This design comes from an exercise in tuning for small area on the open sky130 flow, not from production work.
At most, simulation tests tie the RTL to the original design; equivalence was not proved.
Not every run is shown, and edits may drop behaviour that the tests do not exercise.
The RTL of run 4 was laid out without a check of its function.

run_1/port_nets.png
Drawn at 2 px/µm.
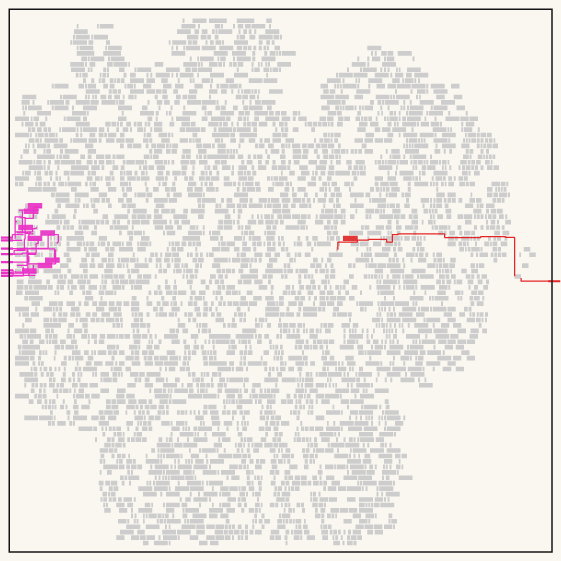
run_1/hierarchy.png
Drawn at 2 px/µm. Other sequential cells in the stronger grey, the rest of the logic in the fainter grey.
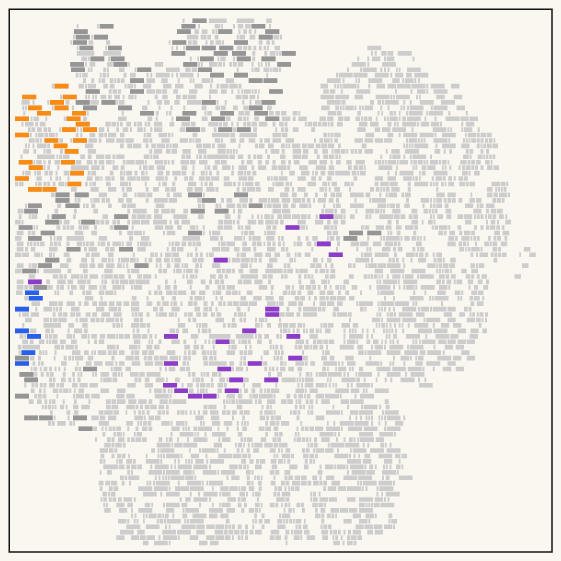
run_1/metal_stack.png
Drawn at 2 px/µm.
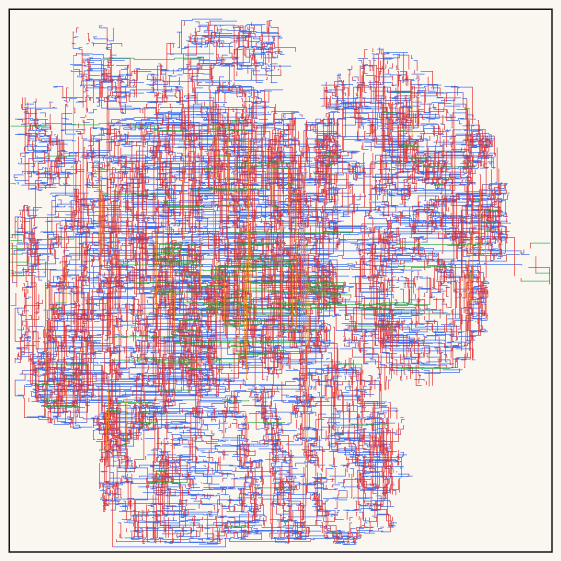
<file path="flow/config.mk">
export PLATFORM = sky130hd
export DESIGN_NAME = final_pro
export DESIGN_NICKNAME = final_pro
export VERILOG_FILES = /design/flow/design.v
export SDC_FILE = /design/flow/constraint.sdc
export NUM_CORES = 4
export LEC_CHECK = 0
export CAP_MARGIN = 20
export CORE_MARGIN = 2
export CORE_UTILIZATION = 40
export SLEW_MARGIN = 20
</file>
<file path="flow/run.sh">
#!/bin/bash
# synth_recipe.tcl (not shown) runs the flow's synth.tcl, then flattens the netlist and writes it again
# the make line also repeats each setting of config.mk as NAME=value (left out here)
make -C /OpenROAD-flow-scripts/flow DESIGN_CONFIG=/design/flow/config.mk WORK_HOME=/design/flow/orfs CLKGATE_MAP_FILE= SYNTH_SCRIPT=/design/flow/synth_recipe.tcl finish
</file>
<file path="flow/design.v">
`timescale 1ns / 1ps
module vga_sync(
  input  clk,
  input  reset,
  output oHS,
  output oVS,
  output visible,
  output p_tick,
  output [9:0] pixel_x,
  output [9:0] pixel_y
  );
localparam HD = 640, HF = 16, HS = 96, HB = 48;
localparam VD = 480, VF = 10, VS = 2,  VB = 33;
reg       mod2;
reg [9:0] h_count, v_count;
reg       h_sync_reg, v_sync_reg;
wire h_end = (h_count == HD + HF + HS + HB - 1);
wire v_end = (v_count == VD + VF + VS + VB - 1);
wire [9:0] h_next = ~mod2 ? h_count : (h_end ? 10'd0 : h_count + 10'd1);
wire [9:0] v_next = (~mod2 | ~h_end) ? v_count : (v_end ? 10'd0 : v_count + 10'd1);
wire h_sync_next = (h_next >= HD + HF) && (h_next <= HD + HF + HS - 1);
wire v_sync_next = (v_next >= VD + VF) && (v_next <= VD + VF + VS - 1);
always @(posedge clk) begin
  if (reset) begin
    mod2       <= 1'b0;
    h_count    <= 10'd0;
    v_count    <= 10'd0;
    h_sync_reg <= 1'b0;
    v_sync_reg <= 1'b0;
  end else begin
    mod2       <= ~mod2;
    h_count    <= h_next;
    v_count    <= v_next;
    h_sync_reg <= h_sync_next;
    v_sync_reg <= v_sync_next;
  end
end
assign p_tick  = mod2;
assign oHS     = ~h_sync_reg;
assign oVS     = ~v_sync_reg;
assign visible = (h_count < HD) && (v_count < VD);
assign pixel_x = h_count;
assign pixel_y = v_count;
endmodule
`timescale 1ns / 1ps
module Rotation_direction(
    input  CLK,
    input  reset,
    input  ROT_A,
    input  ROT_B,
    output reg rotary_event,
    output reg rotary_right
    );
reg [1:0] rot_in;
reg       rot_q1, rot_q2, rot_q1_d;
always @(posedge CLK) begin
  if (reset) begin
    rot_in <= 2'b00;
    rot_q1 <= 1'b0;
    rot_q2 <= 1'b0;
  end else begin
    rot_in <= {ROT_B, ROT_A};
    case (rot_in)
      2'b00: rot_q1 <= 1'b0;
      2'b01: rot_q2 <= 1'b0;
      2'b10: rot_q2 <= 1'b1;
      2'b11: rot_q1 <= 1'b1;
    endcase
  end
end
always @(posedge CLK) begin
  if (reset) begin
    rot_q1_d     <= 1'b0;
    rotary_event <= 1'b0;
    rotary_right <= 1'b0;
  end else begin
    rot_q1_d <= rot_q1;
    if (rot_q1 && !rot_q1_d) begin
      rotary_event <= 1'b1;
      rotary_right <= rot_q2;
    end else
      rotary_event <= 1'b0;
  end
end
endmodule
`timescale 1ns / 1ps
module GP(
	input clk,
	input reset,
	input [9:0]midx,
	input [9:0]midy,
	input [9:0]x,
	input [9:0]y,
	output reg [2:0]rgb,
	output reg gp_valid
    );
	wire [9:0] x_;
	wire [9:0] y_;
	reg [25:0] cnt;
	assign x_ = x > midx ? x - midx : midx - x;
	assign y_ = y > midy ? y - midy : midy - y;
	localparam MOUTH = 25000, PERIOD = 50000;
	always@(*)begin
		rgb <= 3'b110;
		gp_valid <= 0;
		if(  ((x_*x_) + (y_*y_) <= 16*16))begin
			gp_valid <= 1;
			if(cnt <= MOUTH)begin
				if((x+y > midx+midy) ||(x+midy < y+midx))begin
					rgb <= 3'b110;
					gp_valid <= 1;
				end
				else
					gp_valid <= 0;
			end
			else if(cnt <= PERIOD)begin
				rgb <= 3'b110;
				gp_valid <= 1;
			end
		end
		else 
			gp_valid <= 0;
	end
	always@(posedge clk)begin
		if(reset)
			cnt <= 0;
		else if(cnt >=PERIOD)
			cnt <= 0;
		else
			cnt <= cnt + 1 ;
	end
endmodule
`timescale 1ns / 1ps
module TP(
	input clk,
	input show,
	input [1:0]id,
	input [9:0]midx,
	input [9:0]midy,
	input [9:0]x,
	input [9:0]y,
	output reg [2:0]rgb,
	output reg tp_valid
    );
	wire [9:0] x_;
	wire [9:0] y_;
	assign x_ = x > midx ? x - midx : midx - x;
	assign y_ = y > midy ? y - midy : midy - y;
	always@(*)begin
		rgb <= 3'b000;
		tp_valid <= 0;
		if(show)begin
			case(id)
			0:begin
				if(x <= midx+8 && x >= midx-8 && y <= midy+8 && y >= midy-8)begin
					rgb <= 3'b001;
					tp_valid <= 1;
				end
				else tp_valid <=0;
			end
			1:begin
				if(y <= midy+20 && 2*x+midy < y+2*midx && 2*x+y > 2*midx+midy)begin
					rgb <= 3'b010;
					tp_valid <= 1;
				end
				else tp_valid <=0;
			end
			2:begin
				if( x_*x_ + y_*y_ <= 10*10)begin
					rgb <= 3'b100;
					tp_valid <= 1;
				end
				else tp_valid <=0;
			end
			3:begin
				if( x_*x_ + y_*y_ <= 10*10)begin
					rgb <= 3'b101;
					tp_valid <= 1;
				end
				else tp_valid <=0;
			end
			default:
				tp_valid <= 0;
         endcase
		end
		else
			tp_valid <= 0;
	end
endmodule
`timescale 1ns / 1ps
module status_board(
	input [9:0]x,
	input [9:0]y,
	input [3:0]id,
	output reg [2:0]rgb,
	output reg stbd_valid
	 );
	always@(*)begin
		rgb <= 3'b000;
		stbd_valid <= 0;
		if(x > 520 && y < 75)begin
			case(id)
			10:
				if((x > 555 && x < 565 && y > 10 && y < 60 ) || ((x >580 && x < 610 && y> 10 && y <60) && !( x >590 && x < 600 && y > 20 && y<50)))begin
					rgb <= 3'b110;
					stbd_valid <= 1;
				end
				else begin
					rgb <= 3'b011;
					stbd_valid <= 1;
				end
			9:
				if( ((x > 580 && x <610 && y >10  && y <40) && !( x >590 &&  x <600 && y >20  && y < 30)) || (x >580 && x <610 && y >50 && y <60) || (x >600 && x<610 && y >=40 && y<60))begin
					rgb <= 3'b110;
					stbd_valid <= 1;
				end
				else begin
					rgb <= 3'b011;
					stbd_valid <= 1;
				end
			8:
				if( (x > 580 && x <610 && y >10 && y <60) && !(x >590 && x < 600 && ( (y> 20 && y <30) || (y> 40 && y <50))) )begin
					rgb <= 3'b110;
					stbd_valid <= 1;
				end
				else begin
					rgb <= 3'b011;
					stbd_valid <= 1;
				end
			7:
				if(  (x>580 && x <590 && y >10 && y<35) || (x >=590 && x <600 &&y>10 && y <20) || (x >=600 && x <610 && y >10 && y<60))begin
					rgb <= 3'b110;
					stbd_valid <= 1;
				end
				else begin
					rgb <= 3'b011;
					stbd_valid <= 1;
				end
			6:
				if( ((x > 580 && x <610 && y >10 && y <60) && !(x >590 && x < 600 && ( (y> 20 && y <30) || (y> 40 && y <50)))) && !(x >= 600 && x <610 && y>20 && y <30) )begin
					rgb <= 3'b110;
					stbd_valid <= 1;
				end
				else begin
					rgb <= 3'b011;
					stbd_valid <= 1;
				end
			5:
				if( ((x > 580 && x <610 && y >10 && y <60) && !(x >590 && x < 600 && ( (y> 20 && y <30) || (y> 40 && y <50)))) && !((x >= 600 && x <610 && y>20 && y <30) || (x >580 && x <=590 &&y >40 && y <50)) )begin
					rgb <= 3'b110;
					stbd_valid <= 1;
				end
				else begin
					rgb <= 3'b011;
					stbd_valid <= 1;
				end
			4:
				if( (x >580 && x < 590 && y >10 && y < 40) || ( x >= 590 && x <= 600 && y > 30 && y <40) || ( x > 600 && x <610 && y >10 && y <60))begin
					rgb <= 3'b110;
					stbd_valid <= 1;
				end
				else begin
					rgb <= 3'b011;
					stbd_valid <= 1;
				end
			3:
				if( ((x > 580 && x <610 && y >10 && y <60) && !(x >590 && x < 600 && ( (y> 20 && y <30) || (y> 40 && y <50)))) && !( (x>580 && x <= 590) && ( (y >20 && y <30) || (y >40 && y <50)))  )begin
					rgb <= 3'b110;
					stbd_valid <= 1;
				end
				else begin
					rgb <= 3'b011;
					stbd_valid <= 1;
				end
			2:
				if( ((x > 580 && x <610 && y >10 && y <60) && !(x >590 && x < 600 && ( (y> 20 && y <30) || (y> 40 && y <50)))) && !( (x>580 && x <= 590 && y >20 && y <30) || (x>=600 && x <610 && y>40 && y <50)) )begin
					rgb <= 3'b110;
					stbd_valid <= 1;
				end
				else begin
					rgb <= 3'b011;
					stbd_valid <= 1;
				end
			1:
				if( x > 600 && x <610 && y >10 && y < 60)begin
					rgb <= 3'b110;
					stbd_valid <= 1;
				end
				else begin
					rgb <= 3'b011;
					stbd_valid <= 1;
				end
			0:
				if( (x > 580 && x <610 && y >10 && y <60) && !(x>590 && x <600 && y>20 && y <50))begin
					rgb <= 3'b110;
					stbd_valid <= 1;
				end
				else begin
					rgb <= 3'b011;
					stbd_valid <= 1;
				end
			endcase
		end
		else stbd_valid <= 0;
	end
endmodule
`timescale 1ns / 1ps
module final_pro(
    input  clk,
    input  reset,
    input start,
	 input ROT_A,
	 input ROT_B,
	 output reg [7:0] led,
    output HSYNC,
    output VSYNC,
    output VGA_RED,
    output VGA_GREEN,
    output VGA_BLUE
	);
wire video_on;       
wire pixel_tick;     
wire [9:0] pixel_x;  
wire [9:0] pixel_y;  
reg [2:0] rgb_reg;   
reg [2:0] rgb_next;  
wire [2:0] current_rgb;  
reg start_b;
reg [9:0]gp_pos_x;
reg [9:0]gp_pos_y;
reg [9:0]tp_pos_x;
reg [9:0]tp_pos_y;
reg tp_show;
reg [3:0]tp_cnt;
reg [1:0]tp_id;
reg fb_show;
reg [2:0]score;
wire [2:0] rgb_gp;
wire [2:0] rgb_stbd;
wire [2:0] rgb_tp;
wire [2:0] rgb_fb;
reg [3:0]score_0;
reg [3:0]score_1;
reg [3:0]score_2;
reg [3:0]score_3;
reg led_valid;
reg catch;
localparam init_s = 3'b000 , set_s = 3'b001,fall_s = 3'b010 , dsap_s = 3'b011 , over_s = 3'b100;
reg [2:0]S_cur,S_next;
localparam TICK = 5000;
reg [19:0] cnt;
reg [25:0]rand_cnt;
wire stbd_valid;
wire gp_valid;
wire tp_valid;
wire fb_valid;
wire ro_event;
wire ro_dir;
vga_sync vs0(
  .clk(clk), .reset(reset), .oHS(HSYNC), .oVS(VSYNC),
  .visible(video_on), .p_tick(pixel_tick),
  .pixel_x(pixel_x), .pixel_y(pixel_y)
  );
GP gp(
	.clk(clk),
	.reset(reset),
	.midx(gp_pos_x),
	.midy(gp_pos_y),
	.x(pixel_x),
	.y(pixel_y),
	.rgb(rgb_gp),
	.gp_valid(gp_valid)
    );
TP tp(
	.clk(clk),
	.show(tp_show),
	.id(tp_id),
	.midx(tp_pos_x),
	.midy(tp_pos_y),
	.x(pixel_x),
	.y(pixel_y),
	.rgb(rgb_tp),
	.tp_valid(tp_valid)
    );
status_board sta_bd(
	.x(pixel_x),
	.y(pixel_y),
	.id(tp_cnt),
	.rgb(rgb_stbd),
	.stbd_valid(stbd_valid)
    );
Rotation_direction rd(
    .CLK(clk),
    .reset(reset),
    .ROT_A(ROT_A),
    .ROT_B(ROT_B),
    .rotary_event(ro_event),
    .rotary_right(ro_dir)
    );
assign rgb_fb = 3'b000;
assign fb_valid = 1'b0;
assign {VGA_RED, VGA_GREEN, VGA_BLUE} = rgb_reg;
always@(posedge clk)begin
   if(reset)
      start_b <= 0;
   else if(start)
      start_b <= 1;
   else 
      start_b <= 0;
end
always@(posedge clk)begin
   if(reset || start_b)
      S_cur <= init_s;
   else begin
      S_cur <= S_next;
   end
end
always@(posedge clk)begin
   if(reset)
      S_next <= init_s;
   else
   case(S_cur)
   init_s:
      S_next <= set_s;
   set_s:
      S_next <= fall_s;
   fall_s:
      if(catch || tp_pos_y >= 470)
         S_next <= dsap_s;
      else
         S_next <= fall_s;
   dsap_s:
      if(tp_cnt == 0)
         S_next <= over_s;
      else 
         S_next <= set_s;
   over_s:
      S_next <= over_s;
   endcase
end
always @(posedge clk) begin
  if (reset)
    rgb_reg <= 3'b000;
  else if (pixel_tick)
    rgb_reg <= rgb_next;
  else
    rgb_reg <= rgb_reg;
end
always @(*) begin
  if (~video_on)
    rgb_next = 3'b000;  
  else
    rgb_next = current_rgb;  
end
assign current_rgb = stbd_valid ? rgb_stbd: gp_valid ? rgb_gp : tp_valid ? rgb_tp : fb_valid ? rgb_fb : 111;
always@(posedge clk)begin
	if(reset || S_cur == init_s)begin
		gp_pos_x <= 319;
		gp_pos_y <= 463;
	end
	else if(ro_event)begin
		if(ro_dir)begin			 
			if(gp_pos_x <= 619)
				gp_pos_x <= gp_pos_x + 20 ;
			else
				gp_pos_x <= 639;
		end
		else begin					 
			if(gp_pos_x >= 20)
				gp_pos_x <= gp_pos_x - 20;
			else
				gp_pos_x <= 0;
		end
	end 
end
always@(posedge clk)begin
	if(reset)begin
		tp_pos_x <= 319;
		tp_pos_y <= 10;
		tp_show <= 0;
		tp_id <= 0;
	end
	else if(S_cur == init_s || S_cur == set_s)begin
		tp_pos_x <= 0 + 30 *(rand_cnt % 16);
		tp_pos_y <= 10 + 10 * (rand_cnt % 8);
		tp_show <= 1;
		tp_id <= rand_cnt % 4;
	end
	else if(S_cur == fall_s)
      if(cnt == TICK)begin
         if(tp_pos_y < 479)begin
            tp_pos_y <= tp_pos_y + 4;
            tp_show <= 1;
         end
         else
            tp_show <= 0;
      end
end
always@(posedge clk)begin
	if(reset)
		tp_cnt <= 0;
	else if(S_cur == init_s)
		tp_cnt <= 10;
   else if(S_cur == set_s && S_next == fall_s)
      tp_cnt <= tp_cnt -1;
end
always@(posedge clk)begin
   if(reset)
		cnt <= 0;
   else if(cnt < TICK)  
		cnt <= cnt + 1;
	else
		cnt <=0;
end
always@(posedge clk)begin
   if(reset)
      rand_cnt <= 0;
   else if(rand_cnt < 1500000)
      rand_cnt <= rand_cnt + 1;
   else 
      rand_cnt <= 0;
end
always@(posedge clk)begin
	if(reset || S_cur == init_s)begin
      catch <=0;
	end
	else if(S_cur == fall_s)begin
				if(tp_pos_x <= gp_pos_x+10 && tp_pos_x >= gp_pos_x-10 && tp_pos_y <= gp_pos_y+10 && tp_pos_y >= gp_pos_y-10)begin
               catch <= 1;
				end		
			end
         else if(S_cur == dsap_s)
            catch <=0;
end
always@(posedge clk)begin
   if(reset || S_cur == init_s)begin
      led <= 0;
      score_0 <= 0;
      score_1 <= 0;
      score_2 <= 0;
      score_3 <= 0;
   end
   else if(catch && led_valid)
      led <= led + 1;
      case(tp_id)
      0:score_0 <= score_0+1;
      1:score_1 <= score_1+1;
      2:score_2 <= score_2+1;
      3:score_3 <= score_3+1;
      endcase
end
always@(posedge clk)begin
   if(reset)
      led_valid <= 0;
   else if(S_cur == set_s)begin
      led_valid <= 1;
   end
   else if(catch)
      led_valid <= 0;
end
always@(posedge clk)begin
   if(reset)
      fb_show <= 0;
   else if(S_cur == over_s)begin
      fb_show <= 1;
   end
   else
      fb_show <= 0;
end
endmodule
</file>
<file path="flow/constraint.sdc">
create_clock -name core_clock -period 12.0 [get_ports {clk}]
set_input_delay 2.4000 -clock core_clock [delete_from_list [all_inputs] [get_ports {clk}]]
set_output_delay 2.4000 -clock core_clock [all_outputs]
set_load 0.01 [all_outputs]
</file>
==> flow_metrics.tcl, run 1 <==
set metrics [dict create \
    fillCellCount 7208 \
    min_path_type "reg2reg" \
    drtIter0Drc 1944 \
    cts-hold-fix-buffers 0 \
    ant_nets 0 \
    finalSetupTns_ns 0 \
    worstHoldPathCells 1 \
    multi_input_area_um2 23300 \
    yosysMostFrequentCell "ha_1" \
    htree_levels 4 \
    sh_seq_area_pct 10.3 \
    cp_common_cell "inv_1" \
    path_max_fanout 14 \
    n_antenna_cell 0 \
    relSlewSlack_pct 29.9 \
    vias_per_cell 5.45 \
    end_kind "register" \
    clock-sinks 156 \
    rows 97 \
    io_pins 18 \
    vias 24700 \
    max_cap_viol_count 0 \
    clk_path_buf_depth 2 \
    track_usage_pct 20.6 \
    detail_route.wl_per_cell_um 16.7 \
    worstSetupPathType "reg2reg" \
    slowest_delay_ns 0.71 \
    syn_area_um2 28400 \
    startpoint "vs0.h_count[0]" \
    layout_commonest_cell "ha_1" \
    cp.required_ns 12.35 \
    r2r_start "vs0.h_count[0]" \
    num-multi-input-gates 2879 \
    rsz0062_at_grt "false" \
    dominant_cells "multi-input combinational cells" \
    worstSkewPairLatency_ns 0.46 \
    ys_warn_count 6 \
    drive_gt1_share_pct 4.69 \
    nFlopsAndLatches 156 \
    cts_tree "built" \
    cp_slowest_cell "dfxtp_1" \
    synthCells 3563 \
    final_cell_mix "ha_1, inv_1, nor2_1" \
    grt_pass1_vias 23600 \
    synth_commonest_cells "ha_1, inv_1, nor2_1" \
    cts_setup_buffers 0 \
    hp-start "rd.rot_q1_d" \
    ys_ff_latch 156 \
    syn_to_final_growth_pct 7.05 \
    initial_core_util_pct 40.5 \
    drtPass1Iterations 6 \
    largestRegisters "gp.cnt x26, rand_cnt x26, cnt x20" \
    status "timing/DRC/antenna clean" \
    totalWireLength_um 75600 \
    dieArea_um2 73200 \
    synthFlopType "dfxtp_1" \
    clockRootBuffer "clkbuf_16" \
    dpl_cell_area_um2 29900 \
    syn_avg_cell_area_um2 7.98 \
    yosysTopAreaCell "ha_1" \
    worstPathArrival_ns 11.40 \
    dieWidth_um 271 \
    clkCellAreaFrac_pct 1.91 \
    inv_count 440 \
    fin_util_pct 43.4 \
    reg2reg_depth 39 \
]
About port_nets.png:
| port | colour | direction | end cells | buffers | wire |
|---|---|---|---|---|---|
| led | magenta | output | 8 | 8 | 312 µm |
| VGA_RED | red | output | 1 | 1 | 137 µm |

About hierarchy.png:
| scope | colour | sequential cells |
|---|---|---|
| rd | blue | 7 |
| gp | orange | 26 |
| vs0 | purple | 23 |

About metal_stack.png:
| layer | colour | wire length |
|---|---|---|
| met4 | orange | 1930 µm |
| met2 | red | 33.2 mm |
| met1 | blue | 36.9 mm |
| met3 | green | 3640 µm |

## run 1: per-stage QoR
| step | hold slack [ns] | setup WS, ns | cells |
|---|---|---|---|
| floorplan | 0.383 | 2.11 | 3585 |
| global placement | 0.395 | 1.17 | 4491 |
| detailed placement | 0.395 | 1.08 | 4491 |
| CTS | 0.420 | 1.05 | 4521 |
| global route | 0.446 | 0.0708 | 4521 |
| finish | 0.420 | 0.949 | 4521 |
## run 1: per-layer routing
metal	track usage (%)	up-vias	wire length, µm
met2	33.0	656	33200
met3	1.96	115	3640
met1	29.3	11600	36900
met4	6.37	0	1930
met5	0	-	0
li1	-	12300	-
## run 1: critical path, delay by kind of cell, from the launching register on
kind | cells | cell delay, ns
flops | 1 | 0.71
xor+xnor | 1 | 0.54
fa+ha+maj | 8 | 3.36
buf+inv | 7 | 0.87
simple gates | 8 | 1.60
compound gates | 15 | 3.85
## run 1: logic make-up after synthesis
kind of cell	count (synthesis)	share of synthesized area, %
AO/OA/AOI/OAI	760	17.6
XOR/XNOR	286	8.84
adder cells (fa/ha/maj)	680	35.4
buffers and inverters	550	7.39
flip-flops	156	11.0
multiplexers	26	0.959
other	1	0.0132
AND/OR/NAND/NOR	1104	18.8
run_1/registers.png
Drawn at 1.5 px/µm. Other sequential cells in the stronger grey, the rest of the logic in the fainter grey.
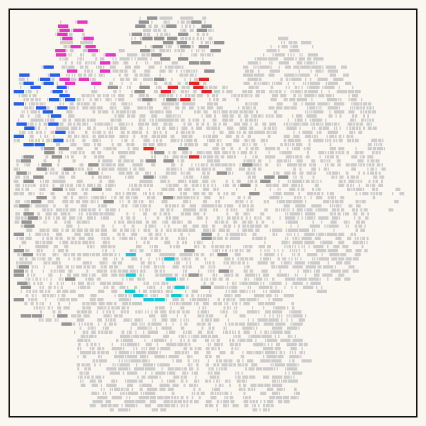

## Run 2: files that changed since run 1, shown whole
==> flow/design.v <==
`timescale 1ns / 1ps
module vga_sync(
  input  clk,
  input  reset,
  output oHS,
  output oVS,
  output visible,
  output p_tick,
  output reg [5:0] hq,
  output reg [4:0] hr,
  output reg [9:0] pixel_y
  );
reg mod2;
wire hr_end = hr[4] & hr[1] & hr[0];                     
wire hq_end = hq[5] & hq[2] & hq[1] & hq[0];             
wire v_end  = pixel_y[9] & pixel_y[3] & pixel_y[2];      
always @(posedge clk) begin
  if (reset) begin
    mod2    <= 1'b0;
    hr      <= 5'd0;
    hq      <= 6'd0;
    pixel_y <= 10'd0;
  end else begin
    mod2 <= ~mod2;
    if (mod2) begin
      hr <= hr_end ? 5'd0 : hr + 5'd1;
      if (hr_end) begin
        hq <= hq_end ? 6'd0 : hq + 6'd1;
        if (hq_end)
          pixel_y <= v_end ? 10'd0 : pixel_y + 10'd1;
      end
    end
  end
end
wire hs = (hq == 6'd32 && hr >= 5'd16) || (hq >= 6'd33 && hq <= 6'd36) ||
          (hq == 6'd37 && hr <= 5'd11);
wire vs = (pixel_y[9:1] == 9'd245);
assign p_tick  = mod2;
assign oHS     = ~hs;
assign oVS     = ~vs;
assign visible = (hq < 6'd32) && (pixel_y < 10'd480);
endmodule
`timescale 1ns / 1ps
module Rotation_direction(
    input  CLK,
    input  reset,
    input  ROT_A,
    input  ROT_B,
    output reg rotary_event,
    output reg rotary_right
    );
reg [1:0] rot_in;
reg       rot_q1, rot_q2, rot_q1_d;
always @(posedge CLK) begin
  if (reset) begin
    rot_in <= 2'b00;
    rot_q1 <= 1'b0;
    rot_q2 <= 1'b0;
  end else begin
    rot_in <= {ROT_B, ROT_A};
    case (rot_in)
      2'b00: rot_q1 <= 1'b0;
      2'b01: rot_q2 <= 1'b0;
      2'b10: rot_q2 <= 1'b1;
      2'b11: rot_q1 <= 1'b1;
    endcase
  end
end
always @(posedge CLK) begin
  if (reset) begin
    rot_q1_d     <= 1'b0;
    rotary_event <= 1'b0;
  end else begin
    rot_q1_d     <= rot_q1;
    rotary_event <= rot_q1 && !rot_q1_d;
  end
end
always @(posedge CLK)
  rotary_right <= rot_q2;
endmodule
`timescale 1ns / 1ps
module GP(
	input clk,
	input reset,
	input [4:0] m,
	input e,
	input [5:0] hq,
	input [4:0] hr,
	input [9:0] y,
	output gp_valid
    );
	localparam MOUTH = 25000, PERIOD = 50000;
	reg [15:0] cnt;
	wire cnt_end = cnt[15] & cnt[14] & cnt[9] & cnt[8] & cnt[6] & cnt[4];
	always@(posedge clk)begin
		if(reset || cnt_end)
			cnt <= 0;
		else
			cnt <= cnt + 1'b1;
	end
	wire mouth_en = (cnt <= MOUTH);
	wire q0 = (hq == {1'b0, m});
	wire qp = (hq == {1'b0, m} + 6'd1);
	wire qn = (hq + 6'd1 == {1'b0, m});
	reg hx;
	reg signed [5:0] dx;
	always @(*) begin
		hx = 1'b0;
		dx = 6'sd0;
		if (!e) begin
			if (q0 && hr <= 5'd16) begin hx = 1'b1; dx = {1'b0, hr}; end
			if (qn && hr >= 5'd4)  begin hx = 1'b1; dx = {1'b0, hr} - 6'sd20; end
		end else begin
			if (q0 && hr >= 5'd3)  begin hx = 1'b1; dx = {1'b0, hr} - 6'sd19; end
			if (qp && hr <= 5'd15) begin hx = 1'b1; dx = {1'b0, hr} + 6'sd1; end
		end
	end
	wire hy = (y >= 10'd447) && (y <= 10'd479);
	wire signed [5:0] dy = y[5:0] - 6'd15;       
	wire [4:0] ax = dx[5] ? -dx[4:0] : dx[4:0];
	wire [4:0] ay = dy[5] ? -dy[4:0] : dy[4:0];
	reg [4:0] w;
	always @(*) begin
		case (ay)
		5'd0: w = 16; 5'd1: w = 15; 5'd2: w = 15; 5'd3: w = 15;
		5'd4: w = 15; 5'd5: w = 15; 5'd6: w = 14; 5'd7: w = 14;
		5'd8: w = 13; 5'd9: w = 13; 5'd10: w = 12; 5'd11: w = 11;
		5'd12: w = 10; 5'd13: w = 9; 5'd14: w = 7; 5'd15: w = 5;
		5'd16: w = 0; default: w = 0;
		endcase
	end
	wire disc = hx && hy && (ax <= w);
	wire signed [6:0] t1 = dx + dy;
	wire lt = dx < dy;
	reg mouth;
	always @(*) begin
		case ({m, e})
		{5'd26, 1'b1}: mouth = (t1 > 0 && t1 < 22) || lt;            
		{5'd27, 1'b0}: mouth = (t1 > 0 && t1 < 21) || lt;            
		{5'd27, 1'b1}: mouth = (t1 == 1) ||                           
			(((dx >= 2) == (dy >= 2)) ? lt : (dx >= 2));
		{5'd28, 1'b0}: mouth =                                        
			(((dx >= 1) == (dy >= 1)) ? lt : (dx >= 1));
		{5'd28, 1'b1}: mouth = t1 > 0 || t1 < -18 || lt;             
		{5'd29, 1'b0}: mouth = t1 > 0 || t1 < -19 || lt;             
		default:       mouth = (dy > 0) || (ax > ay);
		endcase
	end
	assign gp_valid = disc && (!mouth_en || mouth);
endmodule
`timescale 1ns / 1ps
module TP(
	input show,
	input [1:0] id,
	input [3:0] k,
	input [7:0] ty2,
	input [5:0] hq,
	input [4:0] hr,
	input [9:0] y,
	output reg [2:0] rgb,
	output tp_valid
    );
	wire [5:0] qd = hq - ({2'b0, k} + {3'b0, k[3:1]});
	wire q0 = (qd == 6'd0);
	wire qp = (qd == 6'd1);
	wire qn = (qd == 6'h3f);
	reg hx;
	reg signed [4:0] dx;      
	always @(*) begin
		hx = 1'b0;
		dx = 5'sd0;
		if (!k[0]) begin
			if (q0 && hr <= 5'd10) begin hx = 1'b1; dx = hr; end
			if (qn && hr >= 5'd10) begin hx = 1'b1; dx = hr - 5'd20; end
		end else begin
			if (q0)                begin hx = 1'b1; dx = hr - 5'd10; end
			if (qp && hr == 5'd0)  begin hx = 1'b1; dx = 5'sd10; end
		end
	end
	wire signed [8:0] dh = y[9:1] - {1'b0, ty2};
	wire hy = (dh >= -9'sd5) && (dh <= 9'sd10);
	wire signed [5:0] dy = {dh[4:0], y[0]};
	wire [4:0] ax = dx[4] ? -dx : dx;
	wire [4:0] ay = dy[5] ? -dy[4:0] : dy[4:0];
	reg [3:0] w;
	reg wok;
	always @(*) begin
		wok = 1'b1;
		case (ay)
		5'd0: w = 10; 5'd1: w = 9; 5'd2: w = 9; 5'd3: w = 9;
		5'd4: w = 9; 5'd5: w = 8; 5'd6: w = 8; 5'd7: w = 7;
		5'd8: w = 6; 5'd9: w = 4; 5'd10: w = 0;
		default: begin w = 0; wok = 1'b0; end
		endcase
	end
	reg v;
	always @(*) begin
		case (id)
		2'd0: begin v = (k != 4'd0) && (ax <= 8) && (ay <= 8); rgb = 3'b001; end
		2'd1: begin v = !dy[5] && (dy <= 20) && ({ax, 1'b0} < dy); rgb = 3'b010; end
		2'd2: begin v = wok && (ax <= w); rgb = 3'b100; end
		default: begin v = wok && (ax <= w); rgb = 3'b101; end
		endcase
	end
	assign tp_valid = show && hx && hy && v;
endmodule
`timescale 1ns / 1ps
module status_board(
	input [5:0]hq,
	input [4:0]hr,
	input [9:0]y,
	input [3:0]id,
	output [2:0]rgb,
	output stbd_valid
	 );
	function xg(input [5:0] cq, input [4:0] cr);
		xg = (hq > cq) || (hq == cq && hr > cr);
	endfunction
	function xl(input [5:0] cq, input [4:0] cr);
		xl = (hq < cq) || (hq == cq && hr < cr);
	endfunction
	reg pix;
	always@(*)begin
		case(id)
		4'd10: pix = (xg(27,15) && xl(28,5) && y > 10 && y < 60 ) || ((xg(29,0) && xl(30,10) && y> 10 && y <60) && !( xg(29,10) && xl(30,0) && y > 20 && y<50));
		4'd9: pix = ((xg(29,0) && xl(30,10) && y >10  && y <40) && !( xg(29,10) &&  xl(30,0) && y >20  && y < 30)) || (xg(29,0) && xl(30,10) && y >50 && y <60) || (xg(30,0) && xl(30,10) && y >=40 && y<60);
		4'd8: pix = (xg(29,0) && xl(30,10) && y >10 && y <60) && !(xg(29,10) && xl(30,0) && ( (y> 20 && y <30) || (y> 40 && y <50)));
		4'd7: pix = (xg(29,0) && xl(29,10) && y >10 && y<35) || (!xl(29,10) && xl(30,0) &&y>10 && y <20) || (!xl(30,0) && xl(30,10) && y >10 && y<60);
		4'd6: pix = ((xg(29,0) && xl(30,10) && y >10 && y <60) && !(xg(29,10) && xl(30,0) && ( (y> 20 && y <30) || (y> 40 && y <50)))) && !(!xl(30,0) && xl(30,10) && y>20 && y <30);
		4'd5: pix = ((xg(29,0) && xl(30,10) && y >10 && y <60) && !(xg(29,10) && xl(30,0) && ( (y> 20 && y <30) || (y> 40 && y <50)))) && !((!xl(30,0) && xl(30,10) && y>20 && y <30) || (xg(29,0) && !xg(29,10) &&y >40 && y <50));
		4'd4: pix = (xg(29,0) && xl(29,10) && y >10 && y < 40) || ( !xl(29,10) && !xg(30,0) && y > 30 && y <40) || ( xg(30,0) && xl(30,10) && y >10 && y <60);
		4'd3: pix = ((xg(29,0) && xl(30,10) && y >10 && y <60) && !(xg(29,10) && xl(30,0) && ( (y> 20 && y <30) || (y> 40 && y <50)))) && !( (xg(29,0) && !xg(29,10)) && ( (y >20 && y <30) || (y >40 && y <50)));
		4'd2: pix = ((xg(29,0) && xl(30,10) && y >10 && y <60) && !(xg(29,10) && xl(30,0) && ( (y> 20 && y <30) || (y> 40 && y <50)))) && !( (xg(29,0) && !xg(29,10) && y >20 && y <30) || (!xl(30,0) && xl(30,10) && y>40 && y <50));
		4'd1: pix = xg(30,0) && xl(30,10) && y >10 && y < 60;
		4'd0: pix = (xg(29,0) && xl(30,10) && y >10 && y <60) && !(xg(29,10) && xl(30,0) && y>20 && y <50);
		default: pix = 1'b0;
		endcase
	end
	assign stbd_valid = xg(26,0) && y < 75 && id <= 4'd10;
	assign rgb = pix ? 3'b110 : 3'b011;
endmodule
`timescale 1ns / 1ps
module final_pro(
    input  clk,
    input  reset,
    input start,
	 input ROT_A,
	 input ROT_B,
	 output reg [7:0] led,
    output HSYNC,
    output VSYNC,
    output VGA_RED,
    output VGA_GREEN,
    output VGA_BLUE
	);
wire video_on;
wire pixel_tick;
wire [5:0] hq;
wire [4:0] hr;
wire [9:0] pixel_y;
reg [2:0] rgb_reg;
reg start_b;
reg [4:0] gm;
reg       ge;
reg [3:0] tk;
reg [7:0] ty2;
reg tp_show;
reg [3:0] tp_cnt;
reg [1:0] tp_id;
reg led_valid;
reg catch;
localparam init_s = 3'b000 , set_s = 3'b001,fall_s = 3'b010 , dsap_s = 3'b011 , over_s = 3'b100;
reg [2:0] S_cur, S_next;
localparam TICK = 5000;
reg [12:0] cnt;
reg [20:0] rand_cnt;
wire stbd_valid;
wire gp_valid;
wire tp_valid;
wire [2:0] rgb_stbd;
wire [2:0] rgb_tp;
wire ro_event;
wire ro_dir;
vga_sync vs0(
  .clk(clk), .reset(reset), .oHS(HSYNC), .oVS(VSYNC),
  .visible(video_on), .p_tick(pixel_tick),
  .hq(hq), .hr(hr), .pixel_y(pixel_y)
  );
GP gp(
	.clk(clk),
	.reset(reset),
	.m(gm),
	.e(ge),
	.hq(hq),
	.hr(hr),
	.y(pixel_y),
	.gp_valid(gp_valid)
    );
TP tp(
	.show(tp_show),
	.id(tp_id),
	.k(tk),
	.ty2(ty2),
	.hq(hq),
	.hr(hr),
	.y(pixel_y),
	.rgb(rgb_tp),
	.tp_valid(tp_valid)
    );
status_board sta_bd(
	.hq(hq),
	.hr(hr),
	.y(pixel_y),
	.id(tp_cnt),
	.rgb(rgb_stbd),
	.stbd_valid(stbd_valid)
    );
Rotation_direction rd(
    .CLK(clk),
    .reset(reset),
    .ROT_A(ROT_A),
    .ROT_B(ROT_B),
    .rotary_event(ro_event),
    .rotary_right(ro_dir)
    );
assign {VGA_RED, VGA_GREEN, VGA_BLUE} = rgb_reg;
always@(posedge clk)begin
   if(reset)
      start_b <= 0;
   else
      start_b <= start;
end
always@(posedge clk)begin
   if(reset || start_b)
      S_cur <= init_s;
   else
      S_cur <= S_next;
end
wire cnt_end = cnt[12] & cnt[9] & cnt[8] & cnt[7] & cnt[3];    
wire ty_ge470 = (ty2 >= 8'd235);
wire ty_lt479 = (ty2 < 8'd240);
always@(posedge clk)begin
   if(reset)
      S_next <= init_s;
   else
   case(S_cur)
   init_s:
      S_next <= set_s;
   set_s:
      S_next <= fall_s;
   fall_s:
      if(catch || ty_ge470)
         S_next <= dsap_s;
      else
         S_next <= fall_s;
   dsap_s:
      if(tp_cnt == 0)
         S_next <= over_s;
      else
         S_next <= set_s;
   over_s:
      S_next <= over_s;
   default:
      S_next <= S_next;
   endcase
end
wire [2:0] current_rgb = stbd_valid ? rgb_stbd : gp_valid ? 3'b110 : tp_valid ? rgb_tp : 3'b111;
always @(posedge clk) begin
  if (reset)
    rgb_reg <= 3'b000;
  else if (pixel_tick)
    rgb_reg <= video_on ? current_rgb : 3'b000;
end
always@(posedge clk)begin
	if(reset || S_cur == init_s)begin
		gm <= 5'd15;             
		ge <= 1'b1;
	end
	else if(ro_event)begin
		if(ro_dir)begin          
			if(gm != 5'd31)
				gm <= gm + 1'b1;     
			else
				ge <= 1'b1;          
		end
		else begin               
			if(gm != 5'd0)
				gm <= gm - 1'b1;     
			else
				ge <= 1'b0;          
		end
	end
end
always@(posedge clk)begin
	if(reset)
		tp_show <= 0;
	else if(S_cur == init_s || S_cur == set_s)
		tp_show <= 1;
	else if(S_cur == fall_s && cnt_end && !ty_lt479)
		tp_show <= 0;
end
always@(posedge clk)begin
	if(S_cur == init_s || S_cur == set_s)begin
		tk <= rand_cnt[3:0];
		ty2 <= 8'd5 + 8'd5 * rand_cnt[2:0];
		tp_id <= rand_cnt[1:0];
	end
	else if(S_cur == fall_s && cnt_end && ty_lt479)
		ty2 <= ty2 + 8'd2;
end
always@(posedge clk)begin
	if(reset)
		tp_cnt <= 0;
	else if(S_cur == init_s)
		tp_cnt <= 10;
	else if(S_cur == set_s && S_next == fall_s)
		tp_cnt <= tp_cnt - 1'b1;
end
always@(posedge clk)begin
	if(reset || cnt_end)
		cnt <= 0;
	else
		cnt <= cnt + 1'b1;
end
wire rand_end = rand_cnt[20] & rand_cnt[18] & rand_cnt[17] & rand_cnt[15] &
                rand_cnt[14] & rand_cnt[13] & rand_cnt[9] & rand_cnt[8] &
                rand_cnt[6] & rand_cnt[5];
always@(posedge clk)begin
	if(reset || rand_end)
		rand_cnt <= 0;
	else
		rand_cnt <= rand_cnt + 1'b1;
end
wire signed [7:0] j = {2'b0, tk, 1'b0} + {4'b0, tk} - {2'b0, gm, 1'b0};
wire hit_x = ge ? (j == 8'sd1 || j == 8'sd2)
                : ((j == 8'sd0 || j == 8'sd1 || j == -8'sd1) && gm != 5'd0);
wire hit_y = (ty2 >= 8'd227) && (ty2 <= 8'd236);
always@(posedge clk)begin
	if(reset || S_cur == init_s)
		catch <= 0;
	else if(S_cur == fall_s)begin
		if(hit_x && hit_y)
			catch <= 1;
	end
	else if(S_cur == dsap_s)
		catch <= 0;
end
always@(posedge clk)begin
   if(reset || S_cur == init_s)
      led <= 0;
   else if(catch && led_valid)
      led <= led + 1'b1;
end
always@(posedge clk)begin
   if(reset)
      led_valid <= 0;
   else if(S_cur == set_s)
      led_valid <= 1;
   else if(catch)
      led_valid <= 0;
end
endmodule
run_2/registers.png
Drawn at 3 px/µm. Other sequential cells in the stronger grey, the rest of the logic in the fainter grey.
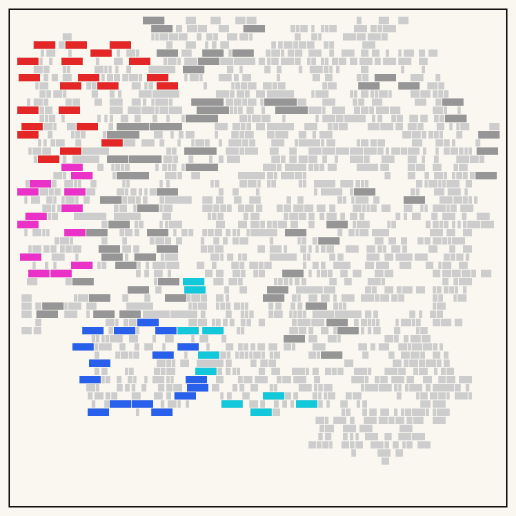
| netlist name | colour | sequential cells |
|---|---|---|
| vs0.pixel_y | cyan | 10 |
| gp.cnt | blue | 16 |
| cnt | magenta | 13 |
| rand_cnt | red | 21 |
not coloured: 62

run_2/port_nets.png
Drawn at 3 px/µm.
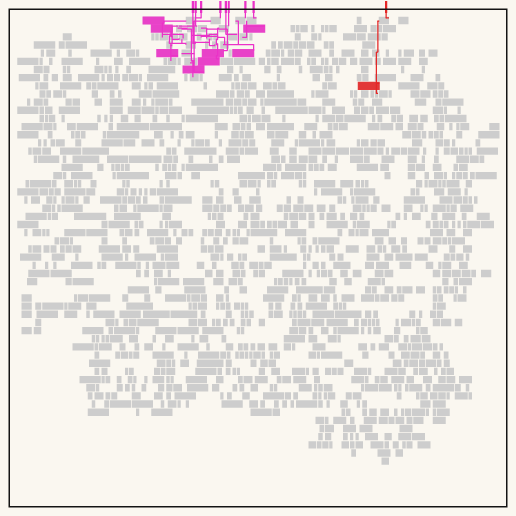
| port | colour | direction | end cells | buffers | wire |
|---|---|---|---|---|---|
| VGA_RED | red | output | 1 | 1 | 29.6 µm |
| led | magenta | output | 8 | 8 | 257 µm |

run_2/metal_stack.png
Drawn at 3 px/µm.
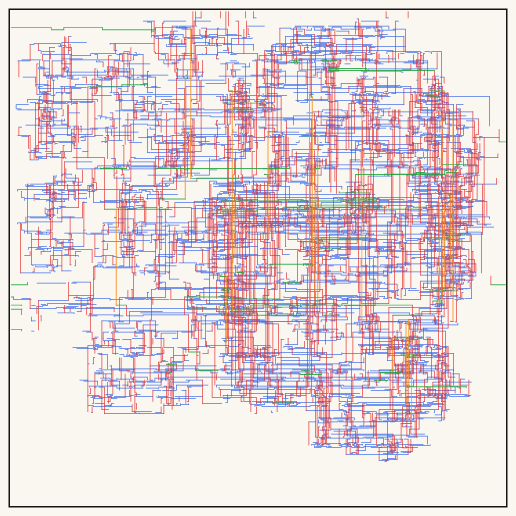
| layer | colour | wire length |
|---|---|---|
| met2 | red | 11300 µm |
| met3 | green | 1220 µm |
| met1 | blue | 13200 µm |
| met4 | orange | 898 µm |

==> run 2 against run 1 <==
Compared with the run above:
- still clean on timing, DRC and antenna
- routed wire length shrank 65%
- die area decreased by 63%
- worst hold slack got worse by 0.061 ns
- worst setup slack improved by 4.9 ns
- maximum frequency grew 80%
- synthesized area is 63% lower
- via count down 62%
==> flow_metrics.tcl, run 2 <==
set metrics [dict create \
    vias 9381 \
    worstSkewPairLatency_ns 0.43 \
    setup_slack_ns 5.87 \
    dpl_cell_area_um2 10800 \
    cts-hold-fix-buffers 0 \
    detail_route.wl_per_cell_um 16.0 \
    htree_levels 4 \
    rsz0062_at_grt "false" \
    crit_family "compound AO/OA/AOI/OAI gates" \
    relSlewSlack_pct 23.1 \
    clock-sinks 122 \
    n_antenna_cell 0 \
    yosysTopAreaCell "dfxtp_1" \
    max_cap_viol_count 0 \
    ant_nets 0 \
    ys_ff_latch 122 \
    status "timing/DRC/antenna clean" \
    io_pins 18 \
    sh_seq_area_pct 22.5 \
    largestRegisters "rand_cnt x21, gp.cnt x16, cnt x13" \
    initial_core_util_pct 40.3 \
    clk_path_buf_depth 2 \
    fin_util_pct 44.1 \
    path_max_fanout 21 \
    layout_commonest_cell "nor2_1" \
    top_layer "met4" \
    cp_slowest_cell "dfxtp_1" \
    drtIter0Drc 794 \
    dp_worst_setup_slack_ns 5.98 \
    yosysMostFrequentCell "nor2_1" \
    ys_warn_count 6 \
    totalWireLength_um 26600 \
    syn_area_um2 10400 \
    clockRootBuffer "clkbuf_16" \
    drtPass1Iterations 5 \
    placed_cells 1628 \
    min_path_type "reg2reg" \
    dieWidth_um 165 \
    nFlopsAndLatches 122 \
    syn_avg_cell_area_um2 7.85 \
    end_kind "register" \
    globalRouteMet1Util_pct 27.6 \
    worstSetupPathType "reg2reg" \
    finalSetupTns_ns 0 \
    dieArea_um2 27300 \
    synth_commonest_cells "nor2_1, dfxtp_1, ha_1" \
    slowest_delay_ns 0.77 \
    multi_input_area_um2 7300 \
    use_met2_pct 29.8 \
    path_buf_inv 3 \
    top_usage_layer "met2" \
    route.met2.wl_um 11300 \
]
[run 2: changes by cell type in the layout (fill, tap and decap cells not counted), sizes merged, moves of 51 or more]
cell	change
a21o	-54
a21oi	-121
buf	-51
fa	-199
ha	-363
inv	-345
nand2	-134
nor2	-248
o21ai	-83
xnor2	-152
[run 2: final timing paths]
| path | from | to | cells past startpoint |
|---|---|---|---|
| max | vs0.hr[4] | rgb_reg[1] | 21 |
| min | rd.rot_q2 | rd.rotary_right | 0 |
| max reg2reg | vs0.hr[4] | rgb_reg[1] | 21 |
| min reg2reg | rd.rot_q2 | rd.rotary_right | 0 |
[run 2: cell families (layout without fill, tap and decap cells)]
group / count (synthesis) / count (layout) / synth area share, %
AO/OA/AOI/OAI: 320 / 320 / 20.1
XOR/XNOR: 115 / 115 / 9.82
adder cells (fa/ha/maj): 118 / 118 / 14.8
buffers and inverters: 143 / 142 / 5.33
flip-flops: 122 / 122 / 24.6
multiplexers: 13 / 13 / 1.29
AND/OR/NAND/NOR: 495 / 495 / 24.0
==> run 3: changes to the inputs <==
--- a/flow/config.mk
+++ b/flow/config.mk
@@ -8,4 +8,4 @@
 export CAP_MARGIN = 20
 export CORE_MARGIN = 2
-export CORE_UTILIZATION = 40
+export CORE_UTILIZATION = 70
 export SLEW_MARGIN = 20
run_3/hierarchy.png
Drawn at 4 px/µm. Other sequential cells in the stronger grey, the rest of the logic in the fainter grey.
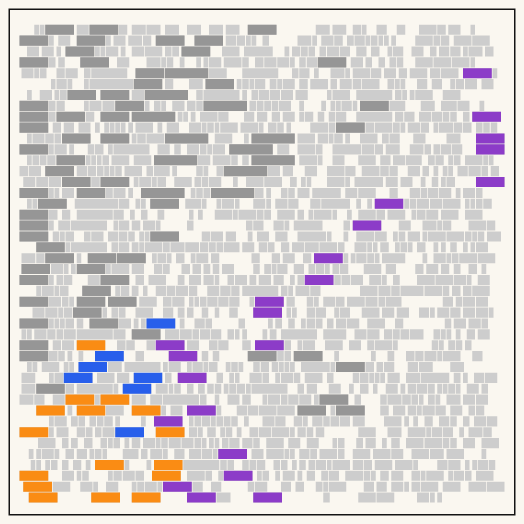
| scope | colour | sequential cells | where |
|---|---|---|---|
| rd | blue | 7 | lower left |
| vs0 | purple | 22 | all over the die |
| gp | orange | 16 | lower left |
not coloured: 77

run_3/metal_stack.png
Drawn at 4 px/µm.
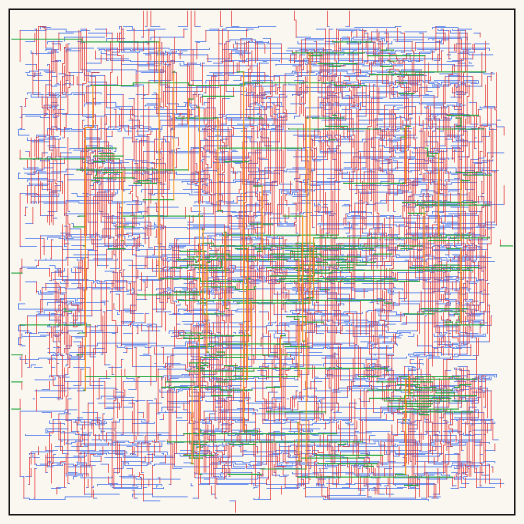
| layer | colour | wire length |
|---|---|---|
| met3 | green | 1990 µm |
| met1 | blue | 11300 µm |
| met4 | orange | 874 µm |
| met2 | red | 12300 µm |

==> run 3 against run 2 <==
Compared with the run above:
- clock-buffer cell count unchanged
- clock skew decreased by 0.0047 ns
- synthesized cell count unchanged
- sequential share of layout area increased by 0.36 points
- still clean on timing, DRC and antenna
- critical path depth unchanged
- die area decreased by 42%
==> flow_metrics.tcl, run 3 <==
set metrics [dict create \
    status "timing/DRC/antenna clean" \
    worstPathArrival_ns 6.39 \
    n_antenna_cell 0 \
    cts_tree "built" \
    synthSimpleGateAreaFrac_pct 24.0 \
    core_region_area_um2 14500 \
    final_cell_mix "nor2_1, dfxtp_1, ha_1" \
    crit_end "rgb_reg[1]" \
    r2r-end "rgb_reg[1]" \
    finalSetupTns_ns 0 \
    io_pins 18 \
    dp_hpwl_um 19500 \
    min_path_type "reg2reg" \
    fin_crit_ns 6.08 \
    regMostFlops "rand_cnt" \
    path_buf_inv 3 \
    layout_commonest_cell "nor2_1" \
    cts_setup_buffers 0 \
    antenna_found_initial 0 \
    worstSkewPairLatency_ns 0.43 \
    relSlewSlack_pct 28.8 \
    end_kind "register" \
    syn_avg_cell_area_um2 7.85 \
    drive_gt1_share_pct 4.54 \
    clk_pin_slew_worst_paths_ns 0.06 \
    path_max_fanout 21 \
    final_nets 1433 \
    drc 0 \
    rsz0062_at_grt "false" \
    dieWidth_um 126 \
    final_cells 1507 \
    detail_route.wl_per_cell_um 17.6 \
    synth_xor_area_share_pct 9.82 \
    vias_per_cell 6.45 \
    yosysTopAreaCell "dfxtp_1" \
    cp.required_ns 12.31 \
    largest_register_ffs 21 \
    slew_violations 0 \
    startpoint "vs0.hr[4]" \
    grt_pass1_vias 9077 \
    post-route-period-util_pct 50.7 \
    netlist_top_cells_area "dfxtp_1, ha_1, xnor2_1" \
    synth_edf_count 12 \
    gp_congestion 0.989 \
    slowest_delay_ns 0.76 \
    cp_slowest_cell "dfxtp_1" \
    track_usage_pct 33.2 \
    max_cap_viol_count 0 \
    reg2reg_depth 21 \
    totalWireLength_um 26500 \
    dpl_cell_area_um2 10600 \
    ant_nets 0 \
    cp.depth 21 \
    setup_viol 0 \
    setup_slack_ns 5.92 \
    synthMuxAreaShare_pct 1.29 \
    grt_pass1_wl_um 43500 \
    largestRegisters "rand_cnt x21, gp.cnt x16, cnt x13" \
    crit_family "compound AO/OA/AOI/OAI gates" \
    initial_core_util_pct 71.7 \
    hold_ws_ns 0.354 \
    r2r_start "vs0.hr[4]" \
    rows 44 \
    ys_ff_latch 122 \
    portBuffers 17 \
    dieArea_um2 15900 \
    synth_top_family_by_area "simple AND/OR/NAND/NOR gates" \
    synthFlopType "dfxtp_1" \
    fin_util_pct 77.2 \
    syn_to_final_growth_pct 7.75 \
    grt-ovfl-total 0 \
    worstHoldPathCells 0 \
    worstSetupPathType "reg2reg" \
    synthAdderAreaFrac_pct 14.8 \
    dp_worst_setup_slack_ns 6.01 \
    yosysSeqAreaShare_pct 24.6 \
    synthCells 1326 \
    yosysTopAreaCellShare_pct 21.1 \
    yosysMostFrequentCell "nor2_1" \
    drtPass1Iterations 5 \
    grt_max_degree 36 \
    cts-hold-fix-buffers 0 \
    vias 9726 \
    skew_ns 0.0162 \
    placed_cells 1475 \
    fillCellCount 1067 \
    synth_compound_area_share_pct 20.1 \
    syn_area_um2 10400 \
    dieHeight_um 126 \
    clk_path_buf_depth 2 \
    synth_commonest_cells "nor2_1, dfxtp_1, ha_1" \
    ys_warn_count 6 \
    drtIter0Drc 1001 \
]
run_3/cts_layout.png
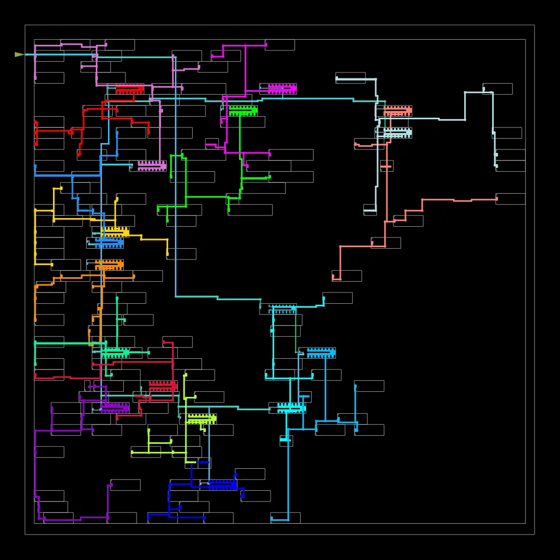
cts bufs inserted: 17
# H-tree levels: 4
clock sink total: 122
Root Driver: clkbuf_16
FFs & Latches: 122

## run 3: cell count changes in the layout (fill, tap and decap cells not counted), sizes merged
cell | before | now
bufinv | 1 | 2
clkinvlp | 1 | 0
buf | 9 | 7
## run 3: per-layer routing
metal  vias up  global-route usage, %  share of wire, %
li1       4709                      -                 -
met1      4541                   43.1                43
met3        73                   6.71               7.5
met4         0                   12.3               3.3
met5         -                      0                 0
met2       403                   54.9                46
## run 3: cell type report
| type | count | area, µm² | share of cell area, % |
|---|---|---|---|
| repair buffers | 24 | 223 | 1.98 |
| well taps | 184 | 230 | 2.05 |
| clock buffers | 18 | 429 | 3.82 |
| multi-input cells | 1061 | 7300 | 65.1 |
| clock inverters | 14 | 161 | 1.44 |
| inverters | 84 | 315 | 2.81 |
| flip-flops and latches | 122 | 2560 | 22.8 |
## run 3: how the worst min path moves through the flow
stage	start	to	slack (ns)
finish	rd.rot_q2	rd.rotary_right	0.35
global route	rd.rot_q2	rd.rotary_right	0.37
CTS	rd.rot_q2	rd.rotary_right	0.36
detailed placement	rd.rot_q2	rd.rotary_right	0.36
global placement	rd.rot_q2	rd.rotary_right	0.34
floorplan	rd.rot_q2	rd.rotary_right	0.33
run_3/port_nets.png
Drawn at 4 px/µm.
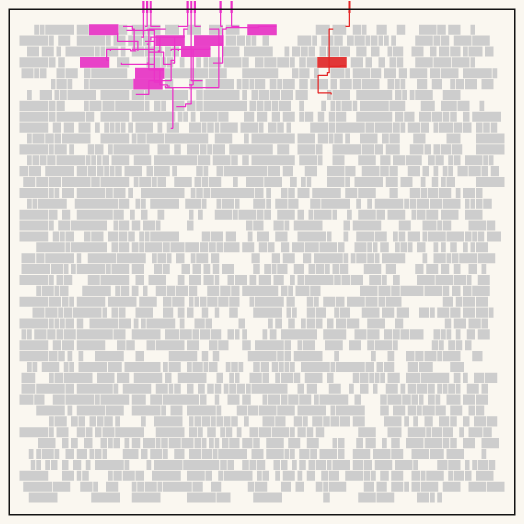

==> run 4: too many edits to list; what changed since run 3 <==
flow/design.v: 462 -> 1181 lines; modules unchanged: 2
  vga_sync: edited, 41 -> 43 lines
  GP: edited, 69 -> 283 lines
  TP: edited, 55 -> 524 lines
  final_pro: edited, 220 -> 254 lines
==> module GP as of run 4 <==
module GP(
	input clk,
	input reset,
	input [5:0] gc,
	input e,
	input [5:0] hq,
	input [5:0] hq_inc,
	input [4:0] hr,
	input [9:0] y,
	output gp_valid
    );
	localparam MOUTH = 25000, PERIOD = 50000;
	reg [15:0] cnt;
	wire cnt_end = cnt[15] & cnt[14] & cnt[9] & cnt[8] & cnt[6] & cnt[4];
	always@(posedge clk)begin
		if(reset || cnt_end)
			cnt <= 0;
		else
			cnt <= cnt + 1'b1;
	end
	function lt5(input [4:0] a, input [4:0] b);
		integer i;
		reg r;
		begin
			r = 1'b0;
			for (i = 0; i < 5; i = i + 1)
				r = (~a[i] & b[i]) | (~(a[i] ^ b[i]) & r);
			lt5 = r;
		end
	endfunction
	function lt16(input [15:0] a, input [15:0] b);
		integer i;
		reg r;
		begin
			r = 1'b0;
			for (i = 0; i < 16; i = i + 1)
				r = (~a[i] & b[i]) | (~(a[i] ^ b[i]) & r);
			lt16 = r;
		end
	endfunction
	wire mouth_en = lt16(cnt, MOUTH + 1);
	wire sel = (hq == gc);
	wire qn = (hq_inc == gc);
	reg hx, sx;
	reg [4:0] ax;
	always @(*) begin
		case ({e, sel, hr})
		7'd4: {hx, sx, ax} = {1'b1, 1'b1, 5'd16};
		7'd5: {hx, sx, ax} = {1'b1, 1'b1, 5'd15};
		7'd6: {hx, sx, ax} = {1'b1, 1'b1, 5'd14};
		7'd7: {hx, sx, ax} = {1'b1, 1'b1, 5'd13};
		7'd8: {hx, sx, ax} = {1'b1, 1'b1, 5'd12};
		7'd9: {hx, sx, ax} = {1'b1, 1'b1, 5'd11};
		7'd10: {hx, sx, ax} = {1'b1, 1'b1, 5'd10};
		7'd11: {hx, sx, ax} = {1'b1, 1'b1, 5'd9};
		7'd12: {hx, sx, ax} = {1'b1, 1'b1, 5'd8};
		7'd13: {hx, sx, ax} = {1'b1, 1'b1, 5'd7};
		7'd14: {hx, sx, ax} = {1'b1, 1'b1, 5'd6};
		7'd15: {hx, sx, ax} = {1'b1, 1'b1, 5'd5};
		7'd16: {hx, sx, ax} = {1'b1, 1'b1, 5'd4};
		7'd17: {hx, sx, ax} = {1'b1, 1'b1, 5'd3};
		7'd18: {hx, sx, ax} = {1'b1, 1'b1, 5'd2};
		7'd19: {hx, sx, ax} = {1'b1, 1'b1, 5'd1};
		7'd32: {hx, sx, ax} = {1'b1, 1'b0, 5'd0};
		7'd33: {hx, sx, ax} = {1'b1, 1'b0, 5'd1};
		7'd34: {hx, sx, ax} = {1'b1, 1'b0, 5'd2};
		7'd35: {hx, sx, ax} = {1'b1, 1'b0, 5'd3};
		7'd36: {hx, sx, ax} = {1'b1, 1'b0, 5'd4};
		7'd37: {hx, sx, ax} = {1'b1, 1'b0, 5'd5};
		7'd38: {hx, sx, ax} = {1'b1, 1'b0, 5'd6};
		7'd39: {hx, sx, ax} = {1'b1, 1'b0, 5'd7};
		7'd40: {hx, sx, ax} = {1'b1, 1'b0, 5'd8};
		7'd41: {hx, sx, ax} = {1'b1, 1'b0, 5'd9};
		7'd42: {hx, sx, ax} = {1'b1, 1'b0, 5'd10};
		7'd43: {hx, sx, ax} = {1'b1, 1'b0, 5'd11};
		7'd44: {hx, sx, ax} = {1'b1, 1'b0, 5'd12};
		7'd45: {hx, sx, ax} = {1'b1, 1'b0, 5'd13};
		7'd46: {hx, sx, ax} = {1'b1, 1'b0, 5'd14};
		7'd47: {hx, sx, ax} = {1'b1, 1'b0, 5'd15};
		7'd48: {hx, sx, ax} = {1'b1, 1'b0, 5'd16};
		7'd67: {hx, sx, ax} = {1'b1, 1'b1, 5'd16};
		7'd68: {hx, sx, ax} = {1'b1, 1'b1, 5'd15};
		7'd69: {hx, sx, ax} = {1'b1, 1'b1, 5'd14};
		7'd70: {hx, sx, ax} = {1'b1, 1'b1, 5'd13};
		7'd71: {hx, sx, ax} = {1'b1, 1'b1, 5'd12};
		7'd72: {hx, sx, ax} = {1'b1, 1'b1, 5'd11};
		7'd73: {hx, sx, ax} = {1'b1, 1'b1, 5'd10};
		7'd74: {hx, sx, ax} = {1'b1, 1'b1, 5'd9};
		7'd75: {hx, sx, ax} = {1'b1, 1'b1, 5'd8};
		7'd76: {hx, sx, ax} = {1'b1, 1'b1, 5'd7};
		7'd77: {hx, sx, ax} = {1'b1, 1'b1, 5'd6};
		7'd78: {hx, sx, ax} = {1'b1, 1'b1, 5'd5};
		7'd79: {hx, sx, ax} = {1'b1, 1'b1, 5'd4};
		7'd80: {hx, sx, ax} = {1'b1, 1'b1, 5'd3};
		7'd81: {hx, sx, ax} = {1'b1, 1'b1, 5'd2};
		7'd82: {hx, sx, ax} = {1'b1, 1'b1, 5'd1};
		7'd83: {hx, sx, ax} = {1'b1, 1'b0, 5'd0};
		7'd96: {hx, sx, ax} = {1'b1, 1'b0, 5'd1};
		7'd97: {hx, sx, ax} = {1'b1, 1'b0, 5'd2};
		7'd98: {hx, sx, ax} = {1'b1, 1'b0, 5'd3};
		7'd99: {hx, sx, ax} = {1'b1, 1'b0, 5'd4};
		7'd100: {hx, sx, ax} = {1'b1, 1'b0, 5'd5};
		7'd101: {hx, sx, ax} = {1'b1, 1'b0, 5'd6};
		7'd102: {hx, sx, ax} = {1'b1, 1'b0, 5'd7};
		7'd103: {hx, sx, ax} = {1'b1, 1'b0, 5'd8};
		7'd104: {hx, sx, ax} = {1'b1, 1'b0, 5'd9};
		7'd105: {hx, sx, ax} = {1'b1, 1'b0, 5'd10};
		7'd106: {hx, sx, ax} = {1'b1, 1'b0, 5'd11};
		7'd107: {hx, sx, ax} = {1'b1, 1'b0, 5'd12};
		7'd108: {hx, sx, ax} = {1'b1, 1'b0, 5'd13};
		7'd109: {hx, sx, ax} = {1'b1, 1'b0, 5'd14};
		7'd110: {hx, sx, ax} = {1'b1, 1'b0, 5'd15};
		7'd111: {hx, sx, ax} = {1'b1, 1'b0, 5'd16};
		default: {hx, sx, ax} = 7'd0;
		endcase
	end
	wire hy = (y[9:6] == 4'b0110 && y[5:0] == 6'd63) || (y[9:5] == 5'b01110);
	reg sy;
	reg [4:0] ay;
	always @(*) begin
		case (y[5:0])
		6'd0: {sy, ay} = {1'b1, 5'd15};
		6'd1: {sy, ay} = {1'b1, 5'd14};
		6'd2: {sy, ay} = {1'b1, 5'd13};
		6'd3: {sy, ay} = {1'b1, 5'd12};
		6'd4: {sy, ay} = {1'b1, 5'd11};
		6'd5: {sy, ay} = {1'b1, 5'd10};
		6'd6: {sy, ay} = {1'b1, 5'd9};
		6'd7: {sy, ay} = {1'b1, 5'd8};
		6'd8: {sy, ay} = {1'b1, 5'd7};
		6'd9: {sy, ay} = {1'b1, 5'd6};
		6'd10: {sy, ay} = {1'b1, 5'd5};
		6'd11: {sy, ay} = {1'b1, 5'd4};
		6'd12: {sy, ay} = {1'b1, 5'd3};
		6'd13: {sy, ay} = {1'b1, 5'd2};
		6'd14: {sy, ay} = {1'b1, 5'd1};
		6'd15: {sy, ay} = {1'b0, 5'd0};
		6'd16: {sy, ay} = {1'b0, 5'd1};
		6'd17: {sy, ay} = {1'b0, 5'd2};
		6'd18: {sy, ay} = {1'b0, 5'd3};
		6'd19: {sy, ay} = {1'b0, 5'd4};
		6'd20: {sy, ay} = {1'b0, 5'd5};
		6'd21: {sy, ay} = {1'b0, 5'd6};
		6'd22: {sy, ay} = {1'b0, 5'd7};
		6'd23: {sy, ay} = {1'b0, 5'd8};
		6'd24: {sy, ay} = {1'b0, 5'd9};
		6'd25: {sy, ay} = {1'b0, 5'd10};
		6'd26: {sy, ay} = {1'b0, 5'd11};
		6'd27: {sy, ay} = {1'b0, 5'd12};
		6'd28: {sy, ay} = {1'b0, 5'd13};
		6'd29: {sy, ay} = {1'b0, 5'd14};
		6'd30: {sy, ay} = {1'b0, 5'd15};
		6'd31: {sy, ay} = {1'b0, 5'd16};
		6'd63: {sy, ay} = {1'b1, 5'd16};
		default: {sy, ay} = 6'd0;
		endcase
	end
	reg [4:0] w;
	always @(*) begin
		case (ay)
		5'd0: w = 5'd16;
		5'd1: w = 5'd15;
		5'd2: w = 5'd15;
		5'd3: w = 5'd15;
		5'd4: w = 5'd15;
		5'd5: w = 5'd15;
		5'd6: w = 5'd14;
		5'd7: w = 5'd14;
		5'd8: w = 5'd13;
		5'd9: w = 5'd13;
		5'd10: w = 5'd12;
		5'd11: w = 5'd11;
		5'd12: w = 5'd10;
		5'd13: w = 5'd9;
		5'd14: w = 5'd7;
		5'd15: w = 5'd5;
		5'd16: w = 5'd0;
		default: w = 5'd0;
		endcase
	end
	wire disc = (sel || qn) && hx && hy && !lt5(w, ax);
	function e539(input [4:0] a, input [4:0] b);
		case ({a, b})
		10'd363: e539 = 1'b1;
		10'd394: e539 = 1'b1;
		10'd425: e539 = 1'b1;
		default: e539 = 1'b0;
		endcase
	endfunction
	function e540(input [4:0] a, input [4:0] b);
		case ({a, b})
		10'd362: e540 = 1'b1;
		10'd363: e540 = 1'b1;
		10'd393: e540 = 1'b1;
		10'd394: e540 = 1'b1;
		10'd424: e540 = 1'b1;
		10'd425: e540 = 1'b1;
		10'd455: e540 = 1'b1;
		default: e540 = 1'b0;
		endcase
	endfunction
	function e579(input [4:0] a, input [4:0] b);
		case ({a, b})
		10'd143: e579 = 1'b1;
		10'd174: e579 = 1'b1;
		10'd175: e579 = 1'b1;
		10'd205: e579 = 1'b1;
		10'd206: e579 = 1'b1;
		10'd236: e579 = 1'b1;
		10'd237: e579 = 1'b1;
		10'd238: e579 = 1'b1;
		10'd267: e579 = 1'b1;
		10'd268: e579 = 1'b1;
		10'd269: e579 = 1'b1;
		10'd298: e579 = 1'b1;
		10'd299: e579 = 1'b1;
		10'd300: e579 = 1'b1;
		10'd301: e579 = 1'b1;
		10'd330: e579 = 1'b1;
		10'd331: e579 = 1'b1;
		10'd332: e579 = 1'b1;
		10'd363: e579 = 1'b1;
		default: e579 = 1'b0;
		endcase
	endfunction
	function e580(input [4:0] a, input [4:0] b);
		case ({a, b})
		10'd175: e580 = 1'b1;
		10'd206: e580 = 1'b1;
		10'd237: e580 = 1'b1;
		10'd238: e580 = 1'b1;
		10'd268: e580 = 1'b1;
		10'd269: e580 = 1'b1;
		10'd299: e580 = 1'b1;
		10'd300: e580 = 1'b1;
		10'd301: e580 = 1'b1;
		10'd330: e580 = 1'b1;
		10'd331: e580 = 1'b1;
		10'd332: e580 = 1'b1;
		10'd363: e580 = 1'b1;
		default: e580 = 1'b0;
		endcase
	endfunction
	function d559(input [4:0] a, input [4:0] b);
		case ({a, b})
		10'd34: d559 = 1'b1;
		10'd67: d559 = 1'b1;
		10'd100: d559 = 1'b1;
		10'd133: d559 = 1'b1;
		10'd166: d559 = 1'b1;
		10'd199: d559 = 1'b1;
		10'd232: d559 = 1'b1;
		10'd265: d559 = 1'b1;
		10'd298: d559 = 1'b1;
		10'd331: d559 = 1'b1;
		default: d559 = 1'b0;
		endcase
	endfunction
	wire agt = lt5(ay, ax);
	wire alt = lt5(ax, ay);
	wire az = (ax == 5'd0), bz = (ay == 5'd0);
	wire dpos = !sx && !az, ypos = !sy && !bz;      
	wire a2 = !sx && (ax[4:1] != 4'd0);             
	wire b2 = !sy && (ay[4:1] != 4'd0);             
	wire mnorm = ypos || agt;
	wire lts = (sx && !sy) || (!sx && !sy && alt) || (sx && sy && agt);
	reg mouth;
	always @(*) begin
		case ({gc, e})
		{6'd27, 1'b1}: mouth = mnorm && !(dpos && ypos && e539(ax, ay));   
		{6'd27, 1'b0}: mouth = mnorm && !(dpos && ypos && e540(ax, ay));   
		{6'd28, 1'b1}: mouth = (a2 && b2) ? alt :                            
		                       (!a2 && !b2) ? (lts || (!sx && ax == 5'd1 && bz)) :
		                       a2 ? 1'b1 : (sx && d559(ax, ay));
		{6'd28, 1'b0}: mouth = (dpos && ypos) ? alt :                        
		                       (!dpos && !ypos) ? agt : dpos;
		{6'd29, 1'b1}: mouth = mnorm || (sx && sy && e579(ax, ay));        
		{6'd29, 1'b0}: mouth = mnorm || (sx && sy && e580(ax, ay));        
		default:       mouth = mnorm;
		endcase
	end
	assign gp_valid = disc && (!mouth_en || mouth);
endmodule
==> module vga_sync as of run 4 <==
module vga_sync(
  input  clk,
  input  reset,
  output oHS,
  output oVS,
  output visible,
  output p_tick,
  output reg [5:0] hq,
  output [5:0] hq_inc,
  output reg [4:0] hr,
  output reg [9:0] pixel_y
  );
reg mod2;
wire hr_end = hr[4] & hr[1] & hr[0];                     
wire hq_end = hq[5] & hq[2] & hq[1] & hq[0];             
wire v_end  = pixel_y[9] & pixel_y[3] & pixel_y[2];      
assign hq_inc = hq + 6'd1;
always @(posedge clk) begin
  if (reset) begin
    mod2    <= 1'b0;
    hr      <= 5'd0;
    hq      <= 6'd0;
    pixel_y <= 10'd0;
  end else begin
    mod2 <= ~mod2;
    if (mod2) begin
      hr <= hr_end ? 5'd0 : hr + 5'd1;
      if (hr_end) begin
        hq <= hq_end ? 6'd0 : hq_inc;
        if (hq_end)
          pixel_y <= v_end ? 10'd0 : pixel_y + 10'd1;
      end
    end
  end
end
wire hs = (hq == 6'd32 && hr[4]) || (hq[5] && (hq[2:0] == 3'd1 || hq[2:1] == 2'd1 || hq[2:0] == 3'd4)) ||
          (hq == 6'd37 && !(hr[4] || (hr[3] && hr[2])));
wire vs = (pixel_y[9:1] == 9'd245);
assign p_tick  = mod2;
assign oHS     = ~hs;
assign oVS     = ~vs;
assign visible = !hq[5] && !pixel_y[9] && !(pixel_y[8] && pixel_y[7] && pixel_y[6] && pixel_y[5]);
endmodule
==> flow/flow/run.sh (new file) <==
#!/bin/bash
# Standard layout, logged.
bash standard.sh > standard.log 2>&1
==> flow/standard.sh (new file) <==
#!/bin/bash
# synth_recipe.tcl (not shown) runs the flow's synth.tcl, then flattens the netlist and writes it again
# the make line also repeats each setting of config.mk as NAME=value (left out here)
make -C /OpenROAD-flow-scripts/flow DESIGN_CONFIG=/design/flow/config.mk WORK_HOME=/design/flow/orfs CLKGATE_MAP_FILE= SYNTH_SCRIPT=/design/flow/synth_recipe.tcl "${@:-finish}"
--- a/flow/config.mk
+++ b/flow/config.mk
@@ -8,4 +8,4 @@
 export CAP_MARGIN = 20
 export CORE_MARGIN = 2
-export CORE_UTILIZATION = 70
+export CORE_UTILIZATION = 40
 export SLEW_MARGIN = 20
removed: flow/run.sh
run_4/port_nets.png
Drawn at 3 px/µm.
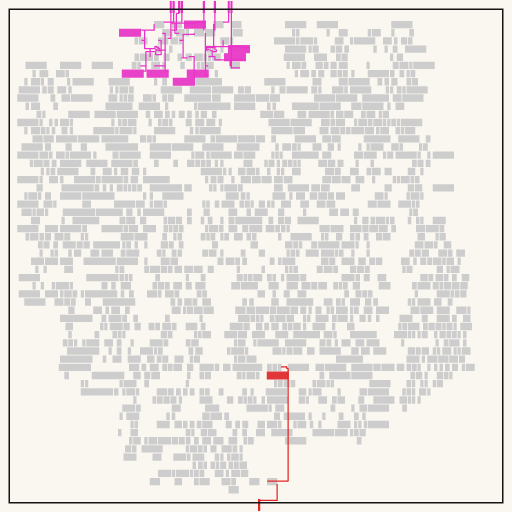
| port | colour | direction | end cells | buffers | wire |
|---|---|---|---|---|---|
| led | magenta | output | 8 | 8 | 242 µm |
| VGA_RED | red | output | 1 | 1 | 58.9 µm |

run_4/cts_layout.png
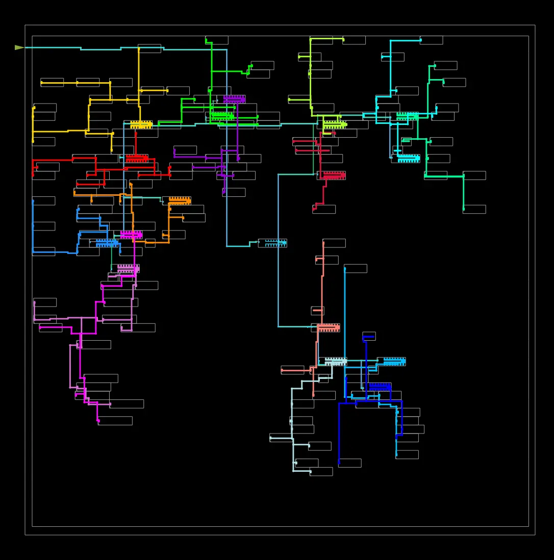
FFs & Latches: 131
clock sink total: 131

==> run 4 against run 3 <==
Compared with the run above:
- still clean on timing, DRC and antenna
- worst hold slack got worse by 0.00090 ns
- global-route usage fell by 13 points
- largest cell class unchanged
- clock skew down 0.0056 ns
- flip-flop and latch count increased by 9
==> flow_metrics.tcl, run 4 <==
set metrics [dict create \
    track_usage_pct 20.5 \
    synthSimpleGateAreaFrac_pct 27.9 \
    reg2reg_depth 15 \
    grt_max_degree 39 \
    n_antenna_cell 0 \
    inv_count 75 \
    max_cap_viol_count 0 \
    taps 330 \
    netlist_top_cells_area "dfxtp_1, ha_1, nor2_1" \
    relSlewSlack_pct 28.7 \
    ant_nets 0 \
    end_kind "output port" \
    largest_register_ffs 21 \
    syn_area_um2 10200 \
    dieArea_um2 26900 \
    grt_pass1_vias 8855 \
    globalRouteMet1Util_pct 27.5 \
    synth_top_family_by_area "simple AND/OR/NAND/NOR gates" \
    hold_end "rd.rotary_right" \
    antenna_found_initial 0 \
    portBuffers 17 \
    dieWidth_um 164 \
    status "timing/DRC/antenna clean" \
    yosysTopAreaCell "dfxtp_1" \
    synth_commonest_cells "nor2_1, dfxtp_1, nand2_1" \
    worstSkewPairLatency_ns 0.42 \
    vias_per_cell 5.74 \
    buffers_excl_clock 21 \
    synthCells 1353 \
    final_nets 1403 \
    cts_setup_buffers 0 \
    multi_input_area_um2 6910 \
    ys_warn_count 6 \
    vias 9546 \
    core_region_area_um2 25200 \
    dominant_cells "multi-input combinational cells" \
    yosysSeqAreaShare_pct 27.0 \
    dp_hpwl_um 19900 \
    syn_avg_cell_area_um2 7.57 \
    dp_worst_setup_slack_ns 7.19 \
    worstHoldPathCells 0 \
    cp.required_ns 9.60 \
    placed_cells 1632 \
    skew_ns 0.0105 \
]
run_4/registers.png
Drawn at 3 px/µm. Other sequential cells in the stronger grey, the rest of the logic in the fainter grey.
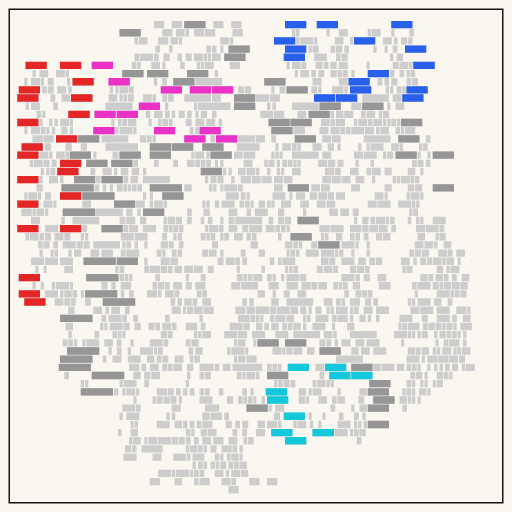
| netlist name | colour | sequential cells |
|---|---|---|
| cnt | magenta | 13 |
| vs0.pixel_y | cyan | 10 |
| gp.cnt | blue | 16 |
| rand_cnt | red | 21 |

==> run 4: cell count changes after synthesis, moves of 13 or more <==
cell | before | now
nor2_1 | 136 | 191
clkbuf_1 | 41 | 54
o21a_1 | 16 | 3
nand3_1 | 53 | 77
ha_1 | 109 | 76
inv_1 | 83 | 69
==> run 4: cell families (layout without fill, tap and decap cells) <==
family / count (synthesis) / count (layout)
AO/OA/AOI/OAI: 298 / 298
XOR/XNOR: 102 / 102
adder cells (fa/ha/maj): 78 / 78
buffers and inverters: 147 / 128
flip-flops: 131 / 131
multiplexers: 19 / 19
AND/OR/NAND/NOR: 578 / 578
==> run 4: metrics by stage <==
step	hold WS [ns]
after detailed placement	0.342
after global placement	0.342
after floorplan	0.331
after CTS	0.354
after global routing	0.361
final	0.353
==> run 4: critical path: stages (launching register included) <==
cell and delay, ns:
dfxtp_1 1.03, ha_1 0.31, nor2_1 0.05, a21oi_1 0.11
nor3_1 0.06, o21ai_0 0.18, clkdlybuf4s50_1 0.60

==> re-timing with driven ports <==
In the flow no input, the clock included, has a driving cell. The finished layouts below were timed again as built, in two steps.
Step 1 (the two cells are an assumption about what drives the block):
set clk [get_ports {clk}]
set_driving_cell -lib_cell sky130_fd_sc_hd__clkbuf_16 $clk
set_driving_cell -lib_cell sky130_fd_sc_hd__buf_2 [delete_from_list [all_inputs] $clk]
Step 2 moves the port delays by t, midway between the first and last clock arrival at a register: inputs arrive t later, outputs are due t later. That takes back most of the time a late clock gives input paths.
Three values: ideal, step 1, step 2; two values: the first two.
run | t (ns) | slack for setup (ns) | worst setup path at the end | clock arrival spread, ns
run 1 | 0.505 | 0.949 / 0.949 / 0.949 | register to register | 0.015 / 0.016
run 2 | 0.462 | 5.871 / 5.871 / 5.871 | register to register | 0.020 / 0.021
run 3 | 0.465 | 5.920 / 5.920 / 5.920 | register to register | 0.017 / 0.017
run 4 | 0.465 | 6.851 / 6.805 / 7.072 | register to register | 0.010 / 0.010
After both steps setup and hold are still met in every run listed.
